This design comes from an exercise in tuning for small area on the open sky130 flow, not from production work.
Where RTL was checked, it was by simulation tests only, not by an equivalence proof against the original.
Some runs may be left out. An edit can pass the tests and still lose a function that they never use.
No functional check of the RTL was part of runs 2 to 6.

$ cat design.v
module UART_Tx
(
   input       i_Clock		,
   input       i_Reset		,	 
   input       i_TX_DV		,
   input [7:0] i_TX_Byte	,
   output reg  o_TX_Serial
 );
  reg [3:0] ph;
  reg [2:0] cc;
  reg [7:0] data;
  wire idle    = (ph == 4'd2);
  wire cleanup = (ph == 4'd1);
  wire cc4     = cc[2];			 
  always @(posedge i_Clock)
  begin
    if (i_Reset)
    begin
      ph          <= 4'd2;
      o_TX_Serial <= 1'b1;
    end
    else
    begin
      if (idle)
      begin
        if (i_TX_DV) ph <= 4'd7;
      end
      else if (cleanup)
        ph <= 4'd2;
      else if (cc4)
        ph <= ph + 1'b1;
      if (ph == 4'd7)
        o_TX_Serial <= 1'b0;
      else if (ph[3])
        o_TX_Serial <= data[ph[2:0]];
      else
        o_TX_Serial <= 1'b1;
    end
    if (idle || cc4)
      cc <= 0;
    else if (!cleanup)
      cc <= cc + 1'b1;
    if (idle && i_TX_DV)
      data <= i_TX_Byte;
  end
endmodule
module hcsr04
(
	input  				clk		,
	input  				rst		,	 
	input  				echoPin	,	 
	input  				perEnd	,	 
	output reg [11:0]	width	,	 
	output 				fall	,	 
	output reg 			M_end	,	 
	output 				rise		 
);
reg mend_q;
assign fall = !echoPin && (width != 0);
wire valid = (width >= 12'd20) && (width <= 12'd720);
always @(posedge clk)
begin
	if (rst)
	begin
		width <= 0;
		M_end <= 0;
	end
	else
	begin
		width <= echoPin ? width + 1'b1 : 12'd0;
		if (perEnd)    M_end <= 0;
		else if (fall) M_end <= valid;
	end
	mend_q <= M_end;
end
assign rise = M_end && !mend_q;
endmodule
module PWM_generator
(
	input 				clk		,
	input 				rst		,	 
	input 		[2:0]	duty	,	 
	output 				perEnd	,	 
	output 				trig	,	 
	output reg 	[3:0]	IN			 
);
reg [7:0] p;
reg [3:0] s;
reg [4:0] v;
wire p199 = p[7] & p[6] & p[2] & p[1] & p[0];	 
wire s14  = s[3] & s[2] & s[1];					 
wire v30  = v[4] & v[3] & v[2] & v[1];			 
assign perEnd = p199 & s14;
assign trig   = (s == 0) && (p[7:3] == 0) && (p[2:0] != 0) && !(p[2] & p[1]);
wire lt55 = (v < 17) || (v == 17 && p < 10);	 
wire lt60 = (v < 18) || (v == 18 && p < 120);	 
wire lt65 = (v < 20) || (v == 20 && p < 30);	 
wire lt75 = (v < 23) || (v == 23 && p < 50);	 
wire lt80 = (v < 24) || (v == 24 && p < 160);	 
reg in3, in2;
always @(*)
begin
	case (duty)
		3'd0: begin in3 = 0;    in2 = 0;    end	 
		3'd1: begin in3 = lt55; in2 = lt55; end	 
		3'd2: begin in3 = lt55; in2 = lt65; end	 
		3'd3: begin in3 = lt65; in2 = lt55; end	 
		3'd4: begin in3 = lt60; in2 = lt60; end	 
		3'd5: begin in3 = lt80; in2 = 0;    end	 
		3'd6: begin in3 = 0;    in2 = lt80; end	 
		default: begin in3 = 0; in2 = lt65; end	 
	endcase
end
always @(posedge clk)
begin
	if (rst)
	begin
		p  <= 0;
		s  <= 0;
		v  <= 0;
		IN <= 4'b0000;
	end
	else
	begin
		p <= p199 ? 8'd0 : p + 1'b1;
		if (p199)
		begin
			s <= s14 ? 4'd0 : s + 1'b1;
			v <= v30 ? 5'd0 : v + 1'b1;
		end
		IN <= {in3, in2, (duty == 3'd7) && lt75, 1'b0};
	end
end
endmodule
module algoritamKretanja
(
	input 				clk,
	input 				rst,		 
	input 		 [11:0] USR,		 
	input 		 [11:0]	USL,		 
	input 		 [11:0]	USM,		 
	input 				riseR,		 
	input 				riseL,		 
	input 				riseM,		 
	output 				TxEnable,	 
	output 		[ 7:0] 	TxData,		 
	output 		[ 2:0]	duty,		 
	output 		 		led
);
wire [2:0] STATE;
wire [1:0] dR, dL;
wire [7:0] distanceS, initS;
wire       initEnd, phase2;
AK_sense SENSE (.clk(clk), .rst(rst), .USR(USR), .USL(USL), .USM(USM), .riseR(riseR), .riseL(riseL), .riseM(riseM),
	.inINIT(STATE == 3'b001), .dR(dR), .dL(dL), .distanceS(distanceS), .initS(initS), .initEnd(initEnd));
AK_fsm FSM (.clk(clk), .rst(rst), .dR(dR), .dL(dL), .distanceS(distanceS), .initEnd(initEnd),
	.STATE(STATE), .duty(duty), .led(led), .phase2(phase2));
AK_ser SER (.clk(clk), .rst(rst), .STATE(STATE), .phase2(phase2), .distanceS(distanceS), .initS(initS),
	.TxEnable(TxEnable), .TxData(TxData));
endmodule
module AK_sense
(
	input 				clk,
	input 				rst,
	input 		 [11:0] USR,
	input 		 [11:0]	USL,
	input 		 [11:0]	USM,
	input 				riseR,
	input 				riseL,
	input 				riseM,
	input 				inINIT,
	output reg	 [ 1:0]	dR,			 
	output reg	 [ 1:0]	dL,			 
	output reg	 [ 7:0]	distanceS,	 
	output reg	 [ 7:0]	initS,		 
	output reg			initEnd
);
reg [1:0] clsR, clsL;		 
reg [7:0] pdM;				 
reg [5:0] NMeasures;
reg [12:0] sum;
function [1:0] cls;
	input [11:0] w;
	begin
		cls[1] = w >= 12'd48;
		cls[0] = cls[1] ? (w >= 12'd88) : (w[11:2] == 10'd11);
	end
endfunction
wire [12:0] sum_n = sum + pdM;
always @(posedge clk)
begin
	clsR <= cls(USR);
	clsL <= cls(USL);
	pdM  <= USM[9:2];
	if (rst)
	begin
		dR <= 0;
		dL <= 0;
		distanceS <= 0;
		NMeasures <= 0;
		sum       <= 0;
		initEnd   <= 0;
	end
	else
	begin
		if (riseR) dR <= clsR;
		if (riseL) dL <= clsL;
		if (riseM)
		begin
			distanceS <= pdM;
			if (inINIT)
			begin
				NMeasures <= NMeasures + 1'b1;
				sum       <= sum_n;
				if (NMeasures == 6'd31)
				begin
					initS   <= sum_n[12:5];
					initEnd <= 1;
				end
			end
			else
			begin
				sum       <= 0;
				NMeasures <= 0;
				initEnd   <= 0;
			end
		end
	end
end
endmodule
module AK_fsm
(
	input 				clk,
	input 				rst,
	input 		[1:0]	dR,
	input 		[1:0]	dL,
	input 		[7:0]	distanceS,
	input 				initEnd,
	output reg	[2:0]	STATE,
	output reg	[2:0]	duty,		 
	output reg			led,
	output 				phase2		 
);
localparam [2:0] D_0 = 3'd0, D_55 = 3'd1, D_L = 3'd2, D_R = 3'd3, D_60 = 3'd4, D_TL = 3'd5, D_TR = 3'd6, D_TT = 3'd7;
localparam IDLE 		= 3'b000;
localparam INIT 		= 3'b001;
localparam sendingINIT 	= 3'b010;
localparam STRAIGHT 	= 3'b011;
localparam turningRIGHT = 3'b100;
localparam turningLEFT	= 3'b101;
localparam TURN 		= 3'b110;
localparam END 			= 3'b111;
reg [16:0] 	statesCounter;
reg [16:0]  cst;			 
reg [7:0] turns;
reg [7:0] turning;
reg [2:0] index;
wire rightBigger = dR == 2'b11;
wire leftBigger  = dL == 2'b11;
wire right11     = dR[1];			 
wire centralBigger43 = distanceS > 43;
wire centralSmaller9 = distanceS <= 9;
wire sc_ge70500 = statesCounter >= 17'd70500;
assign phase2 = cst >= 17'd70500;
always @(posedge clk)
	cst <= (STATE == STRAIGHT) ? 17'd0 : cst + 1'b1;
function [2:0] fl;
	input [1:0] d;
	fl = d[1] ? D_R : (d[0] ? D_55 : D_L);
endfunction
function [2:0] fr;
	input [1:0] d;
	fr = d[1] ? D_L : (d[0] ? D_55 : D_R);
endfunction
reg [16:0] sc_n;
reg [ 2:0] idx_n;
reg [ 7:0] turns_n;
reg [ 7:0] turning_n;
always @(posedge clk)
begin
	if (rst)
	begin
		STATE         <= IDLE;
		duty          <= D_0;
		statesCounter <= 0;
		index         <= 0;
		turns         <= 0;
		turning       <= 0;
		led           <= 0;
	end
	else
	begin
		sc_n      = statesCounter;
		idx_n     = index;
		turns_n   = turns;
		turning_n = turning;
		case(STATE)
			IDLE:
			begin
				sc_n = statesCounter + 1;
				duty <= D_0;
				if(&{statesCounter[15:14], statesCounter[9:8], statesCounter[6], statesCounter[3:0]})	 
				begin
					STATE <= INIT;
					sc_n  = 0;
				end
			end
			INIT:
			begin
				duty <= D_0;
				if(initEnd) STATE <= sendingINIT;
			end
			sendingINIT:
			begin
				duty <= D_0;
				sc_n = statesCounter + 1;
				if(&{statesCounter[6:5], statesCounter[3], statesCounter[0]})	 
				begin
					STATE <= STRAIGHT;
					sc_n  = 0;
				end
			end
			STRAIGHT:
			begin
				if(turning[index]==0)
				begin
					if(!leftBigger && !rightBigger && !centralSmaller9) duty <= fl(dL);
					else if(leftBigger && centralBigger43 && right11 && !rightBigger) STATE <= END;
					else if(leftBigger || rightBigger)
					begin
						if(centralBigger43)
						begin
							idx_n = index + 1;
							turning_n[idx_n] = 0;
							turns_n[idx_n] = leftBigger ? 1'b0 : 1'b1;
						end
						STATE <= leftBigger ? turningLEFT : turningRIGHT;
					end
					else
						STATE <= TURN;
				end
				else
				begin
					case({rightBigger, leftBigger, centralBigger43})
						3'b110:
						begin
							idx_n = index - 1;
							if(turns[index] == 1)
								STATE <= turningRIGHT;
							else
								STATE <= turningLEFT;
						end
						3'b100: STATE <= turningRIGHT;
						3'b010:
						begin
							sc_n = statesCounter + 1;
							if(&{statesCounter[11], statesCounter[9:7], statesCounter[5:3]})	 
							begin
								STATE <= turningLEFT;
								sc_n  = 0;
							end
						end
						3'b000:
						begin
							if(centralSmaller9) STATE <= TURN;
						end
						3'b101, 3'b001: duty <= fl(dL);
						3'b011: duty <= fr(dR);
						default: ;
					endcase
				end
			end
			turningLEFT, turningRIGHT:
			begin
				sc_n = statesCounter + 1;
				if(statesCounter <= 17'd70500)
					duty <= D_60;
				else if (&{statesCounter[16:13], statesCounter[11], statesCounter[9], statesCounter[5:2]})	 
				begin
					sc_n  = 0;
					STATE <= IDLE;
					duty  <= D_0;
				end
				else
					duty <= STATE[0] ? D_TL : D_TR;
			end
			TURN:
			begin
				sc_n = statesCounter + 1;
				if(statesCounter <= 17'd50000)
					duty <= D_0;
				else if (&{statesCounter[16:11], statesCounter[9:6], statesCounter[4]})	 
				begin
					sc_n  = 0;
					STATE <= IDLE;
					turning_n[index] = 1;
				end
				else
					duty <= D_TT;
			end
			END:
			begin
				duty <= D_0;
				sc_n = statesCounter + 1;
				if(&{statesCounter[14:13], statesCounter[8:7], statesCounter[5], statesCounter[3]})	 
				begin
					led <= !led;
					sc_n   = 0;
				end
			end
		endcase
		statesCounter <= sc_n;
		index         <= idx_n;
		turns         <= turns_n;
		turning       <= turning_n;
	end
end
endmodule
module AK_ser
(
	input 				clk,
	input 				rst,
	input 		[2:0]	STATE,
	input 				phase2,
	input 		[7:0]	distanceS,
	input 		[7:0]	initS,
	output reg			TxEnable,
	output reg	[7:0]	TxData
);
localparam sendingINIT 	= 3'b010;
localparam STRAIGHT 	= 3'b011;
localparam turningRIGHT = 3'b100;
localparam turningLEFT	= 3'b101;
localparam TURN 		= 3'b110;
reg [11:0] 	counterSending 	 ;	 
reg [ 6:0] 	countSendingINIT ;
wire [7:0] msg = (STATE == TURN) ? 8'd4 : (STATE == turningLEFT) ? 8'd3 : 8'd2;
always @(posedge clk)
begin
	if (rst)
	begin
		TxEnable          <= 0;
		countSendingINIT  <= 0;
	end
	else
	case(STATE)
		sendingINIT:
		begin
			countSendingINIT <= countSendingINIT + 1'b1;
			if(countSendingINIT == 7'd0)
			begin
				TxData 	<= 8'd1;
				TxEnable <= 1;
			end
			else if(countSendingINIT == 7'd99)
			begin
				TxData 	<= initS;
				TxEnable <= 1;
			end
			else
			begin
				TxEnable <= 0;
				if(countSendingINIT == 7'd100)
					counterSending	 <= 12'd1;
			end
		end
		STRAIGHT, turningLEFT, turningRIGHT:
		begin
			if(STATE == STRAIGHT || !phase2)
			begin
				if(counterSending == 12'b101100110101)	 
				begin
					TxData 			 <= distanceS;
					TxEnable 		 <= 1;
					counterSending	 <= 12'd1;
					if (STATE == STRAIGHT)
						countSendingINIT <= 0;
				end
				else
				begin
					counterSending <= {counterSending[10:0], counterSending[11] ^ counterSending[10] ^ counterSending[9] ^ counterSending[3]};
					TxEnable <= 0;
				end
			end
			else
			begin
				if(TxData != msg)
				begin
					TxData 	<= msg;
					TxEnable <= 1;
				end
				else TxEnable <= 0;
			end
		end
		TURN:
		begin
			if(TxData != msg)
			begin
				TxData 	<= msg;
				TxEnable <= 1;
			end
			else TxEnable <= 0;
		end
		default: ;
	endcase
end
endmodule
module labyrinth_car
(
	input  		 clk	,
	input  		 rst	,	 
	input  		 echoR,
	input  		 echoL,
	input  		 echoM,
	output 		 trigR,	 
	output 		 trigL,
	output 		 trigM,
	output 		 Tx	,
	output [3:0] motors_PWM,
	output 		 led,
	output 		 buzzer
);
wire [ 7:0] dataTransmit;
wire 		TxEnable;
wire [11:0] widthR, widthL, widthM;
wire 		riseR, riseL, riseM;
wire [ 2:0]	duty;
wire 		perEnd, trig;
wire [ 3:0] IN;
UART_Tx UART_Transmitter(
	.i_Clock(clk)        	,
	.i_Reset(rst)        	,
	.i_TX_DV(TxEnable)     	,
	.i_TX_Byte(dataTransmit),
	.o_TX_Serial(Tx)
);
algoritamKretanja AK
(
	.clk(clk)		,
	.rst(rst)		,
	.USR(widthR),
	.USL(widthL),
	.USM(widthM),
	.riseR(riseR)	,
	.riseL(riseL)	,
	.riseM(riseM)	,
	.TxEnable(TxEnable)	,
	.TxData(dataTransmit),
	.duty(duty),
	.led(led)
);
hcsr04 UltrasonicR (.clk(clk), .rst(rst), .echoPin(echoR), .perEnd(perEnd), .width(widthR), .fall(), .M_end(), .rise(riseR));
hcsr04 UltrasonicL (.clk(clk), .rst(rst), .echoPin(echoL), .perEnd(perEnd), .width(widthL), .fall(), .M_end(), .rise(riseL));
hcsr04 UltrasonicM (.clk(clk), .rst(rst), .echoPin(echoM), .perEnd(perEnd), .width(widthM), .fall(), .M_end(), .rise(riseM));
PWM_generator PWM
(
	.clk(clk)	,
	.rst(rst)	,
	.duty(duty)	,
	.perEnd(perEnd),
	.trig(trig),
	.IN(IN)
);
assign trigR = trig;
assign trigL = trig;
assign trigM = trig;
assign motors_PWM = {IN[3:1], 1'b0};
assign buzzer = led;	 
endmodule
$ cat flow/run.sh
#!/bin/bash
# Layout flow: the standard synthesis, then the combinational logic between the
# registers mapped again by ABC for area (the registers, their names and cell types are
# kept as the standard synthesis made them), then the rest of the standard flow.
# Each tool's output goes to a log of its own in this folder.
set -euo pipefail
R=orfs/results/$FLOW_PLATFORM/labyrinth_car/base
PLAT=$FLOW_HOME/platforms/$FLOW_PLATFORM
LIB=$PLAT/lib/sky130_fd_sc_hd__tt_025C_1v80.lib
YOSYS=$(command -v yosys || echo /OpenROAD-flow-scripts/tools/install/yosys/bin/yosys)

bash standard.sh synth > 1_standard_synth.log 2>&1
cp $R/1_2_yosys.v 1_standard_netlist.v

# the platform's don't-use cells
DU=$(sed -n '/DONT_USE_CELLS += /,/^#/p' $PLAT/config.mk | grep -o 'sky130_fd_sc_hd__[a-z0-9_]*' | sed 's/^/-dont_use /' | tr '\n' ' ')

# read each combinational cell as its function and each register cell as a black box,
# flatten the combinational cells into logic and map that logic again
$YOSYS -p "read_liberty -ignore_miss_func $LIB; \
  blackbox sky130_fd_sc_hd__df* sky130_fd_sc_hd__edf* sky130_fd_sc_hd__sdf* sky130_fd_sc_hd__sedf* sky130_fd_sc_hd__dl*; \
  read_verilog 1_standard_netlist.v; hierarchy -top $FLOW_TOP; flatten; opt_clean -purge; \
  techmap; opt -fast; \
  abc -script flow/area.abc -liberty $LIB $DU; opt_clean -purge; \
  hilomap -singleton -hicell sky130_fd_sc_hd__conb_1 HI -locell sky130_fd_sc_hd__conb_1 LO; \
  splitnets; opt_clean -purge; stat -liberty $LIB; \
  write_verilog -noattr -nohex -nodec 1_remapped_netlist.v" > 1_remap.log 2>&1

cp 1_remapped_netlist.v $R/1_2_yosys.v
bash standard.sh finish > 2_standard_finish.log 2>&1
$ cat flow/area.abc
strash
&get -n
&deepsyn -T 30
&put
dch -f
amap
$ cat standard.sh
#!/bin/bash
# synth_recipe.tcl (not shown) runs the flow's synth.tcl, then flattens the netlist and writes it again
# the make line also repeats each setting of config.mk as NAME=value (left out here)
make -C /OpenROAD-flow-scripts/flow DESIGN_CONFIG=/design/flow/config.mk WORK_HOME=/design/flow/orfs CLKGATE_MAP_FILE= SYNTH_SCRIPT=/design/flow/synth_recipe.tcl "${@:-finish}"
$ cat config.mk
export PLATFORM = sky130hd
export DESIGN_NAME = labyrinth_car
export DESIGN_NICKNAME = labyrinth_car
export VERILOG_FILES = /design/flow/design.v
export SDC_FILE = /design/flow/constraint.sdc
export NUM_CORES = 4
export LEC_CHECK = 0
export ABC_AREA = 1
export CAP_MARGIN = 20
export CORE_MARGIN = 2
export CORE_UTILIZATION = 60
export CTS_BUF_LIST = sky130_fd_sc_hd__clkbuf_4
export CTS_CLUSTER_DIAMETER = 40
export CTS_CLUSTER_SIZE = 12
export SLEW_MARGIN = 20
$ cat constraint.sdc
create_clock -name core_clock -period 10.0 [get_ports {clk}]
set_input_delay 2.0000 -clock core_clock [delete_from_list [all_inputs] [get_ports {clk}]]
set_output_delay 2.0000 -clock core_clock [all_outputs]
set_load 0.01 [all_outputs]
==> run_1/io_fan.png <==
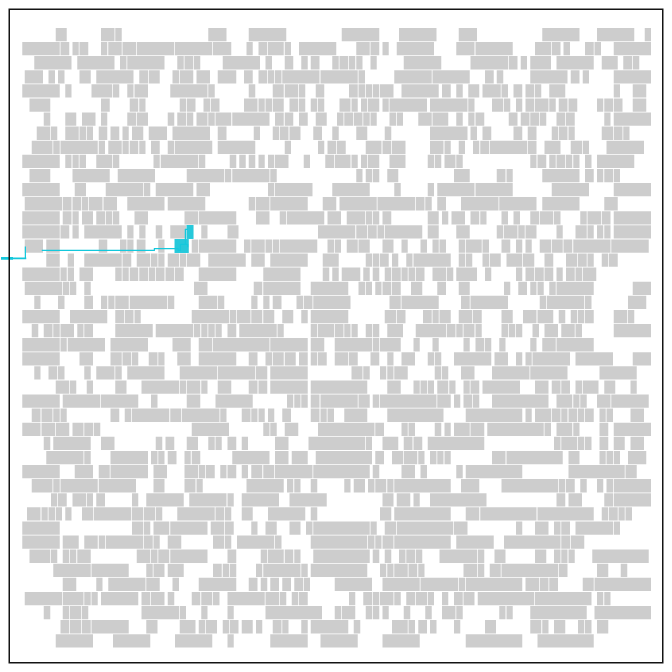
echoL: shown in cyan, bits 1, direction input, end cells 2, buffers 1, wire 38.5 µm.
I/O Buffers: 13
I/O pins: 15

==> run_1/by_instance.png <==
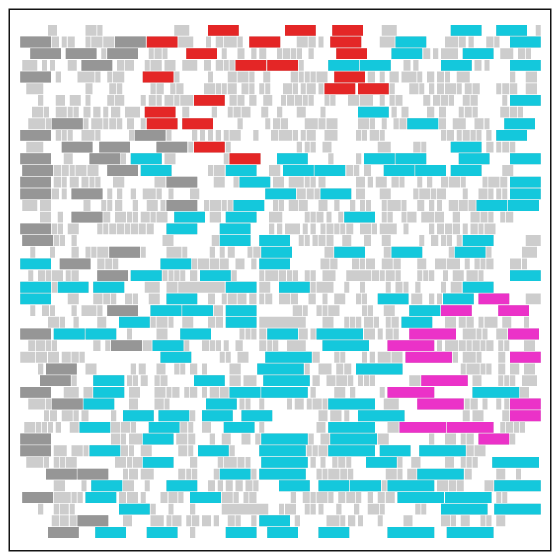
PWM: shown in red, placed flops 20, where north. AK: shown in cyan, placed flops 140, where all over the die. UART_Transmitter: shown in magenta, placed flops 16.
Another 42 sequential cells are not colored.
final core area utilization: 67.63%
count of non-filler cells in the finished layout: 1333

==> run_1/sizes.png <==
The bar under the picture is 50 µm long.
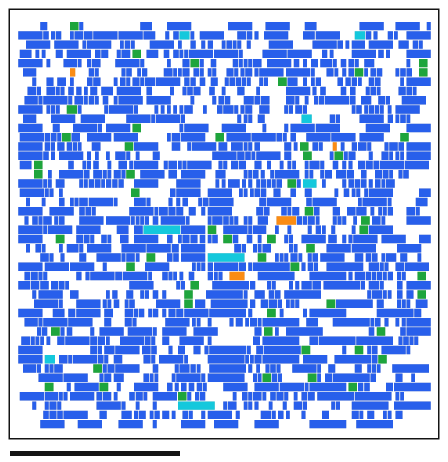
_0 and _1 cells: shown in blue, cells 1083, share 94%, most used nor2_1. _6 and larger: shown in cyan, cells 8, share 0.70%, most used inv_6. _2 cells: shown in orange, cells 4, share 0.35%. _3 and _4 cells: shown in green, cells 53, share 4.6%, most used clkbuf_4.
layout buffer count excluding clock buffers: 19
Synth-to-Final Area Change: 10.48%

==> run_1/cell_density.png <==
The bar under the picture is 50 µm long. 13 x 13 tiles, from dark blue (low) to red (high), 0 to 100% covered.
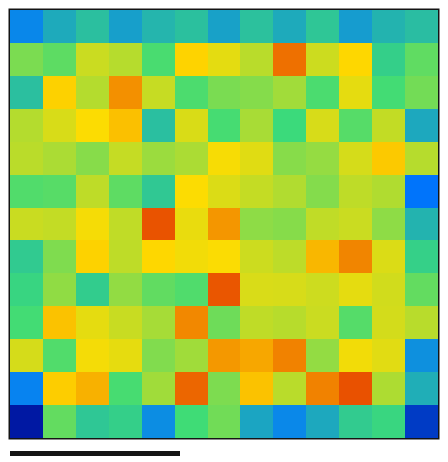
15% of the tiles are over 75% full. The mean over all tiles is 61%. The fullest tile reaches 91%.

-- run 1: per-layer routing --
metal  track usage (%)  wire length [µm]
met5                 0                 0
met4             7.240               271
met3             4.418               827
met2             35.23              7727
met1             32.49              8586
-- run 1: worst max path at each step --
stage	cells after the start	slack, ps	to	startpoint
floorplan	5	5580	AK.SENSE.initS[0]	rst
global placement	9	4750	AK.SENSE.initEnd	rst
detailed placement	9	4590	AK.SENSE.NMeasures[5]	rst
CTS	9	5210	AK.SENSE.NMeasures[5]	rst
global route	19	5120	AK.FSM.statesCounter[14]	AK.FSM.index[1]
finish	4	5360	trigR	PWM.p[6]
-- run 1: stage by stage --
| stage | setup slack [ps] | hold WS, ps | utilization, % |
|---|---|---|---|
| 2_1_floorplan | 5583 | 338.0 | - |
| 3_3_place_gp | 4746 | 340.2 | 64.06 |
| 3_5_place_dp | 4594 | 342.5 | 64.06 |
| 4_1_cts | 5207 | 359.6 | 67.57 |
| 5_1_grt | 5117 | 369.3 | 67.63 |
| 6_report | 5362 | 358.0 | 67.63 |
-- run 1: critical path, cell delays in order, from the launching register on --
cell	delay (ps)
sky130_fd_sc_hd__dfxtp_1	350
sky130_fd_sc_hd__nor3_1	300
sky130_fd_sc_hd__nand2b_1	130
sky130_fd_sc_hd__a2111oi_0	590
sky130_fd_sc_hd__clkdlybuf4s50_1	670
-- run 1: state kept, by name, summed over array words and instances (netlist names), 12 cells and up --
name / count
AK.FSM.cst: 17
AK.FSM.statesCounter: 17
AK.SENSE.sum: 13
AK.SER.counterSending: 12
UltrasonicL.width: 12
UltrasonicM.width: 12
UltrasonicR.width: 12
-- run 1: layout by cell type, fill, tap and decap left out, types with 3 or more instances in the layout --
cell and instances:
sky130_fd_sc_hd__inv_6 4, sky130_fd_sc_hd__a31oi_1 10, sky130_fd_sc_hd__a21oi_1 29, sky130_fd_sc_hd__nor3b_1 3, sky130_fd_sc_hd__a221oi_1 4, sky130_fd_sc_hd__a311oi_1 3, sky130_fd_sc_hd__dfxtp_1 182, sky130_fd_sc_hd__nor2b_1 16
sky130_fd_sc_hd__nand4_1 5, sky130_fd_sc_hd__o21a_1 8, sky130_fd_sc_hd__and2_0 11, sky130_fd_sc_hd__clkinv_1 143, sky130_fd_sc_hd__o211ai_1 3, sky130_fd_sc_hd__o2111a_1 7, sky130_fd_sc_hd__o32a_1 4, sky130_fd_sc_hd__nor3_1 61
sky130_fd_sc_hd__o22ai_1 24, sky130_fd_sc_hd__a22oi_1 8, sky130_fd_sc_hd__nor2_1 204, sky130_fd_sc_hd__nor4_1 14, sky130_fd_sc_hd__or2_0 6, sky130_fd_sc_hd__edfxtp_1 36, sky130_fd_sc_hd__clkinvlp_4 3, sky130_fd_sc_hd__and3_1 10
sky130_fd_sc_hd__bufinv_16 3, sky130_fd_sc_hd__o21ai_0 81, sky130_fd_sc_hd__clkdlybuf4s50_1 13, sky130_fd_sc_hd__nand2_1 108, sky130_fd_sc_hd__o32ai_1 5, sky130_fd_sc_hd__o221ai_1 5, sky130_fd_sc_hd__nand3_1 19, sky130_fd_sc_hd__buf_4 6
sky130_fd_sc_hd__a211oi_1 33, sky130_fd_sc_hd__clkbuf_4 43, sky130_fd_sc_hd__or3_1 6
-- run 1: cell type report --
cell class	count	area, µm²
Timing Repair Buffer	19	175.2
Antenna cell	1	2.502
Clock inverter	17	187.7
Clock buffer	43	322.8
Multi-Input combinational cell	711	3661
Tap cell	184	230.2
Inverter	140	525.5
Sequential cell	218	4725
Fill cell	1226	4705
==> out/qor.yml, run 1 <==
critical_path.endpoint_type: "primary output"
clock-skew-final_ps: 50.07
chipHeight_um: 125.8
layout_worst_path_cycle_share_pct: 46.38
max-clock-path-buffers: 3
grt_resource_usage_total_pct: 22.75
clock_sinks: 218
crit_path_max_fanout: 5
avgSynthCellArea_um2: 8.323
mapped_area_um2: 8897
global_route.overflow_total: 0
worst_hold_path.endpoint: "UltrasonicR.mend_q"
final_hold_viol_count: 0
vias_in_the_first_global_route: 6744
fp.dieW_um: 125.8
synthCells: 1069
post_cts.repair.setup_buffers: 0
grt_pass1_wl_um: 30610
finalWorstPathRequiredPeriod_ps: 4638
finalWeightedCongestion: 0.8520
synth-warning-count: 6
run_status: "complete, no violations"
htree_levels: 2
grt_start_max_net_pins: 30
initial_antenna_violation_count: 1
fin_nets: 1129
tritoncts_clock_tree: "yes"
==> run_1/congestion.png <==
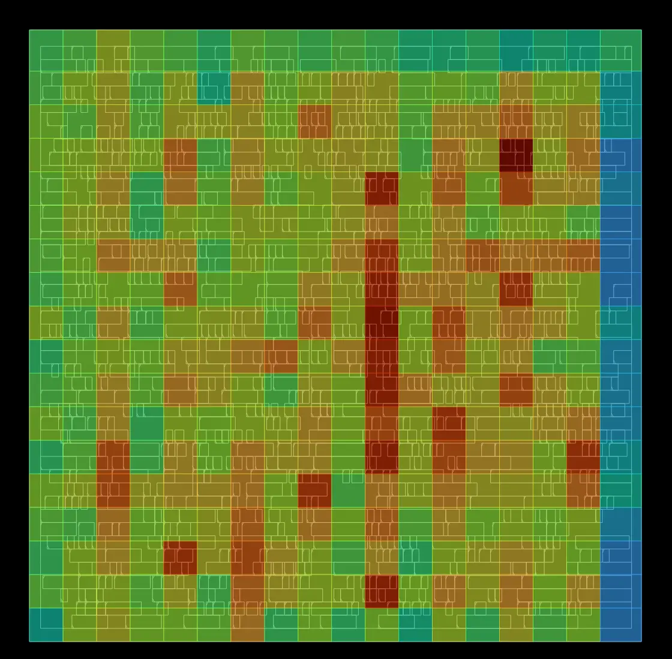

==> run 1 -> run 2 <==
--- a/design.v
+++ b/design.v
@@ -252,5 +252,5 @@
 localparam END 			= 3'b111;
 reg [16:0] 	statesCounter;
-reg [16:0]  cst;			 
+reg [11:0]  K;				 
 reg [7:0] turns;
 reg [7:0] turning;
@@ -262,7 +262,5 @@
 wire centralSmaller9 = distanceS <= 9;
 wire sc_ge70500 = statesCounter >= 17'd70500;
-assign phase2 = cst >= 17'd70500;
-always @(posedge clk)
-	cst <= (STATE == STRAIGHT) ? 17'd0 : cst + 1'b1;
+assign phase2 = sc_ge70500 && (K == 0);
 function [2:0] fl;
 	input [1:0] d;
@@ -411,4 +409,8 @@
 		endcase
 		statesCounter <= sc_n;
+		if (STATE == STRAIGHT)
+			K <= sc_n[11:0];
+		else if (sc_ge70500 && K != 0)
+			K <= K - 1'b1;
 		index         <= idx_n;
 		turns         <= turns_n;
@@ -433,5 +435,5 @@
 localparam turningLEFT	= 3'b101;
 localparam TURN 		= 3'b110;
-reg [11:0] 	counterSending 	 ;	 
+reg [11:0] 	counterSending 	 ;
 reg [ 6:0] 	countSendingINIT ;
 wire [7:0] msg = (STATE == TURN) ? 8'd4 : (STATE == turningLEFT) ? 8'd3 : 8'd2;
@@ -462,5 +464,5 @@
 				TxEnable <= 0;
 				if(countSendingINIT == 7'd100)
-					counterSending	 <= 12'd1;
+					counterSending	 <= 0;
 			end
 		end
@@ -469,9 +471,9 @@
 			if(STATE == STRAIGHT || !phase2)
 			begin
-				if(counterSending == 12'b101100110101)	 
+				if(&{counterSending[11], counterSending[9:7], counterSending[5:3]})	 
 				begin
 					TxData 			 <= distanceS;
 					TxEnable 		 <= 1;
-					counterSending	 <= 12'd1;
+					counterSending	 <= 0;
 					if (STATE == STRAIGHT)
 						countSendingINIT <= 0;
@@ -479,5 +481,5 @@
 				else
 				begin
-					counterSending <= {counterSending[10:0], counterSending[11] ^ counterSending[10] ^ counterSending[9] ^ counterSending[3]};
+					counterSending <= counterSending + 1'b1;
 					TxEnable <= 0;
 				end
==> run_2/congestion.png <==
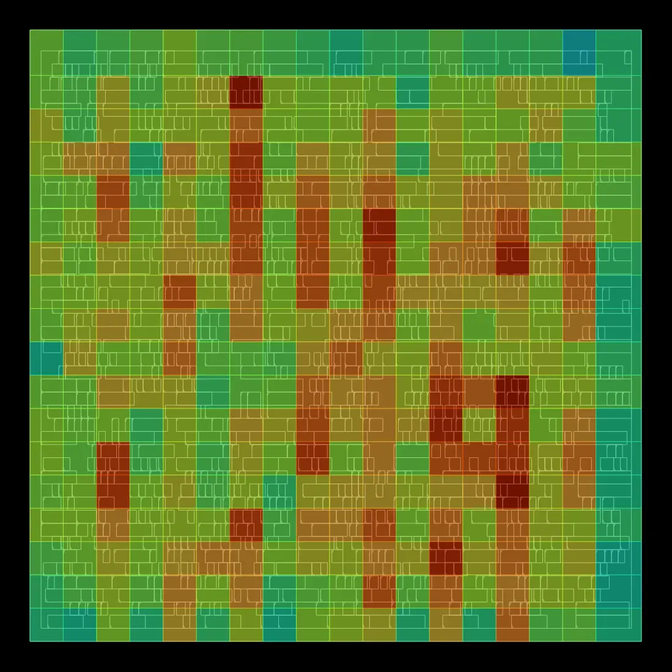
busiest metal layer after global routing: met2
met2 demand-to-capacity share in global routing: 38.86%
global-route met1 utilization: 31.78%

==> run 2 against run 1 <==
- via count up 1.8%
- setup slack improved by 330 ps
- cell count is 0.23% lower
- sequential share of layout area shrank 0.43 points
- critical endpoint is now trigM
- largest cell class unchanged
==> out/qor.yml, run 2 <==
final_ant_viol_nets: 0
io_buffer_count: 13
grt_resource_usage_total_pct: 23.16
layout_worst_path_cycle_share_pct: 43.05
initial_antenna_violation_count: 1
max-clock-path-buffers: 3
finalWorstPathRequiredPeriod_ps: 4305
placement.setup.worst_slack_ps: 5600
timing.final.ws_setup_ps: 5695
largest_register: "AK.FSM.statesCounter"
io_pins: 15
clock_sinks: 213
biggestRegsByFlops: "AK.FSM.statesCounter x17, AK.SENSE.sum x13"
run_status: "complete, no violations"
grt_pass1_wl_um: 31510
final_common_cell: "sky130_fd_sc_hd__nor2_1"
dr.first_iter.drc_count: 511
final_hold_viol_count: 0
synth-warning-count: 6
crit_path_max_fanout: 5
start_kind: "flop"
ctsRootBufferMaster: "sky130_fd_sc_hd__clkbuf_4"
wl_per_cell_um: 13.85
vias_in_the_first_global_route: 6821
dieArea_um2: 16060
clock-skew-final_ps: 28.53
post_cts.repair.setup_buffers: 0
grt_start_max_net_pins: 36
critical_path.endpoint_type: "primary output"
fin_nets: 1129
cts-hold-fix-buffers: 0
setup_tns_ps: 0
mostFrequentLayoutCells: "sky130_fd_sc_hd__nor2_1 (201), sky130_fd_sc_hd__dfxtp_1 (165), sky130_fd_sc_hd__clkinv_1 (142), sky130_fd_sc_hd__nand2_1 (105), sky130_fd_sc_hd__o21ai_0 (81)"
chipHeight_um: 126.7
synthToLayoutAreaGrowth_pct: 10.20
mapped_area_um2: 9037
htree_levels: 1
timing_max_transition_violations_final: 0
synthCells: 1077
finalWeightedCongestion: 0.9114
avgSynthCellArea_um2: 8.391
fp.dieW_um: 126.7
final_core_area_utilization_pct: 68.01
tritoncts_clock_tree: "yes"
post_cts.resized_instances: 0
global_route.overflow_total: 0
syn_nets: 1082
flip_flop_count_of_the_largest_register_after_layout: 17
==> run_2/sizes.png <==
The bar under the picture is 50 µm long.
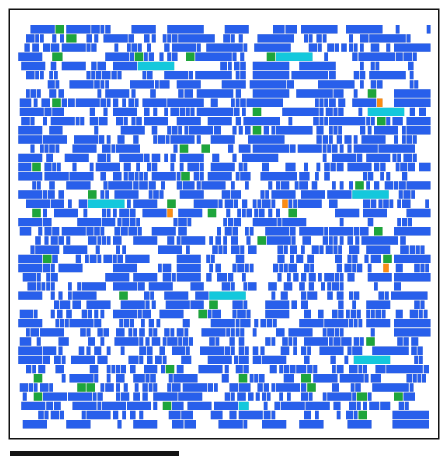
_3 and _4 cells: shown in green, cells 41, share 3.6%, most used clkbuf_4. _2 cells: shown in orange, cells 4, share 0.35%, most used clkinv_2. _0 and _1 cells: shown in blue, cells 1092, share 95%, most used nor2_1. _6 and larger: shown in cyan, cells 8, share 0.70%, most used bufinv_16.

==> run 2: changes by cell type in the layout (fill, tap and decap cells not counted), moves of 5 or more <==
cell	before	now
sky130_fd_sc_hd__dfxtp_1	182	165
sky130_fd_sc_hd__a211oi_1	33	39
sky130_fd_sc_hd__nand3_1	19	14
sky130_fd_sc_hd__edfxtp_1	36	48
sky130_fd_sc_hd__clkbuf_4	43	30
sky130_fd_sc_hd__a21oi_1	29	36
==> run 2: critical path, cell delays in order (launching register included) <==
cell                              delay [ps]
sky130_fd_sc_hd__dfxtp_1                 360
sky130_fd_sc_hd__a211oi_1                230
sky130_fd_sc_hd__o2111ai_1               140
sky130_fd_sc_hd__nor3_1                  320
sky130_fd_sc_hd__clkdlybuf4s50_1         610
==> run 2: final timing paths <==
check	start	endpoint	slack, ps	cells past startpoint
max	PWM.p[1]	trigM	5690	4
min reg2reg	UltrasonicM.M_end	UltrasonicM.mend_q	360	0
min	UltrasonicM.M_end	UltrasonicM.mend_q	360	0
max reg2reg	AK.FSM.index[0]	AK.FSM.statesCounter[15]	5900	16
==> run 2: metal layers <==
layer	vias to the layer above	track usage, %	routed length [µm]
met1	3316	31.78	9036
met4	0	6.270	259
met5	-	0	0
met2	143	38.86	8320
met3	27	3.163	799
li1	3962	-	-
==> run 2: final cells by class <==
type / instances / area [µm²]
multi-input combinational: 724 / 3767
clock inverter: 21 / 304.0
clock buffer: 30 / 225.2
tap: 184 / 230.2
inverter: 140 / 525.5
fill: 1264 / 4684
sequential: 213 / 4745
antenna: 1 / 2.502
timing repair buffer: 17 / 160.2
==> run 2: stage by stage <==
step	std cells	hold slack [ps]	area (µm²)
floorplan	1077	338.0	9037
finish	1330	361.9	9960
global placement	1278	340.5	9428
global route	1330	367.6	9960
detailed placement	1278	347.8	9428
CTS	1329	367.5	9957
==> run_2/by_instance.png <==
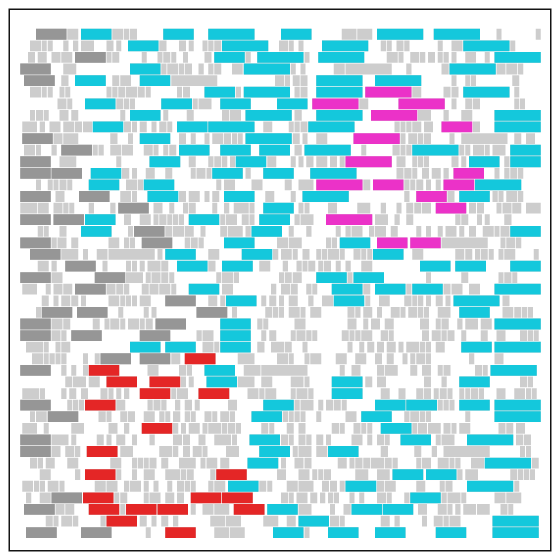

==> run 2 -> run 3 <==
==> run.sh (new file) <==
#!/bin/bash
# synth_recipe.tcl (not shown) runs the flow's synth.tcl, then flattens the netlist and writes it again
# the make line also repeats each setting of config.mk as NAME=value (left out here)
make -C /OpenROAD-flow-scripts/flow DESIGN_CONFIG=/design/flow/config.mk WORK_HOME=/design/flow/orfs CLKGATE_MAP_FILE= SYNTH_SCRIPT=/design/flow/synth_recipe.tcl finish
--- a/config.mk
+++ b/config.mk
@@ -10,6 +10,3 @@
 export CORE_MARGIN = 2
 export CORE_UTILIZATION = 60
-export CTS_BUF_LIST = sky130_fd_sc_hd__clkbuf_4
-export CTS_CLUSTER_DIAMETER = 40
-export CTS_CLUSTER_SIZE = 12
 export SLEW_MARGIN = 20
removed: flow/run.sh
removed: flow/area.abc
removed: standard.sh
==> run_3/by_instance.png <==
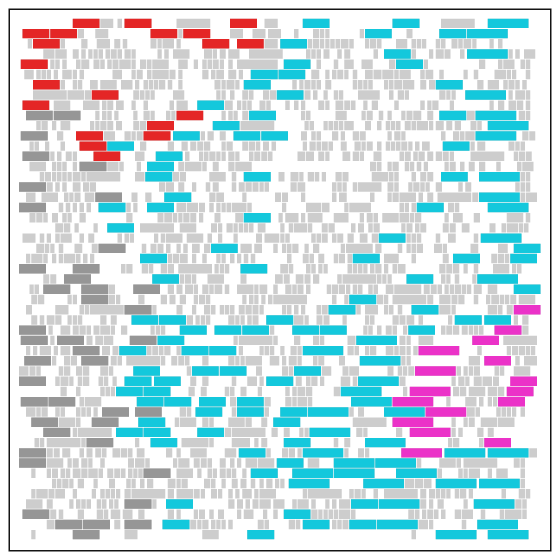
AK: shown in cyan, placed flops 135, where all over the die. PWM: shown in red, placed flops 20, where north-west. UART_Transmitter: shown in magenta, placed flops 16.
Another 42 sequential cells are not colored.
die footprint: 20630 µm²
count of non-filler cells in the finished layout: 1909

==> run 3 against run 2 <==
- still clean on timing, DRC and antenna
- sequential share of layout area decreased by 10 points
- die area increased by 28%
- routed wire length increased by 42%
- register-to-register slack improved by 1100 ps
- final area increased by 28%
- largest cell class is now multi-input combinational cells
==> out/qor.yml, run 3 <==
mapped_area_um2: 11700
placement.setup.worst_slack_ps: 6087
bufs_and_invs_on_worst_path: 2
run_status: "complete, no violations"
vias_in_the_first_global_route: 9496
cts-hold-fix-buffers: 0
max-clock-path-buffers: 3
tritoncts_clock_tree: "yes"
grt_start_max_net_pins: 51
finalWorstPathRequiredPeriod_ps: 4147
io_pins: 15
clock-skew-final_ps: 15.93
fin_nets: 1674
worstRegToRegCells: 7
final_common_cell: "sky130_fd_sc_hd__nand2_1"
min_path_cells: 0
antenna-diode-count: 0
finalWeightedCongestion: 0.9306
worst-r2r-setup-slack_ps: 7000
cp_cell_sequence: "inv_1, ha_1, nand2_1, nand4_1, nor3_1, clkdlybuf4s50_1"
start_kind: "flop"
final_ant_viol_nets: 0
biggestRegsByFlops: "AK.FSM.statesCounter x17, AK.SENSE.sum x13"
dr.first_iter.drc_count: 677
clock_sinks: 213
layout_worst_path_cycle_share_pct: 41.47
synth-warning-count: 6
critical_path.endpoint_type: "primary output"
startpoint: "PWM.p[0]"
global_route.overflow_total: 0
initial_antenna_violation_count: 0
==> run_3/sizes.png <==
The bar under the picture is 50 µm long.
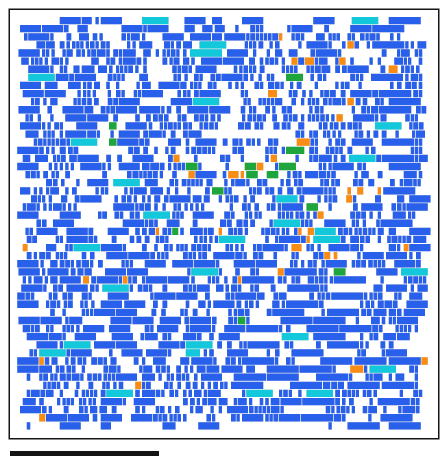
_3 and _4 cells: shown in green, cells 14, share 0.85%, most used nor2_4. _2 cells: shown in orange, cells 40, share 2.4%, most used nand2_2. _6 and larger: shown in cyan, cells 29, share 1.8%, most used clkbuf_16. _0 and _1 cells: shown in blue, cells 1561, share 95%, most used nand2_1.
layout buffer count excluding clock buffers: 16
Synth-to-Final Area Change: 8.662%
summed area of non-filler cells in the final layout: 12710 µm²
post-route worst setup slack: 5853 ps

[run 3: logic make-up after synthesis]
kind of cell / count (synthesis)
AO/OA/AOI/OAI: 296
XOR/XNOR: 33
adder cells (fa/ha/maj): 41
buffers and inverters: 258
flip-flops: 213
other: 1
AND/OR/NAND/NOR: 786
[run 3: cell type report]
class / instances / area share (%)
tap: 265 / 2.608
sequential: 213 / 37.32
inverter: 215 / 6.368
clock inverter: 7 / 0.5708
multi-input combinational: 1157 / 46.65
clock buffer: 36 / 5.324
timing repair buffer: 16 / 1.161
[run 3: metrics by stage]
stage	hold slack, ps	util, %	cells	area, µm²
6_report	369.7	65.97	1909	12710
5_1_grt	384.7	65.97	1909	12710
4_1_cts	372.8	65.95	1909	12710
3_5_place_dp	365.0	62.06	1866	11960
3_3_place_gp	357.7	62.06	1866	11960
2_1_floorplan	345.1	-	1628	11700
[run 3: worst max-delay path by stage]
stage | end | slack, ps | depth (start not counted)
after global placement | AK.SER.TxData[6] | 6230 | 5
after CTS | trigR | 5820 | 6
final | trigR | 5850 | 6
after detailed placement | AK.SER.TxData[5] | 6090 | 5
after global routing | trigM | 5710 | 6
after floorplan | AK.SER.counterSending[0] | 6210 | 3
[run 3: worst reg2reg max path, cell delays in order (launching register included)]
cell and delay (ps):
sky130_fd_sc_hd__dfxtp_1 340, sky130_fd_sc_hd__inv_1 50, sky130_fd_sc_hd__nor2_1 130, sky130_fd_sc_hd__clkinv_1 730, sky130_fd_sc_hd__nor2_2 890, sky130_fd_sc_hd__inv_1 160, sky130_fd_sc_hd__nor4_1 200, sky130_fd_sc_hd__buf_4 220
[run 3: routing by layer]
metal,wire length (µm),global-route usage [%]
met3,948,2.999
met2,12490,44.94
met1,12150,33.05
met5,0,0
met4,554,6.089
==> run_3/congestion.png <==
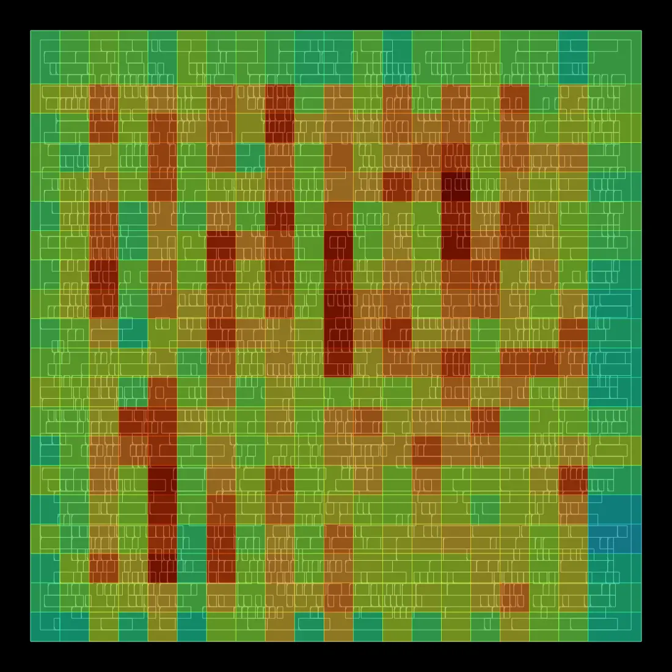

==> run 3 -> run 4 <==
--- a/config.mk
+++ b/config.mk
@@ -10,3 +10,6 @@
 export CORE_MARGIN = 2
 export CORE_UTILIZATION = 60
+export CTS_BUF_LIST = sky130_fd_sc_hd__clkbuf_8
+export CTS_CLUSTER_DIAMETER = 50
+export CTS_CLUSTER_SIZE = 20
 export SLEW_MARGIN = 20
==> run_4/congestion.png <==
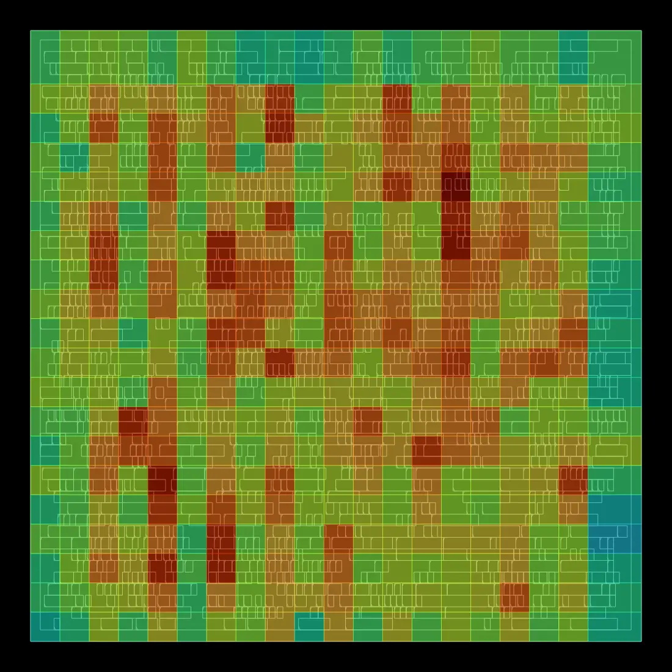
GRT met3 Usage: 3.199%
average wire per cell in the routed design: 13.67 µm
global-route met1 utilization: 33.10%
met2 demand-to-capacity share in global routing: 44.41%

==> run 4 against run 3 <==
- final area down 0.80%
- die area unchanged
- cell count increased by 0.47%
- non-clock buffer count is the same
- highest routed layer unchanged
- sequential cell count unchanged
- routed wire length rose by 0.29%
- via count is essentially flat
==> out/qor.yml, run 4 <==
clock_sinks: 213
initial_antenna_violation_count: 0
worst-r2r-setup-slack_ps: 6960
io_buffer_count: 13
flip_flop_count_of_the_largest_register_after_layout: 17
htree_levels: 1
post_cts.resized_instances: 0
tritoncts_clock_tree: "yes"
ctsRootBufferMaster: "sky130_fd_sc_hd__clkbuf_8"
slowest_delay_ps: 600
fin_nets: 1677
grt_resource_usage_total_pct: 25.41
timing_max_transition_violations_final: 0
final-instance-count-excl-fill: 1918
run_status: "complete, no violations"
biggestRegsByFlops: "AK.FSM.statesCounter x17, AK.SENSE.sum x13"
final_hold_viol_count: 0
placement.setup.worst_slack_ps: 6087
grt_start_max_net_pins: 51
synth-warning-count: 6
global_route.overflow_total: 0
post_cts.repair.setup_buffers: 0
worstReg2RegStart: "UltrasonicM.M_end"
==> run_4/io_fan.png <==
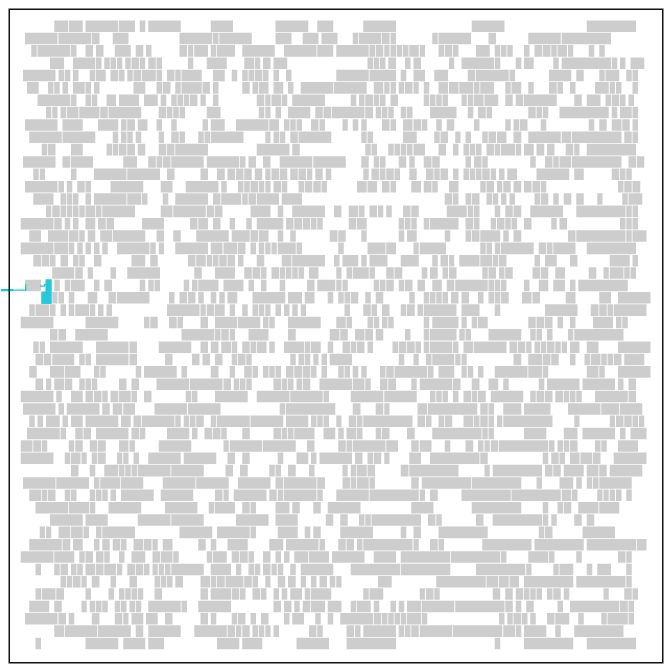
echoL: shown in cyan, bits 1, direction input, end cells 2, buffers 1, wire 8.10 µm.

-- run 4: path summary, 6_finish.rpt --
path         cells past startpoint                  to
max                              6               trigR
min                              0  UltrasonicM.mend_q
max reg2reg                      7   AK.SENSE.initS[5]
min reg2reg                      0  UltrasonicM.mend_q
-- run 4: cells by family after synthesis --
| family | count (synthesis) | synth area share [%] |
|---|---|---|
| simple gates | 786 | 29.60 |
| other cells | 1 | 0.03205 |
| compound gates | 296 | 14.06 |
| flops | 213 | 40.55 |
| buf+inv | 258 | 8.833 |
| fa+ha+maj | 41 | 4.449 |
| xor+xnor | 33 | 2.470 |
-- run 4: routing by layer --
layer | up-vias | wire (µm) | global-route usage (%)
met5 | - | 0 | 0
met3 | 55 | 1021 | 3.199
met1 | 4637 | 12160 | 33.10
li1 | 5372 | - | -
met2 | 219 | 12350 | 44.41
met4 | 0 | 682 | 7.172
-- run 4: final cells by class --
class / instances / area, µm²
sequential: 213 / 4745
multi-input combinational: 1157 / 5931
tap: 265 / 331.6
fill: 1756 / 6659
clock inverter: 24 / 262.8
clock buffer: 28 / 385.4
timing repair buffer: 16 / 147.6
inverter: 215 / 809.5
-- run 4: metrics by stage --
| stage | hold WS, ps | utilization (%) |
|---|---|---|
| floorplan | 345.1 | - |
| global placement | 357.7 | 62.06 |
| detailed placement | 365.0 | 62.06 |
| CTS | 366.2 | 65.43 |
| global route | 384.1 | 65.45 |
| finish | 360.0 | 65.45 |
-- run 4: worst max-delay path: cells and delay by family, from the launching register on --
| family | cells | cell delay (ps) |
|---|---|---|
| AND/OR/NAND/NOR | 3 | 380 |
| flip-flops | 1 | 370 |
| adder cells (fa/ha/maj) | 1 | 180 |
| buffers and inverters | 2 | 680 |
==> run_4/by_instance.png <==
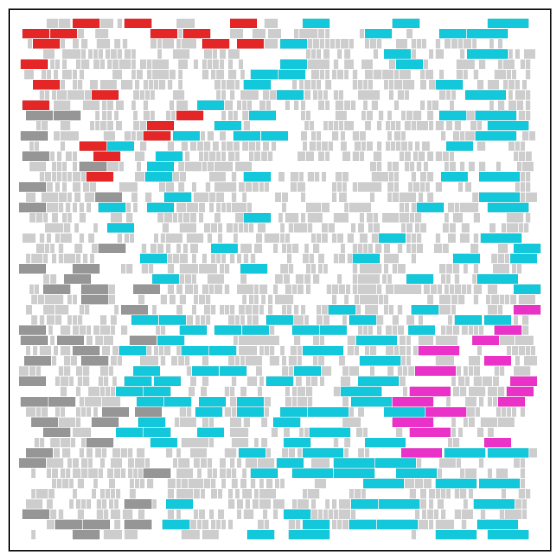

==> run 4 -> run 5 <==
--- a/config.mk
+++ b/config.mk
@@ -10,6 +10,6 @@
 export CORE_MARGIN = 2
 export CORE_UTILIZATION = 60
-export CTS_BUF_LIST = sky130_fd_sc_hd__clkbuf_8
-export CTS_CLUSTER_DIAMETER = 50
-export CTS_CLUSTER_SIZE = 20
+export CTS_BUF_LIST = sky130_fd_sc_hd__clkbuf_4
+export CTS_CLUSTER_DIAMETER = 40
+export CTS_CLUSTER_SIZE = 12
 export SLEW_MARGIN = 20
==> run_5/by_instance.png <==
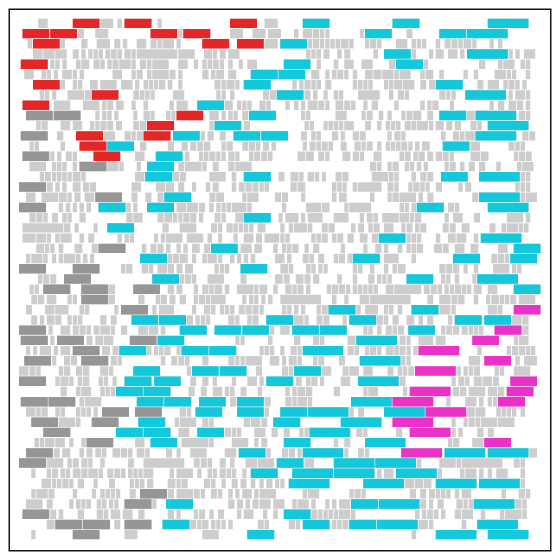
AK: shown in cyan, placed flops 135, where all over the die. UART_Transmitter: shown in magenta, placed flops 16. PWM: shown in red, placed flops 20, where north-west.
Another 42 sequential cells are not colored.
final core area utilization: 65.10%
count of non-filler cells in the finished layout: 1928

==> run 5 against run 4 <==
- still clean on timing, DRC and antenna
- first-iteration DRC count increased by 6.3%
- final area is 0.54% lower
- utilization fell by 0.35 points
- highest routed layer unchanged
- global-route usage about the same
- via count is 0.44% higher
- critical path type unchanged
==> out/qor.yml, run 5 <==
fp.dieW_um: 143.6
cp_slowest_cell: "sky130_fd_sc_hd__clkdlybuf4s50_1"
critical_path.endpoint_type: "primary output"
post_cts.resized_instances: 0
vias_in_the_first_global_route: 9551
run_status: "complete, no violations"
max-clock-path-buffers: 3
crit_path_max_fanout: 3
final_ant_viol_nets: 0
multi_input_comb_area_um2: 5931
fin_nets: 1684
io_pins: 15
grt_resource_usage_total_pct: 25.45
finalWeightedCongestion: 0.9306
path_delay_family: "buffers and inverters"
layout_worst_path_cycle_share_pct: 42.29
cp_cell_sequence: "inv_1, ha_1, nand2_1, nand4_1, nor3_1, clkdlybuf4s50_1"
n_fill_cell: 1781
grt_start_max_net_pins: 51
final_common_cell: "sky130_fd_sc_hd__nand2_1"
synthCells: 1628
bufs_and_invs_on_worst_path: 2
biggestRegsByFlops: "AK.FSM.statesCounter x17, AK.SENSE.sum x13"
dieArea_um2: 20630
==> run_5/io_fan.png <==
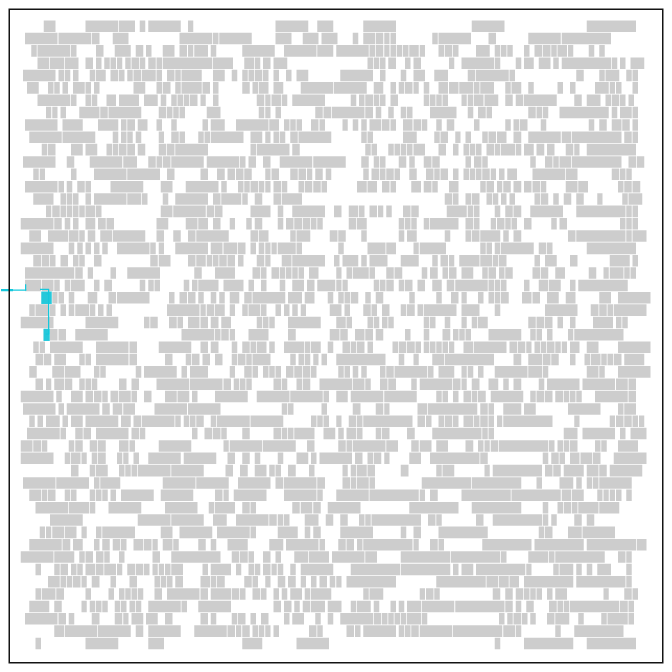
echoL: shown in cyan, bits 1, direction input, end cells 2, buffers 1, wire 16.9 µm.

-- run 5: cell counts after synthesis --
No cell type changed its count.
-- run 5: logic make-up (layout without fill, tap and decap cells) --
kind of cell    after synthesis  after routing  share of synthesized area (%)
buf+inv                     258            291                          8.833
fa+ha+maj                    41             41                          4.449
xor+xnor                     33             33                          2.470
simple gates                786            786                          29.60
other cells                   1              3                        0.03205
flops                       213            213                          40.55
compound gates              296            296                          14.06
-- run 5: final timing paths --
kind | startpoint | end | slack (ps) | depth (start not counted)
setup reg to reg | UltrasonicM.M_end | AK.SENSE.initS[1] | 6930 | 7
setup / recovery | PWM.p[0] | trigR | 5770 | 6
hold / removal | UltrasonicM.M_end | UltrasonicM.mend_q | 360 | 0
hold reg to reg | UltrasonicM.M_end | UltrasonicM.mend_q | 360 | 0
-- run 5: layout make-up --
cell class                 count  area share [%]
timing repair buffer          16           1.177
antenna                        2         0.03990
sequential                   213           37.82
clock inverter                21           2.254
multi-input combinational   1157           47.28
clock buffer                  39           2.334
tap                          265           2.643
inverter                     215           6.453
-- run 5: routing by layer --
layer	share of wire [%]	global-route usage, %	wire length, µm
met1	47	32.62	12090
met2	47	44.11	12190
met3	4.1	3.899	1078
met4	2.5	8.204	640
met5	0	0	0
-- run 5: worst register-to-register path: stages (launching register included) --
cell and delay [ps]:
sky130_fd_sc_hd__dfxtp_1 360, sky130_fd_sc_hd__inv_1 40, sky130_fd_sc_hd__nor2_1 150, sky130_fd_sc_hd__clkinv_1 750, sky130_fd_sc_hd__nor2_2 920, sky130_fd_sc_hd__inv_1 170
sky130_fd_sc_hd__nor4_1 200, sky130_fd_sc_hd__buf_4 220
-- run 5: metrics by stage --
stage	worst slack [ps]	std cells	area (µm²)	utilization, %
6_report	5771	1928	12540	65.10
5_1_grt	5575	1928	12540	65.10
4_1_cts	5689	1926	12540	65.05
3_5_place_dp	6087	1866	11960	62.06
3_3_place_gp	6229	1866	11960	62.06
2_1_floorplan	6211	1628	11700	-
==> run_5/congestion.png <==
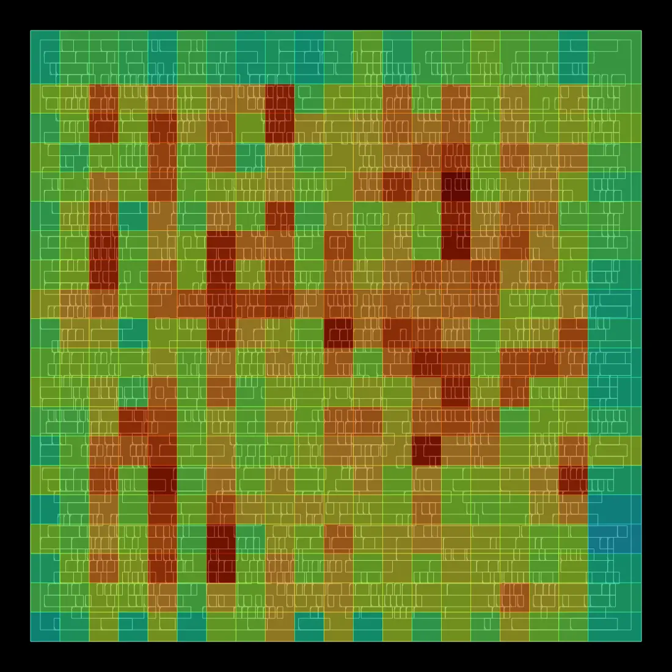

==> run 5 -> run 6 <==
--- a/design.v
+++ b/design.v
@@ -143,41 +143,34 @@
 	input 				riseL,		 
 	input 				riseM,		 
-	output 				TxEnable,	 
-	output 		[ 7:0] 	TxData,		 
-	output 		[ 2:0]	duty,		 
-	output 		 		led
-);
-wire [2:0] STATE;
-wire [1:0] dR, dL;
-wire [7:0] distanceS, initS;
-wire       initEnd, phase2;
-AK_sense SENSE (.clk(clk), .rst(rst), .USR(USR), .USL(USL), .USM(USM), .riseR(riseR), .riseL(riseL), .riseM(riseM),
-	.inINIT(STATE == 3'b001), .dR(dR), .dL(dL), .distanceS(distanceS), .initS(initS), .initEnd(initEnd));
-AK_fsm FSM (.clk(clk), .rst(rst), .dR(dR), .dL(dL), .distanceS(distanceS), .initEnd(initEnd),
-	.STATE(STATE), .duty(duty), .led(led), .phase2(phase2));
-AK_ser SER (.clk(clk), .rst(rst), .STATE(STATE), .phase2(phase2), .distanceS(distanceS), .initS(initS),
-	.TxEnable(TxEnable), .TxData(TxData));
-endmodule
-module AK_sense
-(
-	input 				clk,
-	input 				rst,
-	input 		 [11:0] USR,
-	input 		 [11:0]	USL,
-	input 		 [11:0]	USM,
-	input 				riseR,
-	input 				riseL,
-	input 				riseM,
-	input 				inINIT,
-	output reg	 [ 1:0]	dR,			 
-	output reg	 [ 1:0]	dL,			 
-	output reg	 [ 7:0]	distanceS,	 
-	output reg	 [ 7:0]	initS,		 
-	output reg			initEnd
+	output 	reg			TxEnable,	 
+	output 	reg [ 7:0] 	TxData,		 
+	output 	reg [ 2:0]	duty,		 
+	output 	reg 		led
 );
+localparam [2:0] D_0 = 3'd0, D_55 = 3'd1, D_L = 3'd2, D_R = 3'd3, D_60 = 3'd4, D_TL = 3'd5, D_TR = 3'd6, D_TT = 3'd7;
+reg [16:0] 	statesCounter 	 ;
+reg [11:0] 	counterSending 	 ;
+reg [ 6:0] 	countSendingINIT ;
+reg [16:0]  countSendingTurns;
 reg [1:0] clsR, clsL;		 
+reg [1:0] dR, dL;
 reg [7:0] pdM;				 
-reg [5:0] NMeasures;
-reg [12:0] sum;
+reg [7:0] distanceS;
+reg [ 7:0]  initS	 ;
+reg 		initEnd	 ;
+reg [ 5:0]  NMeasures;
+reg [12:0]	sum		 ;
+reg [ 2:0] 	STATE;
+localparam IDLE 		= 3'b000;
+localparam INIT 		= 3'b001;
+localparam sendingINIT 	= 3'b010;
+localparam STRAIGHT 	= 3'b011;
+localparam turningRIGHT = 3'b100;
+localparam turningLEFT	= 3'b101;
+localparam TURN 		= 3'b110;
+localparam END 			= 3'b111;
+reg [7:0] turns;
+reg [7:0] turning;
+reg [2:0] index;
 function [1:0] cls;
 	input [11:0] w;
@@ -187,4 +180,9 @@
 	end
 endfunction
+wire rightBigger = dR == 2'b11;
+wire leftBigger  = dL == 2'b11;
+wire right11     = dR[1];			 
+wire centralBigger43 = distanceS > 43;
+wire centralSmaller9 = distanceS <= 9;
 wire [12:0] sum_n = sum + pdM;
 always @(posedge clk)
@@ -209,5 +207,5 @@
 		begin
 			distanceS <= pdM;
-			if (inINIT)
+			if (STATE == INIT)
 			begin
 				NMeasures <= NMeasures + 1'b1;
@@ -228,39 +226,4 @@
 	end
 end
-endmodule
-module AK_fsm
-(
-	input 				clk,
-	input 				rst,
-	input 		[1:0]	dR,
-	input 		[1:0]	dL,
-	input 		[7:0]	distanceS,
-	input 				initEnd,
-	output reg	[2:0]	STATE,
-	output reg	[2:0]	duty,		 
-	output reg			led,
-	output 				phase2		 
-);
-localparam [2:0] D_0 = 3'd0, D_55 = 3'd1, D_L = 3'd2, D_R = 3'd3, D_60 = 3'd4, D_TL = 3'd5, D_TR = 3'd6, D_TT = 3'd7;
-localparam IDLE 		= 3'b000;
-localparam INIT 		= 3'b001;
-localparam sendingINIT 	= 3'b010;
-localparam STRAIGHT 	= 3'b011;
-localparam turningRIGHT = 3'b100;
-localparam turningLEFT	= 3'b101;
-localparam TURN 		= 3'b110;
-localparam END 			= 3'b111;
-reg [16:0] 	statesCounter;
-reg [11:0]  K;				 
-reg [7:0] turns;
-reg [7:0] turning;
-reg [2:0] index;
-wire rightBigger = dR == 2'b11;
-wire leftBigger  = dL == 2'b11;
-wire right11     = dR[1];			 
-wire centralBigger43 = distanceS > 43;
-wire centralSmaller9 = distanceS <= 9;
-wire sc_ge70500 = statesCounter >= 17'd70500;
-assign phase2 = sc_ge70500 && (K == 0);
 function [2:0] fl;
 	input [1:0] d;
@@ -298,5 +261,5 @@
 				sc_n = statesCounter + 1;
 				duty <= D_0;
-				if(&{statesCounter[15:14], statesCounter[9:8], statesCounter[6], statesCounter[3:0]})	 
+				if(statesCounter == 17'd49999)
 				begin
 					STATE <= INIT;
@@ -313,5 +276,5 @@
 				duty <= D_0;
 				sc_n = statesCounter + 1;
-				if(&{statesCounter[6:5], statesCounter[3], statesCounter[0]})	 
+				if(statesCounter == 17'd105)
 				begin
 					STATE <= STRAIGHT;
@@ -353,5 +316,5 @@
 						begin
 							sc_n = statesCounter + 1;
-							if(&{statesCounter[11], statesCounter[9:7], statesCounter[5:3]})	 
+							if(statesCounter == 17'd3000)
 							begin
 								STATE <= turningLEFT;
@@ -374,5 +337,5 @@
 				if(statesCounter <= 17'd70500)
 					duty <= D_60;
-				else if (&{statesCounter[16:13], statesCounter[11], statesCounter[9], statesCounter[5:2]})	 
+				else if (statesCounter == 17'd125500)
 				begin
 					sc_n  = 0;
@@ -388,5 +351,5 @@
 				if(statesCounter <= 17'd50000)
 					duty <= D_0;
-				else if (&{statesCounter[16:11], statesCounter[9:6], statesCounter[4]})	 
+				else if (statesCounter == 17'd130000)
 				begin
 					sc_n  = 0;
@@ -401,5 +364,5 @@
 				duty <= D_0;
 				sc_n = statesCounter + 1;
-				if(&{statesCounter[14:13], statesCounter[8:7], statesCounter[5], statesCounter[3]})	 
+				if(statesCounter == 17'd25000)
 				begin
 					led <= !led;
@@ -409,8 +372,4 @@
 		endcase
 		statesCounter <= sc_n;
-		if (STATE == STRAIGHT)
-			K <= sc_n[11:0];
-		else if (sc_ge70500 && K != 0)
-			K <= K - 1'b1;
 		index         <= idx_n;
 		turns         <= turns_n;
@@ -418,23 +377,4 @@
 	end
 end
-endmodule
-module AK_ser
-(
-	input 				clk,
-	input 				rst,
-	input 		[2:0]	STATE,
-	input 				phase2,
-	input 		[7:0]	distanceS,
-	input 		[7:0]	initS,
-	output reg			TxEnable,
-	output reg	[7:0]	TxData
-);
-localparam sendingINIT 	= 3'b010;
-localparam STRAIGHT 	= 3'b011;
-localparam turningRIGHT = 3'b100;
-localparam turningLEFT	= 3'b101;
-localparam TURN 		= 3'b110;
-reg [11:0] 	counterSending 	 ;
-reg [ 6:0] 	countSendingINIT ;
 wire [7:0] msg = (STATE == TURN) ? 8'd4 : (STATE == turningLEFT) ? 8'd3 : 8'd2;
 always @(posedge clk)
@@ -469,7 +409,11 @@
 		STRAIGHT, turningLEFT, turningRIGHT:
 		begin
-			if(STATE == STRAIGHT || !phase2)
+			if (STATE == STRAIGHT)
+				countSendingTurns <= 0;
+			else
+				countSendingTurns <= countSendingTurns + 1'b1;
+			if(STATE == STRAIGHT || countSendingTurns < 17'd70500)
 			begin
-				if(&{counterSending[11], counterSending[9:7], counterSending[5:3]})	 
+				if(counterSending == 12'd3000)
 				begin
 					TxData 			 <= distanceS;
==> config.mk (replaced) <==
export PLATFORM = sky130hd
export DESIGN_NAME = labyrinth_car
export DESIGN_NICKNAME = labyrinth_car
export VERILOG_FILES = /design/flow/design.v
export SDC_FILE = /design/flow/constraint.sdc
export NUM_CORES = 4
export LEC_CHECK = 0
export CAP_MARGIN = 20
export CORE_MARGIN = 2
export CORE_UTILIZATION = 40
export SLEW_MARGIN = 20
==> run_6/congestion.png <==
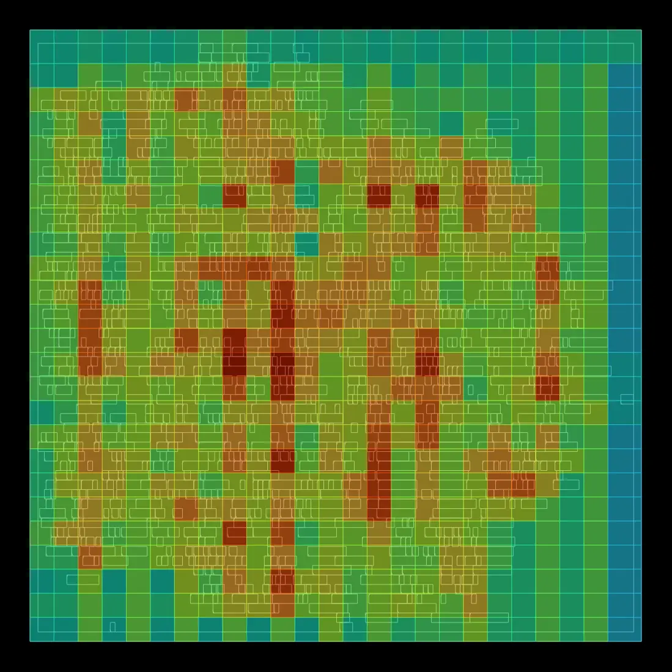
met2 demand-to-capacity share in global routing: 27.44%
final core area utilization: 44.44%
average wire per cell in the routed design: 15.40 µm
global-route met1 utilization: 23.86%
GRT Resource Usage Total: 17.00%

==> run_6/cell_density.png <==
The bar under the picture is 50 µm long. 18 x 18 tiles, from dark blue (low) to red (high), 0 to 100% covered.
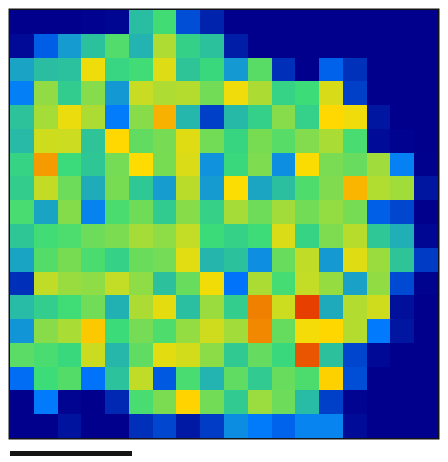
4.0% of the tiles are over 75% full. The emptiest ninth of the die: north-east. The mean over all tiles is 40%.

==> run 6 against run 5 <==
- still clean
- synthesized cell count shrank 18%
- sequential share of layout area grew 0.45 points
- clock-buffer cell count shrank 8
- final area grew 2.0%
- setup slack gained 120 ps
- maximum frequency grew 2.9%
- first-iteration DRC count shrank 18%
- non-clock buffer count grew 4
- utilization shrank 21 points
- critical endpoint is now trigM
==> out/qor.yml, run 6 <==
cp_slowest_cell: "sky130_fd_sc_hd__clkdlybuf4s50_1"
cts-hold-fix-buffers: 0
slowest_delay_ps: 550
fp.dieW_um: 175.2
synthToLayoutAreaGrowth_pct: 9.105
antenna-diode-count: 0
layout_worst_path_cycle_share_pct: 41.11
io_pins: 15
place.detailed.instances: 1654
post_cts.resized_instances: 0
final_common_cell: "sky130_fd_sc_hd__dfxtp_1"
post_synth_mux_area_share_pct: 2.049
biggestRegsByFlops: "AK.countSendingTurns x17, AK.statesCounter x17, AK.sum x13"
final-instance-count-excl-fill: 1700
initial_antenna_violation_count: 0
fin_nets: 1345
run_status: "complete, no violations"
dieArea_um2: 30690
n_fill_cell: 2811
chipHeight_um: 175.2
clock-skew-final_ps: 18.14
finalWeightedCongestion: 0.8303
global_route.overflow_total: 0
synth-adder-area-share_pct: 4.654
clock_sinks: 218
max-clock-path-buffers: 3
synthCells: 1331
placement.setup.worst_slack_ps: 6236
setup_tns_ps: 0
-- run 6: cell count changes after synthesis, moves of 13 or more --
cell / before / now
sky130_fd_sc_hd__or3_1: 0 / 18
sky130_fd_sc_hd__a21oi_1: 122 / 82
sky130_fd_sc_hd__xnor2_1: 8 / 32
sky130_fd_sc_hd__nand2_1: 330 / 122
sky130_fd_sc_hd__o21ai_0: 110 / 52
sky130_fd_sc_hd__nor2b_1: 0 / 13
sky130_fd_sc_hd__and2_1: 3 / 17
sky130_fd_sc_hd__nor2_1: 208 / 154
sky130_fd_sc_hd__nand3_1: 113 / 71
sky130_fd_sc_hd__and3_1: 1 / 19
sky130_fd_sc_hd__clkbuf_1: 15 / 60
sky130_fd_sc_hd__inv_1: 202 / 39
sky130_fd_sc_hd__xor2_1: 25 / 48
-- run 6: per-stage QoR --
| stage | hold WS (ps) | area [µm²] |
|---|---|---|
| final | 361.7 | 12790 |
| after detailed placement | 358.2 | 12020 |
| after CTS | 366.5 | 12790 |
| after floorplan | 337.9 | 11720 |
| after global placement | 354.9 | 12020 |
| after global routing | 386.7 | 12790 |
-- run 6: area by class of cell --
cell class              instances  area (µm²)  share of cell area [%]
multi-input cells             992        6320                   49.41
clock inverters                15       86.33                  0.6750
flip-flops and latches        218        4895                   38.27
clock buffers                  31       678.2                   5.302
repair buffers                 20       180.2                   1.409
well taps                     384       480.5                   3.757
inverters                      40       150.1                   1.174
-- run 6: logic make-up (layout without fill, tap and decap cells) --
| family | after synthesis | after routing |
|---|---|---|
| and+or+nand+nor | 580 | 580 |
| AOI/OAI and AO/OA | 273 | 273 |
| DFF | 218 | 218 |
| buffers and inverters | 121 | 106 |
| xor gates and xnor gates | 80 | 80 |
| adders and majority gates | 43 | 43 |
| muxes | 15 | 15 |
| other | 1 | 1 |
-- run 6: final timing paths --
path | start | endpoint | slack [ps] | cells past startpoint
worst max-delay path | PWM.s[1] | trigM | 5890 | 5
worst min-delay path | UltrasonicR.M_end | UltrasonicR.mend_q | 360 | 0
worst max register to register | AK.STATE[0] | AK.TxData[2] | 6870 | 5
worst min register to register | UltrasonicR.M_end | UltrasonicR.mend_q | 360 | 0
-- run 6: per-layer routing --
layer	vias to the layer above	share of wire [%]	global-route usage, %
li1	4747	-	-
met2	166	45	27.44
met3	37	4.3	2.393
met4	0	1.4	4.479
met5	-	0	0
met1	4449	49	23.86
==> run_6/chip.png <==
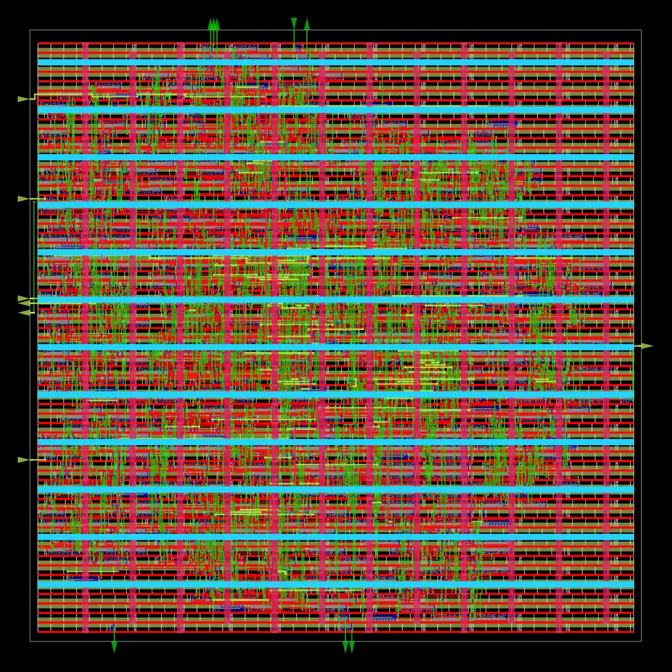

--- run 7 (changed files replaced; the others as in run 6) ---
removed: run.sh
==> design.v <==
module UART_Tx
(
   input       i_Clock		,
   input       i_Reset		,	 
   input       i_TX_DV		,
   input [7:0] i_TX_Byte	,
   output reg  o_TX_Serial
 );
  reg [3:0] ph;
  reg [2:0] cc;
  reg [7:0] data;
  wire idle    = (ph == 4'd2);
  wire cleanup = (ph == 4'd1);
  wire cc4     = cc[2];			 
  always @(posedge i_Clock)
  begin
    if (i_Reset)
    begin
      ph          <= 4'd2;
      o_TX_Serial <= 1'b1;
    end
    else
    begin
      if (idle)
      begin
        if (i_TX_DV) ph <= 4'd7;
      end
      else if (cleanup)
        ph <= 4'd2;
      else if (cc4)
        ph <= ph + 1'b1;
      if (ph == 4'd7)
        o_TX_Serial <= 1'b0;
      else if (ph[3])
        o_TX_Serial <= data[ph[2:0]];
      else
        o_TX_Serial <= 1'b1;
    end
    if (idle || cc4)
      cc <= 0;
    else if (!cleanup)
      cc <= cc + 1'b1;
    if (idle && i_TX_DV)
      data <= i_TX_Byte;
  end
endmodule
module hcsr04
(
	input  				clk		,
	input  				rst		,	 
	input  				echoPin	,	 
	input  				perEnd	,	 
	output reg [11:0]	width	,	 
	output 				fall	,	 
	output reg 			M_end	,	 
	output 				rise		 
);
reg mend_q;
assign fall = !echoPin && (width != 0);
wire valid = (width >= 12'd20) && (width <= 12'd720);
always @(posedge clk)
begin
	if (rst)
	begin
		width <= 0;
		M_end <= 0;
	end
	else
	begin
		width <= echoPin ? width + 1'b1 : 12'd0;
		if (perEnd)    M_end <= 0;
		else if (fall) M_end <= valid;
	end
	mend_q <= M_end;
end
assign rise = M_end && !mend_q;
endmodule
module PWM_generator
(
	input 				clk		,
	input 				rst		,	 
	input 		[2:0]	duty	,	 
	output 				perEnd	,	 
	output 				trig	,	 
	output reg 	[3:0]	IN			 
);
reg [7:0] p;
reg [3:0] s;
reg [4:0] v;
wire p199 = p[7] & p[6] & p[2] & p[1] & p[0];	 
wire s14  = (s == 4'b1000);
wire v30  = v[4] & v[3] & v[2] & v[1];			 
assign perEnd = p199 & s14;
assign trig   = (s == 4'd1) && (p[7:3] == 0) && (p[2:0] != 0) && !(p[2] & p[1]);
wire lt55 = (v < 17) || (v == 17 && p < 10);	 
wire lt60 = (v < 18) || (v == 18 && p < 120);	 
wire lt65 = (v < 20) || (v == 20 && p < 30);	 
wire lt75 = (v < 23) || (v == 23 && p < 50);	 
wire lt80 = (v < 24) || (v == 24 && p < 160);	 
reg in3, in2;
always @(*)
begin
	case (duty)
		3'd0: begin in3 = 0;    in2 = 0;    end	 
		3'd1: begin in3 = lt55; in2 = lt55; end	 
		3'd2: begin in3 = lt55; in2 = lt65; end	 
		3'd3: begin in3 = lt65; in2 = lt55; end	 
		3'd4: begin in3 = lt60; in2 = lt60; end	 
		3'd5: begin in3 = lt80; in2 = 0;    end	 
		3'd6: begin in3 = 0;    in2 = lt80; end	 
		default: begin in3 = 0; in2 = lt65; end	 
	endcase
end
always @(posedge clk)
begin
	if (rst)
	begin
		p  <= 0;
		s  <= 4'd1;
		v  <= 0;
		IN <= 4'b0000;
	end
	else
	begin
		p <= p199 ? 8'd0 : p + 1'b1;
		if (p199)
		begin
			s <= {s[2:0], s[3] ^ s[2]};
			v <= v30 ? 5'd0 : v + 1'b1;
		end
		IN <= {in3, in2, (duty == 3'd7) && lt75, 1'b0};
	end
end
endmodule
module algoritamKretanja
(
	input 				clk,
	input 				rst,		 
	input 		 [11:0] USR,		 
	input 		 [11:0]	USL,		 
	input 		 [11:0]	USM,		 
	input 				riseR,		 
	input 				riseL,		 
	input 				riseM,		 
	output 				TxEnable,	 
	output 		[ 7:0] 	TxData,		 
	output 		[ 2:0]	duty,		 
	output 		 		led
);
wire [2:0] STATE;
wire [1:0] dR, dL;
wire [7:0] distanceS, initS;
wire       initEnd, phase2;
AK_sense SENSE (.clk(clk), .rst(rst), .USR(USR), .USL(USL), .USM(USM), .riseR(riseR), .riseL(riseL), .riseM(riseM),
	.inINIT(STATE == 3'b001), .dR(dR), .dL(dL), .distanceS(distanceS), .initS(initS), .initEnd(initEnd));
AK_fsm FSM (.clk(clk), .rst(rst), .dR(dR), .dL(dL), .distanceS(distanceS), .initEnd(initEnd),
	.STATE(STATE), .duty(duty), .led(led), .phase2(phase2));
AK_ser SER (.clk(clk), .rst(rst), .STATE(STATE), .phase2(phase2), .distanceS(distanceS), .initS(initS),
	.TxEnable(TxEnable), .TxData(TxData));
endmodule
module AK_sense
(
	input 				clk,
	input 				rst,
	input 		 [11:0] USR,
	input 		 [11:0]	USL,
	input 		 [11:0]	USM,
	input 				riseR,
	input 				riseL,
	input 				riseM,
	input 				inINIT,
	output reg	 [ 1:0]	dR,			 
	output reg	 [ 1:0]	dL,			 
	output reg	 [ 7:0]	distanceS,	 
	output reg	 [ 7:0]	initS,		 
	output reg			initEnd
);
reg [1:0] clsR, clsL;		 
reg [7:0] pdM;				 
reg [5:0] NMeasures;
reg [12:0] sum;
function [1:0] cls;
	input [11:0] w;
	begin
		cls[1] = w >= 12'd48;
		cls[0] = cls[1] ? (w >= 12'd88) : (w[11:2] == 10'd11);
	end
endfunction
wire [12:0] sum_n = sum + pdM;
always @(posedge clk)
begin
	clsR <= cls(USR);
	clsL <= cls(USL);
	pdM  <= USM[9:2];
	if (rst)
	begin
		dR <= 0;
		dL <= 0;
		distanceS <= 0;
		NMeasures <= 0;
		sum       <= 0;
		initEnd   <= 0;
	end
	else
	begin
		if (riseR) dR <= clsR;
		if (riseL) dL <= clsL;
		if (riseM)
		begin
			distanceS <= pdM;
			if (inINIT)
			begin
				NMeasures <= NMeasures + 1'b1;
				sum       <= sum_n;
				if (NMeasures == 6'd31)
				begin
					initS   <= sum_n[12:5];
					initEnd <= 1;
				end
			end
			else
			begin
				sum       <= 0;
				NMeasures <= 0;
				initEnd   <= 0;
			end
		end
	end
end
endmodule
module AK_fsm
(
	input 				clk,
	input 				rst,
	input 		[1:0]	dR,
	input 		[1:0]	dL,
	input 		[7:0]	distanceS,
	input 				initEnd,
	output reg	[2:0]	STATE,
	output reg	[2:0]	duty,		 
	output reg			led,
	output 				phase2		 
);
localparam [2:0] D_0 = 3'd0, D_55 = 3'd1, D_L = 3'd2, D_R = 3'd3, D_60 = 3'd4, D_TL = 3'd5, D_TR = 3'd6, D_TT = 3'd7;
localparam IDLE 		= 3'b000;
localparam INIT 		= 3'b001;
localparam sendingINIT 	= 3'b010;
localparam STRAIGHT 	= 3'b011;
localparam turningRIGHT = 3'b100;
localparam turningLEFT	= 3'b101;
localparam TURN 		= 3'b110;
localparam END 			= 3'b111;
reg [16:0] 	statesCounter;
reg [16:0]  cst;			 
reg [7:0] turns;	 
reg [7:0] turning;	 
wire rightBigger = dR == 2'b11;
wire leftBigger  = dL == 2'b11;
wire right11     = dR[1];			 
wire centralBigger43 = distanceS > 43;
wire centralSmaller9 = distanceS <= 9;
wire sc_ge70500 = statesCounter >= 17'd70500;
reg ph2;
wire cst70500 = (cst == 17'b10100000100000011);
assign phase2 = ph2 | cst70500;
always @(posedge clk)
begin
	if (STATE == STRAIGHT)
	begin
		cst <= 17'd1;
		ph2 <= 0;
	end
	else
	begin
		cst <= {cst[15:0], cst[16] ^ cst[13]};
		if (cst70500) ph2 <= 1;
	end
end
function [2:0] fl;
	input [1:0] d;
	fl = d[1] ? D_R : (d[0] ? D_55 : D_L);
endfunction
function [2:0] fr;
	input [1:0] d;
	fr = d[1] ? D_L : (d[0] ? D_55 : D_R);
endfunction
reg [16:0] sc_n;
reg [ 7:0] turns_n;
reg [ 7:0] turning_n;
always @(posedge clk)
begin
	if (rst)
	begin
		STATE         <= IDLE;
		duty          <= D_0;
		statesCounter <= 0;
		turns         <= 0;
		turning       <= 0;
		led           <= 0;
	end
	else
	begin
		sc_n      = statesCounter;
		turns_n   = turns;
		turning_n = turning;
		case(STATE)
			IDLE:
			begin
				sc_n = statesCounter + 1;
				duty <= D_0;
				if(&{statesCounter[15:14], statesCounter[9:8], statesCounter[6], statesCounter[3:0]})	 
				begin
					STATE <= INIT;
					sc_n  = 0;
				end
			end
			INIT:
			begin
				duty <= D_0;
				if(initEnd) STATE <= sendingINIT;
			end
			sendingINIT:
			begin
				duty <= D_0;
				sc_n = statesCounter + 1;
				if(&{statesCounter[6:5], statesCounter[3], statesCounter[0]})	 
				begin
					STATE <= STRAIGHT;
					sc_n  = 0;
				end
			end
			STRAIGHT:
			begin
				if(turning[0]==0)
				begin
					if(!leftBigger && !rightBigger && !centralSmaller9) duty <= fl(dL);
					else if(leftBigger && centralBigger43 && right11 && !rightBigger) STATE <= END;
					else if(leftBigger || rightBigger)
					begin
						if(centralBigger43)
						begin
							turning_n = {turning[0], turning[7:2], 1'b0};
							turns_n   = {turns[0], turns[7:2], !leftBigger};
						end
						STATE <= leftBigger ? turningLEFT : turningRIGHT;
					end
					else
						STATE <= TURN;
				end
				else
				begin
					case({rightBigger, leftBigger, centralBigger43})
						3'b110:
						begin
							turning_n = {turning[6:0], turning[7]};
							turns_n   = {turns[6:0], turns[7]};
							if(turns[0] == 1)
								STATE <= turningRIGHT;
							else
								STATE <= turningLEFT;
						end
						3'b100: STATE <= turningRIGHT;
						3'b010:
						begin
							sc_n = statesCounter + 1;
							if(&{statesCounter[11], statesCounter[9:7], statesCounter[5:3]})	 
							begin
								STATE <= turningLEFT;
								sc_n  = 0;
							end
						end
						3'b000:
						begin
							if(centralSmaller9) STATE <= TURN;
						end
						3'b101, 3'b001: duty <= fl(dL);
						3'b011: duty <= fr(dR);
						default: ;
					endcase
				end
			end
			turningLEFT, turningRIGHT:
			begin
				sc_n = statesCounter + 1;
				if(statesCounter <= 17'd70500)
					duty <= D_60;
				else if (&{statesCounter[16:13], statesCounter[11], statesCounter[9], statesCounter[5:2]})	 
				begin
					sc_n  = 0;
					STATE <= IDLE;
					duty  <= D_0;
				end
				else
					duty <= STATE[0] ? D_TL : D_TR;
			end
			TURN:
			begin
				sc_n = statesCounter + 1;
				if(statesCounter <= 17'd50000)
					duty <= D_0;
				else if (&{statesCounter[16:11], statesCounter[9:6], statesCounter[4]})	 
				begin
					sc_n  = 0;
					STATE <= IDLE;
					turning_n[0] = 1;
				end
				else
					duty <= D_TT;
			end
			END:
			begin
				duty <= D_0;
				sc_n = statesCounter + 1;
				if(&{statesCounter[14:13], statesCounter[8:7], statesCounter[5], statesCounter[3]})	 
				begin
					led <= !led;
					sc_n   = 0;
				end
			end
		endcase
		statesCounter <= sc_n;
		turns         <= turns_n;
		turning       <= turning_n;
	end
end
endmodule
module AK_ser
(
	input 				clk,
	input 				rst,
	input 		[2:0]	STATE,
	input 				phase2,
	input 		[7:0]	distanceS,
	input 		[7:0]	initS,
	output reg			TxEnable,
	output reg	[7:0]	TxData
);
localparam sendingINIT 	= 3'b010;
localparam STRAIGHT 	= 3'b011;
localparam turningRIGHT = 3'b100;
localparam turningLEFT	= 3'b101;
localparam TURN 		= 3'b110;
reg [11:0] 	counterSending 	 ;	 
reg [ 6:0] 	countSendingINIT ;
wire [7:0] msg = (STATE == TURN) ? 8'd4 : (STATE == turningLEFT) ? 8'd3 : 8'd2;
always @(posedge clk)
begin
	if (rst)
	begin
		TxEnable          <= 0;
		countSendingINIT  <= 0;
	end
	else
	case(STATE)
		sendingINIT:
		begin
			countSendingINIT <= countSendingINIT + 1'b1;
			if(countSendingINIT == 7'd0)
			begin
				TxData 	<= 8'd1;
				TxEnable <= 1;
			end
			else if(countSendingINIT == 7'd99)
			begin
				TxData 	<= initS;
				TxEnable <= 1;
			end
			else
			begin
				TxEnable <= 0;
				if(countSendingINIT == 7'd100)
					counterSending	 <= 12'd1;
			end
		end
		STRAIGHT, turningLEFT, turningRIGHT:
		begin
			if(STATE == STRAIGHT || !phase2)
			begin
				if(counterSending == 12'b101100110101)	 
				begin
					TxData 			 <= distanceS;
					TxEnable 		 <= 1;
					counterSending	 <= 12'd1;
					if (STATE == STRAIGHT)
						countSendingINIT <= 0;
				end
				else
				begin
					counterSending <= {counterSending[10:0], counterSending[11] ^ counterSending[10] ^ counterSending[9] ^ counterSending[3]};
					TxEnable <= 0;
				end
			end
			else
			begin
				if(TxData != msg)
				begin
					TxData 	<= msg;
					TxEnable <= 1;
				end
				else TxEnable <= 0;
			end
		end
		TURN:
		begin
			if(TxData != msg)
			begin
				TxData 	<= msg;
				TxEnable <= 1;
			end
			else TxEnable <= 0;
		end
		default: ;
	endcase
end
endmodule
module labyrinth_car
(
	input  		 clk	,
	input  		 rst	,	 
	input  		 echoR,
	input  		 echoL,
	input  		 echoM,
	output 		 trigR,	 
	output 		 trigL,
	output 		 trigM,
	output 		 Tx	,
	output [3:0] motors_PWM,
	output 		 led,
	output 		 buzzer
);
wire [ 7:0] dataTransmit;
wire 		TxEnable;
wire [11:0] widthR, widthL, widthM;
wire 		riseR, riseL, riseM;
wire [ 2:0]	duty;
wire 		perEnd, trig;
wire [ 3:0] IN;
UART_Tx UART_Transmitter(
	.i_Clock(clk)        	,
	.i_Reset(rst)        	,
	.i_TX_DV(TxEnable)     	,
	.i_TX_Byte(dataTransmit),
	.o_TX_Serial(Tx)
);
algoritamKretanja AK
(
	.clk(clk)		,
	.rst(rst)		,
	.USR(widthR),
	.USL(widthL),
	.USM(widthM),
	.riseR(riseR)	,
	.riseL(riseL)	,
	.riseM(riseM)	,
	.TxEnable(TxEnable)	,
	.TxData(dataTransmit),
	.duty(duty),
	.led(led)
);
hcsr04 UltrasonicR (.clk(clk), .rst(rst), .echoPin(echoR), .perEnd(perEnd), .width(widthR), .fall(), .M_end(), .rise(riseR));
hcsr04 UltrasonicL (.clk(clk), .rst(rst), .echoPin(echoL), .perEnd(perEnd), .width(widthL), .fall(), .M_end(), .rise(riseL));
hcsr04 UltrasonicM (.clk(clk), .rst(rst), .echoPin(echoM), .perEnd(perEnd), .width(widthM), .fall(), .M_end(), .rise(riseM));
PWM_generator PWM
(
	.clk(clk)	,
	.rst(rst)	,
	.duty(duty)	,
	.perEnd(perEnd),
	.trig(trig),
	.IN(IN)
);
assign trigR = trig;
assign trigL = trig;
assign trigM = trig;
assign motors_PWM = {IN[3:1], 1'b0};
assign buzzer = led;	 
endmodule
==> flow/run.sh <==
#!/bin/bash
# Layout flow: the standard synthesis, then the combinational logic between the
# registers mapped again by ABC for area (the registers, their names and cell types are
# kept as the standard synthesis made them), then the rest of the standard flow.
# Each tool's output goes to a log of its own in this folder.
set -euo pipefail
R=orfs/results/$FLOW_PLATFORM/labyrinth_car/base
PLAT=$FLOW_HOME/platforms/$FLOW_PLATFORM
LIB=$PLAT/lib/sky130_fd_sc_hd__tt_025C_1v80.lib
YOSYS=$(command -v yosys || echo /OpenROAD-flow-scripts/tools/install/yosys/bin/yosys)

bash standard.sh synth > 1_standard_synth.log 2>&1
cp $R/1_2_yosys.v 1_standard_netlist.v

# the platform's don't-use cells
DU=$(sed -n '/DONT_USE_CELLS += /,/^#/p' $PLAT/config.mk | grep -o 'sky130_fd_sc_hd__[a-z0-9_]*' | sed 's/^/-dont_use /' | tr '\n' ' ')

# read each combinational cell as its function and each register cell as a black box,
# flatten the combinational cells into logic and map that logic again
$YOSYS -p "read_liberty -ignore_miss_func $LIB; \
  blackbox sky130_fd_sc_hd__df* sky130_fd_sc_hd__edf* sky130_fd_sc_hd__sdf* sky130_fd_sc_hd__sedf* sky130_fd_sc_hd__dl*; \
  read_verilog 1_standard_netlist.v; hierarchy -top $FLOW_TOP; flatten; opt_clean -purge; \
  techmap; opt -fast; \
  abc -script flow/area.abc -liberty $LIB $DU; opt_clean -purge; \
  hilomap -singleton -hicell sky130_fd_sc_hd__conb_1 HI -locell sky130_fd_sc_hd__conb_1 LO; \
  splitnets; opt_clean -purge; stat -liberty $LIB; \
  write_verilog -noattr -nohex -nodec 1_remapped_netlist.v" > 1_remap.log 2>&1

cp 1_remapped_netlist.v $R/1_2_yosys.v
bash standard.sh finish BUFFER_PORTS_ARGS="-buffer_cell sky130_fd_sc_hd__buf_1" CTS_ARGS="-sink_clustering_enable -repair_clock_nets -sink_clustering_size 20 -sink_clustering_max_diameter 50 -buf_list sky130_fd_sc_hd__clkbuf_8 -dont_use_dummy_load" > 2_standard_finish.log 2>&1
==> flow/area.abc <==
strash
&get -n
&deepsyn -T 30
&put
dch -f
amap
==> standard.sh <==
#!/bin/bash
# synth_recipe.tcl (not shown) runs the flow's synth.tcl, then flattens the netlist and writes it again
# the make line also repeats each setting of config.mk as NAME=value (left out here)
make -C /OpenROAD-flow-scripts/flow DESIGN_CONFIG=/design/flow/config.mk WORK_HOME=/design/flow/orfs CLKGATE_MAP_FILE= SYNTH_SCRIPT=/design/flow/synth_recipe.tcl "${@:-finish}"
==> config.mk <==
export PLATFORM = sky130hd
export DESIGN_NAME = labyrinth_car
export DESIGN_NICKNAME = labyrinth_car
export VERILOG_FILES = /design/flow/design.v
export SDC_FILE = /design/flow/constraint.sdc
export NUM_CORES = 4
export LEC_CHECK = 0
export ABC_AREA = 1
export CAP_MARGIN = 20
export CORE_MARGIN = 2
export CORE_UTILIZATION = 60
export CTS_BUF_LIST = sky130_fd_sc_hd__clkbuf_4
export CTS_CLUSTER_DIAMETER = 40
export CTS_CLUSTER_SIZE = 12
export SLEW_MARGIN = 20
==> run_7/chip.png <==
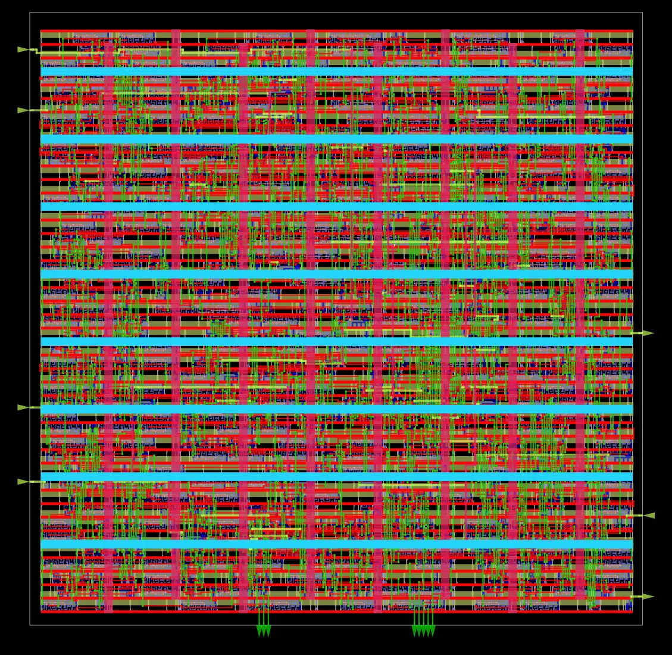
count of non-filler cells in the finished layout: 1219
final core area utilization: 65.73%
summed area of non-filler cells in the final layout: 9159 µm²
die span in y: 123.5 µm
total routed wirelength: 16600 µm

==> run_7/cell_density.png <==
The bar under the picture is 20 µm long. 12 x 12 tiles, from dark blue (low) to red (high), 0 to 100% covered.
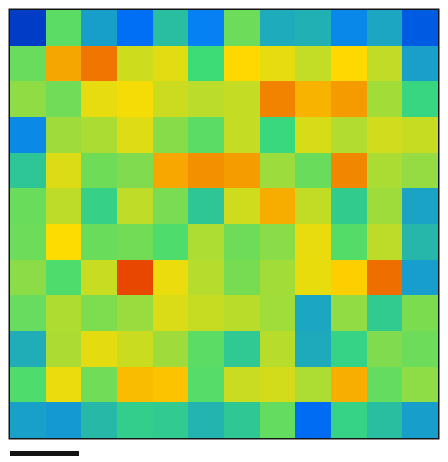
13% of the tiles are over 75% full. The fullest tile reaches 92%. The mean over all tiles is 59%.
starting utilization of the core area: 61.43%
core area: 13930 µm²

==> run 7 against run 6 <==
- still clean
- sequential cell count decreased by 2
- utilization increased by 21 points
- routed wire length shrank 37%
- worst hold slack got worse by 12 ps
- critical path type unchanged
- critical endpoint is now trigR
==> out/qor.yml, run 7 <==
cp_cell_sequence: "nor2b_1, nor3_1, nand4_1, a2111oi_0, buf_1"
run_status: "complete, no violations"
place.detailed.instances: 1199
final_hold_viol_count: 0
worstRegToRegCells: 20
setup_tns_ps: 0
synth-warning-count: 6
final_ant_viol_nets: 0
cp_slowest_cell: "sky130_fd_sc_hd__a2111oi_0"
worst_hold_path.endpoint: "UltrasonicR.mend_q"
timing.hold.worst.start: "UltrasonicR.M_end"
mapped_area_um2: 8561
post_cts.resized_instances: 0
crit_path_max_fanout: 4
clock-skew-final_ps: 52.76
min_path_cells: 0
ctsRootBufferMaster: "sky130_fd_sc_hd__clkbuf_8"
initial_antenna_violation_count: 0
fp.dieW_um: 123.5
biggestRegsByFlops: "AK.FSM.cst x17, AK.FSM.statesCounter x17, AK.SENSE.sum x13"
fin_nets: 1046
avgSynthCellArea_um2: 8.544
regToRegEndpoint: "AK.FSM.statesCounter[16]"
cts-hold-fix-buffers: 0
max-clock-path-buffers: 3
synthCells: 1002
io_buffer_count: 13
vias_in_the_first_global_route: 6087
grt_start_max_net_pins: 25
grt_resource_usage_total_pct: 22.23
timing.final.ws_setup_ps: 5827
slowest_delay_ps: 730
global_route.overflow_total: 0
final_common_cell: "sky130_fd_sc_hd__nor2_1"
start_kind: "flop"
==> run 7: worst max-delay path by stage <==
stage                                          end      startpoint  slack, ps  cells after the start
after global placement           AK.SENSE.initS[5]             rst       5510                      8
after CTS                                    trigR        PWM.p[1]       5810                      5
final                                        trigR        PWM.p[1]       5830                      5
after detailed placement         AK.SENSE.initS[1]             rst       5370                      8
after global routing      AK.FSM.statesCounter[16]  AK.SENSE.dL[1]       5640                     20
after floorplan                  AK.SENSE.initS[0]             rst       5450                      5
==> run 7: layer usage <==
metal	track usage [%]	part of all wire [%]
met1	31.76	50
met2	35.27	45
met3	3.552	2.9
met4	5.753	2.1
met5	0	0
==> run 7: area by class of cell <==
type,instances,area [µm²]
Clock buffer,20,275.3
Fill cell,1214,4776
Inverter,142,533.0
Multi-Input combinational cell,644,3362
Sequential cell,216,4684
Tap cell,180,225.2
Timing Repair Buffer,17,78.83
==> run 7: worst register-to-register path, stage by stage, from the launching register on <==
cell                       delay [ps]
sky130_fd_sc_hd__dfxtp_1          340
sky130_fd_sc_hd__clkinv_1         100
sky130_fd_sc_hd__nor2_1           270
sky130_fd_sc_hd__clkinv_1         180
sky130_fd_sc_hd__nor3_1           300
sky130_fd_sc_hd__a31oi_1          200
sky130_fd_sc_hd__nor2_1           210
sky130_fd_sc_hd__nand2_1          110
sky130_fd_sc_hd__nor2_1           170
sky130_fd_sc_hd__nand2_1          110
sky130_fd_sc_hd__nor2_1           170
sky130_fd_sc_hd__nand2_1          110
sky130_fd_sc_hd__nor2_1           190
sky130_fd_sc_hd__nand2_1          100
sky130_fd_sc_hd__nor2_1           180
sky130_fd_sc_hd__nand2_1          130
sky130_fd_sc_hd__nor3_1           320
sky130_fd_sc_hd__nand2_1          170
sky130_fd_sc_hd__nor3_1           280
sky130_fd_sc_hd__nor2_1            70
sky130_fd_sc_hd__nor2_1            80
==> run 7: per-stage QoR <==
| step | hold WS, ps | area [µm²] |
|---|---|---|
| CTS | 350.2 | 9145 |
| floorplan | 344.3 | 8561 |
| global route | 364.5 | 9159 |
| detailed placement | 364.1 | 8870 |
| finish | 350.0 | 9159 |
| global placement | 356.8 | 8865 |
==> run_7/io_fan.png <==
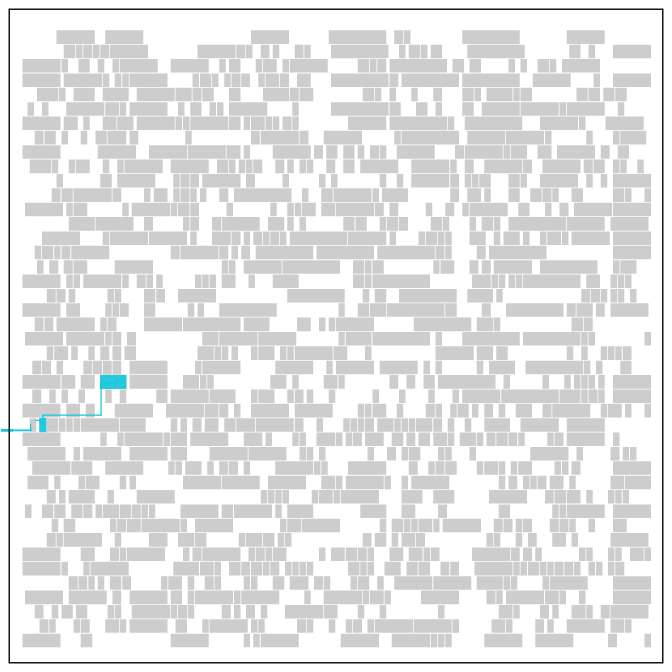

==> run 7 -> run 8 <==
--- a/flow/run.sh
+++ b/flow/run.sh
@@ -28,3 +28,3 @@
 
 cp 1_remapped_netlist.v $R/1_2_yosys.v
-bash standard.sh finish BUFFER_PORTS_ARGS="-buffer_cell sky130_fd_sc_hd__buf_1" CTS_ARGS="-sink_clustering_enable -repair_clock_nets -sink_clustering_size 20 -sink_clustering_max_diameter 50 -buf_list sky130_fd_sc_hd__clkbuf_8 -dont_use_dummy_load" > 2_standard_finish.log 2>&1
+bash standard.sh finish BUFFER_PORTS_ARGS="-buffer_cell sky130_fd_sc_hd__buf_1" CTS_ARGS="-sink_clustering_enable -repair_clock_nets -sink_clustering_size 12 -sink_clustering_max_diameter 40 -buf_list sky130_fd_sc_hd__clkbuf_4 -dont_use_dummy_load" > 2_standard_finish.log 2>&1
==> run_8/io_fan.png <==
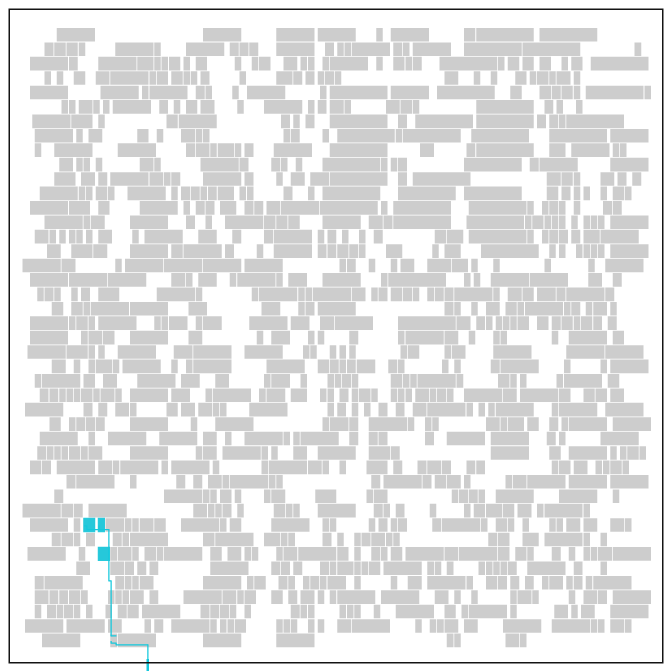
echoL: shown in cyan, bits 1, direction input, end cells 3, buffers 1, wire 37.9 µm.

==> run 8 against run 7 <==
- die area fell by 0.73%
- worst hold slack better by 12 ps
- synthesized cell count fell by 2.8%
- largest cell class unchanged
- clock-buffer cell count is 8 higher
- register-to-register slack about the same
- first-iteration DRC count shrank 16%
==> out/qor.yml, run 8 <==
worst-r2r-setup-slack_ps: 6150
synthToLayoutAreaGrowth_pct: 6.214
initial_antenna_violation_count: 0
chipHeight_um: 123
start_kind: "flop"
multi_input_comb_area_um2: 3376
final-instance-count-excl-fill: 1199
grt_start_max_net_pins: 27
n_fill_cell: 1165
fin_nets: 1026
max-clock-path-buffers: 3
drt-total-wl_um: 17210
antenna-diode-count: 0
layout.cell_area.non_filler_um2: 9025
run_status: "complete, no violations"
tritoncts_clock_tree: "yes"
biggestRegsByFlops: "AK.FSM.cst x17, AK.FSM.statesCounter x17, AK.SENSE.sum x13"
placed_area_um2: 8801
critical_path.endpoint_type: "primary output"
place.detailed.instances: 1171
timing_max_transition_violations_final: 0
global_route.overflow_total: 0
io_pins: 15
synth-warning-count: 6
avgSynthCellArea_um2: 8.724
synthCells: 974
core_area_um2: 13880
initial_core_util_pct: 61.21
post_cts.resized_instances: 0
worstReg2RegStart: "AK.SENSE.dL[1]"
dr.first_iter.drc_count: 417
wl_per_cell_um: 14.35
finalWeightedCongestion: 0.9380
finalWorstPathRequiredPeriod_ps: 4303
cts-hold-fix-buffers: 0
syn_nets: 979
dieArea_um2: 15130
htree_levels: 1
grt_pass1_wl_um: 28750
area.sequential_um2: 4684
clock_sinks: 216
==> run_8/by_instance.png <==
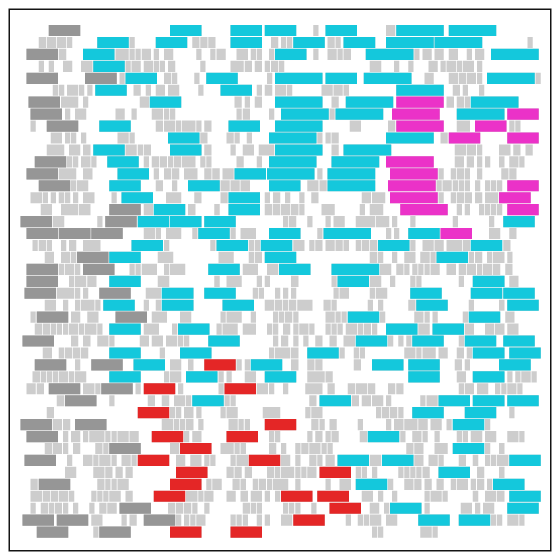
UART_Transmitter: shown in magenta, placed flops 16. AK: shown in cyan, placed flops 138, where all over the die. PWM: shown in red, placed flops 20.
Another 42 sequential cells are not colored.

[run 8: critical path: stages (launching register included)]
cell	delay [ps]
sky130_fd_sc_hd__dfxtp_1	350
sky130_fd_sc_hd__nor2b_1	160
sky130_fd_sc_hd__nor3_1	140
sky130_fd_sc_hd__nand4_1	120
sky130_fd_sc_hd__a2111oi_0	680
sky130_fd_sc_hd__buf_1	210
[run 8: stage by stage]
stage / worst slack, ps / hold slack [ps]
CTS: 5620 / 364.6
finish: 5697 / 361.6
global placement: 5277 / 342.7
detailed placement: 5168 / 349.0
floorplan: 5419 / 338.0
global route: 5427 / 372.3
[run 8: layout make-up]
cell class                      instances  share of cell area [%]
Inverter                              120                   4.991
Multi-Input combinational cell        638                   37.40
Timing Repair Buffer                   17                  0.8734
Tap cell                              180                   2.495
Sequential cell                       216                   51.91
Clock buffer                           28                   2.329
[run 8: path summary, 6_finish.rpt]
check / to / depth (start not counted)
max: trigR / 5
min: AK.SENSE.pdM[2] / 0
max reg2reg: AK.FSM.statesCounter[15] / 21
min reg2reg: AK.SENSE.pdM[2] / 0
[run 8: layer usage]
| metal | track usage, % | vias up | part of all wire (%) |
|---|---|---|---|
| met4 | 8.594 | 0 | 3.0 |
| met2 | 39.19 | 184 | 47 |
| met5 | 0 | - | 0 |
| met1 | 29.41 | 3271 | 45 |
| li1 | - | 3542 | - |
| met3 | 3.736 | 48 | 4.7 |
==> run_8/sizes.png <==
The bar under the picture is 20 µm long.
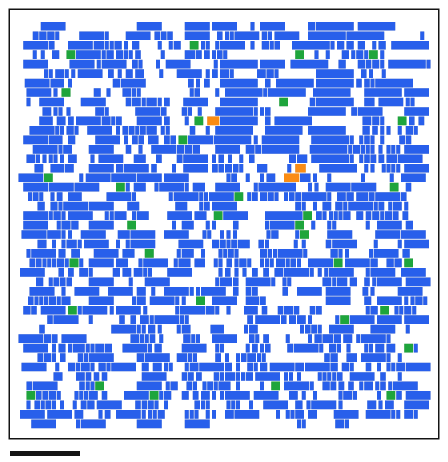

==> run 8 -> run 9 <==
--- a/flow/run.sh
+++ b/flow/run.sh
@@ -28,3 +28,3 @@
 
 cp 1_remapped_netlist.v $R/1_2_yosys.v
-bash standard.sh finish BUFFER_PORTS_ARGS="-buffer_cell sky130_fd_sc_hd__buf_1" CTS_ARGS="-sink_clustering_enable -repair_clock_nets -sink_clustering_size 12 -sink_clustering_max_diameter 40 -buf_list sky130_fd_sc_hd__clkbuf_4 -dont_use_dummy_load" > 2_standard_finish.log 2>&1
+bash standard.sh finish BUFFER_PORTS_ARGS="-buffer_cell sky130_fd_sc_hd__buf_1" CTS_ARGS="-sink_clustering_enable -repair_clock_nets -sink_clustering_size 11 -sink_clustering_max_diameter 50 -buf_list sky130_fd_sc_hd__clkbuf_4 -dont_use_dummy_load" > 2_standard_finish.log 2>&1
--- a/config.mk
+++ b/config.mk
@@ -9,7 +9,4 @@
 export CAP_MARGIN = 20
 export CORE_MARGIN = 2
-export CORE_UTILIZATION = 60
-export CTS_BUF_LIST = sky130_fd_sc_hd__clkbuf_4
-export CTS_CLUSTER_DIAMETER = 40
-export CTS_CLUSTER_SIZE = 12
+export CORE_UTILIZATION = 70
 export SLEW_MARGIN = 20
==> run_9/sizes.png <==
The bar under the picture is 20 µm long.
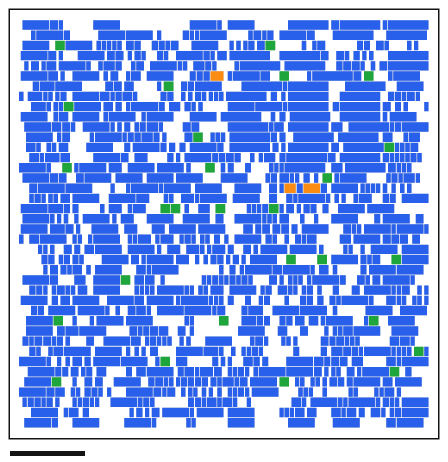
_0 and _1 cells: shown in blue, cells 984, share 97%. _3 and _4 cells: shown in green, cells 27, share 2.7%, most used clkbuf_4. _2 cells: shown in orange, cells 3, share 0.30%.

==> run 9 against run 8 <==
- final area is 0.87% lower
- cell count decreased by 3.2%
- register-to-register slack improved by 40 ps
- area after synthesis is the same
- synthesized cell count unchanged
- sequential share of layout area up 0.46 points
- first-iteration DRC count up 21%
- still clean
- clock-buffer cell count fell by 5
- critical path depth unchanged
==> out/qor.yml, run 9 <==
run_status: "complete, no violations"
initial_core_util_pct: 71.33
worstRegToRegCells: 21
io_pins: 15
dieArea_um2: 13040
cts-hold-fix-buffers: 0
fin_nets: 1021
area.sequential_um2: 4684
io_buffer_count: 13
max-clock-path-buffers: 3
htree_levels: 1
start_kind: "flop"
met2_usage_pct: 44.40
finalWeightedCongestion: 0.8908
clock-skew-final_ps: 58.59
multi_input_comb_area_um2: 3376
global_route.overflow_total: 0
grt_pass1_wl_um: 28390
syn_nets: 979
timing_max_transition_violations_final: 0
ctsRootBufferMaster: "sky130_fd_sc_hd__clkbuf_4"
layout_worst_path_cycle_share_pct: 42.69
tritoncts_clock_tree: "yes"
n_fill_cell: 888
worst_hold_path.endpoint: "AK.SENSE.pdM[2]"
biggestRegsByFlops: "AK.FSM.cst x17, AK.FSM.statesCounter x17, AK.SENSE.sum x13"
final_hold_viol_count: 0
mapped_area_um2: 8497
min_path_cells: 0
fp.dieW_um: 114.2
initial_antenna_violation_count: 0
vias_in_the_first_global_route: 6340
grt_start_max_net_pins: 27
drt-total-wl_um: 16500
finalWorstPathRequiredPeriod_ps: 4269
critical_path.endpoint_type: "primary output"
core_area_um2: 11910
avgSynthCellArea_um2: 8.724
remaining_max_slew_budget_at_the_tightest_pin_pct: 31.19
crit_path_max_fanout: 4
chipHeight_um: 114.2
synthToLayoutAreaGrowth_pct: 5.286
grt-busiest-layer: "met2"
antenna-diode-count: 0
clock_sinks: 216
grt_use_met3_pct: 3.388
final_ant_viol_nets: 0
synth-warning-count: 6
synthCells: 974
wl_per_cell_um: 14.21
mostFrequentLayoutCells: "sky130_fd_sc_hd__dfxtp_1 (180), sky130_fd_sc_hd__nor2_1 (180), sky130_fd_sc_hd__clkinv_1 (120), sky130_fd_sc_hd__nand2_1 (84), sky130_fd_sc_hd__o21ai_0 (68)"
post_cts.resized_instances: 0
worstReg2RegStart: "AK.SENSE.dL[1]"
==> run_9/congestion.png <==
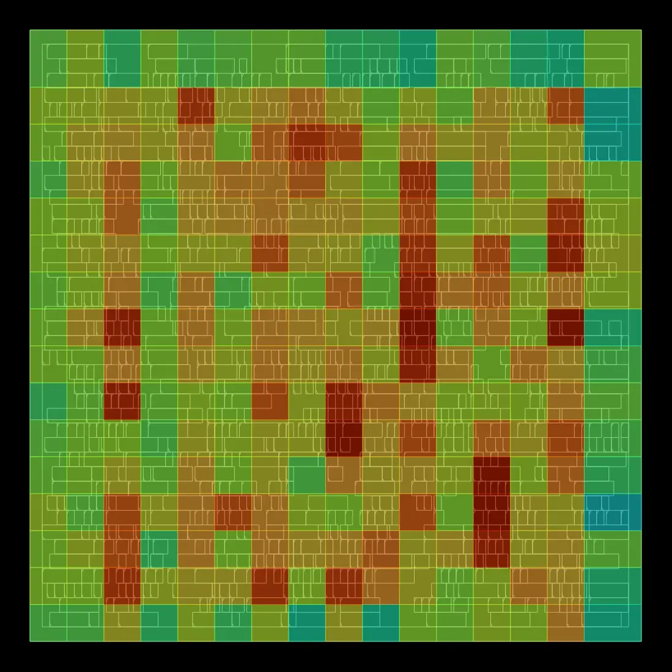
global-route met1 utilization: 35.19%
GRT Resource Usage Total: 26.04%

[run 9: area by class of cell]
class | instances | area share [%]
repair buffers | 17 | 0.8811
inverters | 120 | 5.035
multi-input cells | 638 | 37.73
well taps | 147 | 2.056
flip-flops and latches | 216 | 52.36
clock buffers | 23 | 1.930
[run 9: worst max-delay path, stage by stage (launching register included)]
cell,delay [ps]
sky130_fd_sc_hd__dfxtp_1,350
sky130_fd_sc_hd__nor2b_1,160
sky130_fd_sc_hd__nor3_1,130
sky130_fd_sc_hd__nand4_1,110
sky130_fd_sc_hd__a2111oi_0,690
sky130_fd_sc_hd__buf_1,210
[run 9: routing by layer]
metal  up-vias  routed length (µm)
li1       3547                   -
met2       171                7848
met3        40                 681
met5         -                   0
met1      3179                7556
met4         0                 413
[run 9: worst max path at each step]
stage               startpoint           endpoint  cells after the start
finish                PWM.p[1]              trigR                      5
global route          PWM.p[6]              trigR                      4
detailed placement         rst  AK.SENSE.initS[0]                      9
CTS                   PWM.p[1]              trigR                      5
global placement           rst  AK.SENSE.initS[0]                      9
floorplan                  rst  AK.SENSE.initS[0]                      5
[run 9: stage by stage]
stage	cell area, µm²	instances	hold WS (ps)	util [%]	worst slack (ps)
detailed placement	8760	1138	342.5	73.54	5197
floorplan	8497	974	338.0	-	5419
finish	8946	1161	358.9	75.11	5731
CTS	8932	1161	359.6	74.99	5677
global route	8946	1161	369.4	75.11	5508
global placement	8760	1138	342.5	73.54	5332

## Gallery

Cell area per tile.
picture 1
The bar under the picture is 50 µm long. 14 x 14 tiles, from dark blue (low) to red (high), 0 to 100% covered.
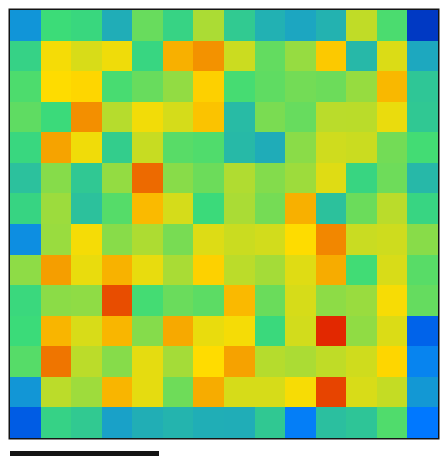
picture 2
The bar under the picture is 20 µm long. 12 x 12 tiles, from dark blue (low) to red (high), 0 to 100% covered.
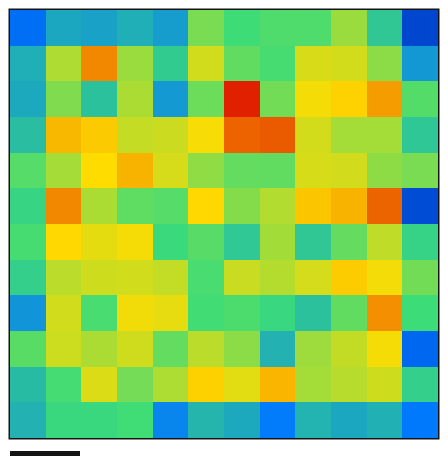
picture 3
The bar under the picture is 50 µm long. 13 x 13 tiles, from dark blue (low) to red (high), 0 to 100% covered.
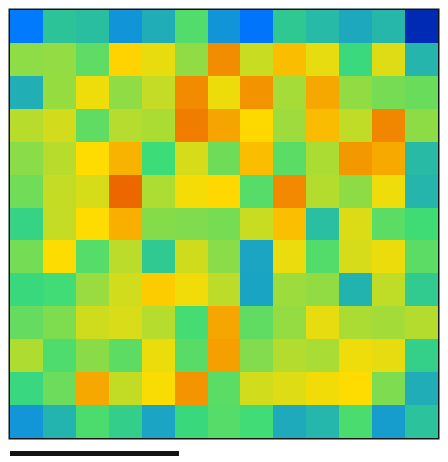
picture 4
The bar under the picture is 20 µm long. 11 x 11 tiles, from dark blue (low) to red (high), 0 to 100% covered.
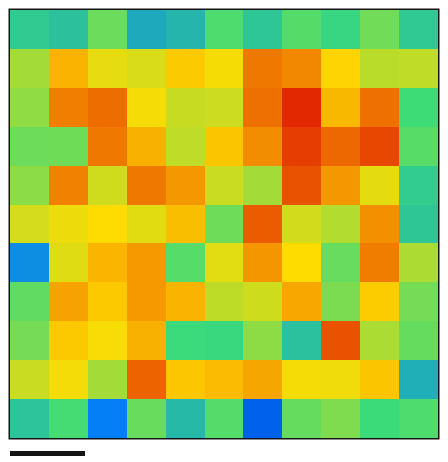
The one with the largest die is picture 1.
| from | picture |
|---|---|
| run 9 | picture 4 |
| run 8 | picture 2 |
| run 2 | picture 3 |
| run 3 | picture 1 |


## Gallery

Nets reached from selected ports.
panel A
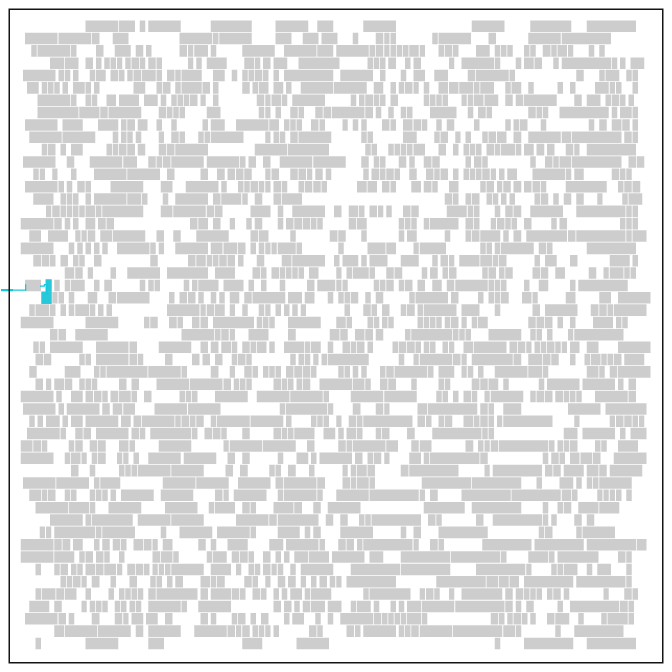
panel B
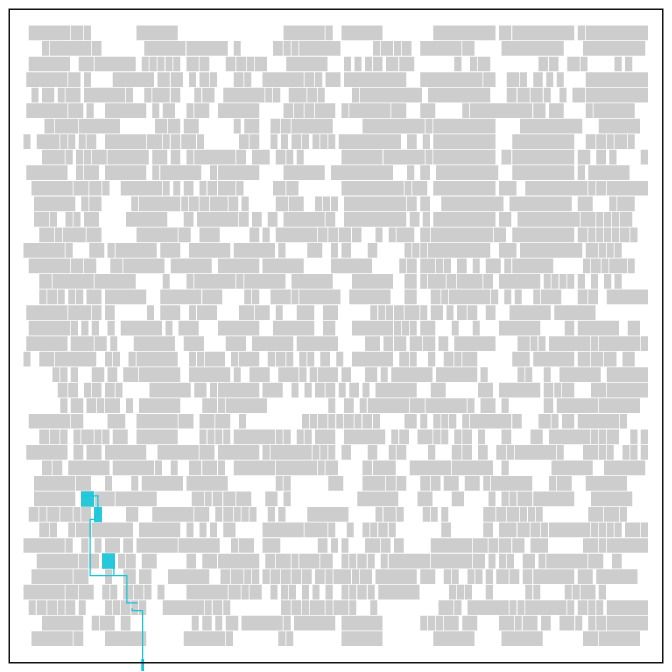
panel C
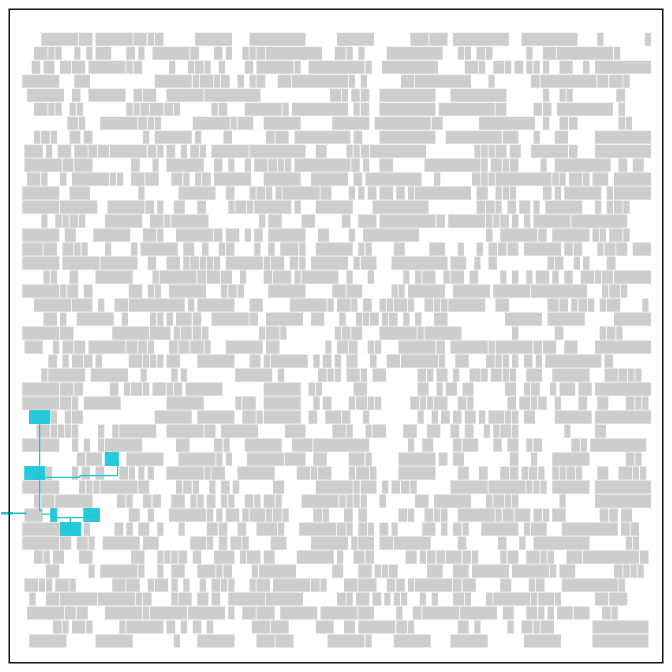
panel D
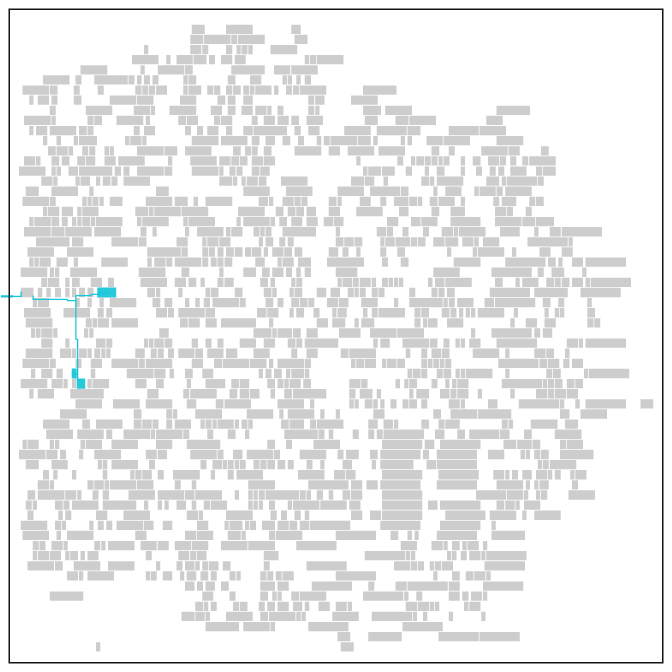
For run 2, see panel C.
For run 6, see panel D.
For run 3, see panel A.
For run 9, see panel B.

Key to panel C:
echoL: shown in cyan, bits 1, direction input, end cells 6, buffers 1, wire 53.1 µm.

[re-timing with driven ports]
The flow's constraints put no driver on any port. The routed layouts listed below were extracted and timed again, unchanged, in two steps. Step 1 sets driving cells, clkbuf_16 on the clock port and buf_2 on the other inputs (assumed; they add their load-dependent delay and slew). Step 2 also shifts input and output timing later by t, the mid clock arrival at the registers, as if the neighbouring blocks saw the same clock. Slacks: ideal / step 1 / step 2; pairs: ideal / step 1.
run	t, ns	slack for setup (ns)	latest minus earliest clock arrival (ns)	worst slew at a driven data input, ns
run 1	0.629	5.362 / 5.323 / 4.919	0.050 / 0.051	0.03
run 2	0.685	5.695 / 5.659 / 5.715	0.029 / 0.028	0.03
run 3	0.571	5.853 / 5.804 / 6.103	0.017 / 0.017	0.04
run 4	0.631	5.784 / 5.740 / 6.090	0.040 / 0.041	0.04
run 5	0.669	5.771 / 5.732 / 6.074	0.031 / 0.031	0.04
run 6	0.572	5.889 / 5.839 / 6.213	0.020 / 0.020	0.03
run 7	0.539	5.827 / 5.788 / 5.694	0.060 / 0.060	0.03
run 8	0.657	5.697 / 5.660 / 5.436	0.057 / 0.057	0.03
run 9	0.625	5.731 / 5.698 / 5.469	0.059 / 0.059	0.03
After both steps every run listed still meets setup and hold. For run 1, which loses most, drivers alone change the setup slack by -0.039 ns; drivers and shift together by -0.443 ns.
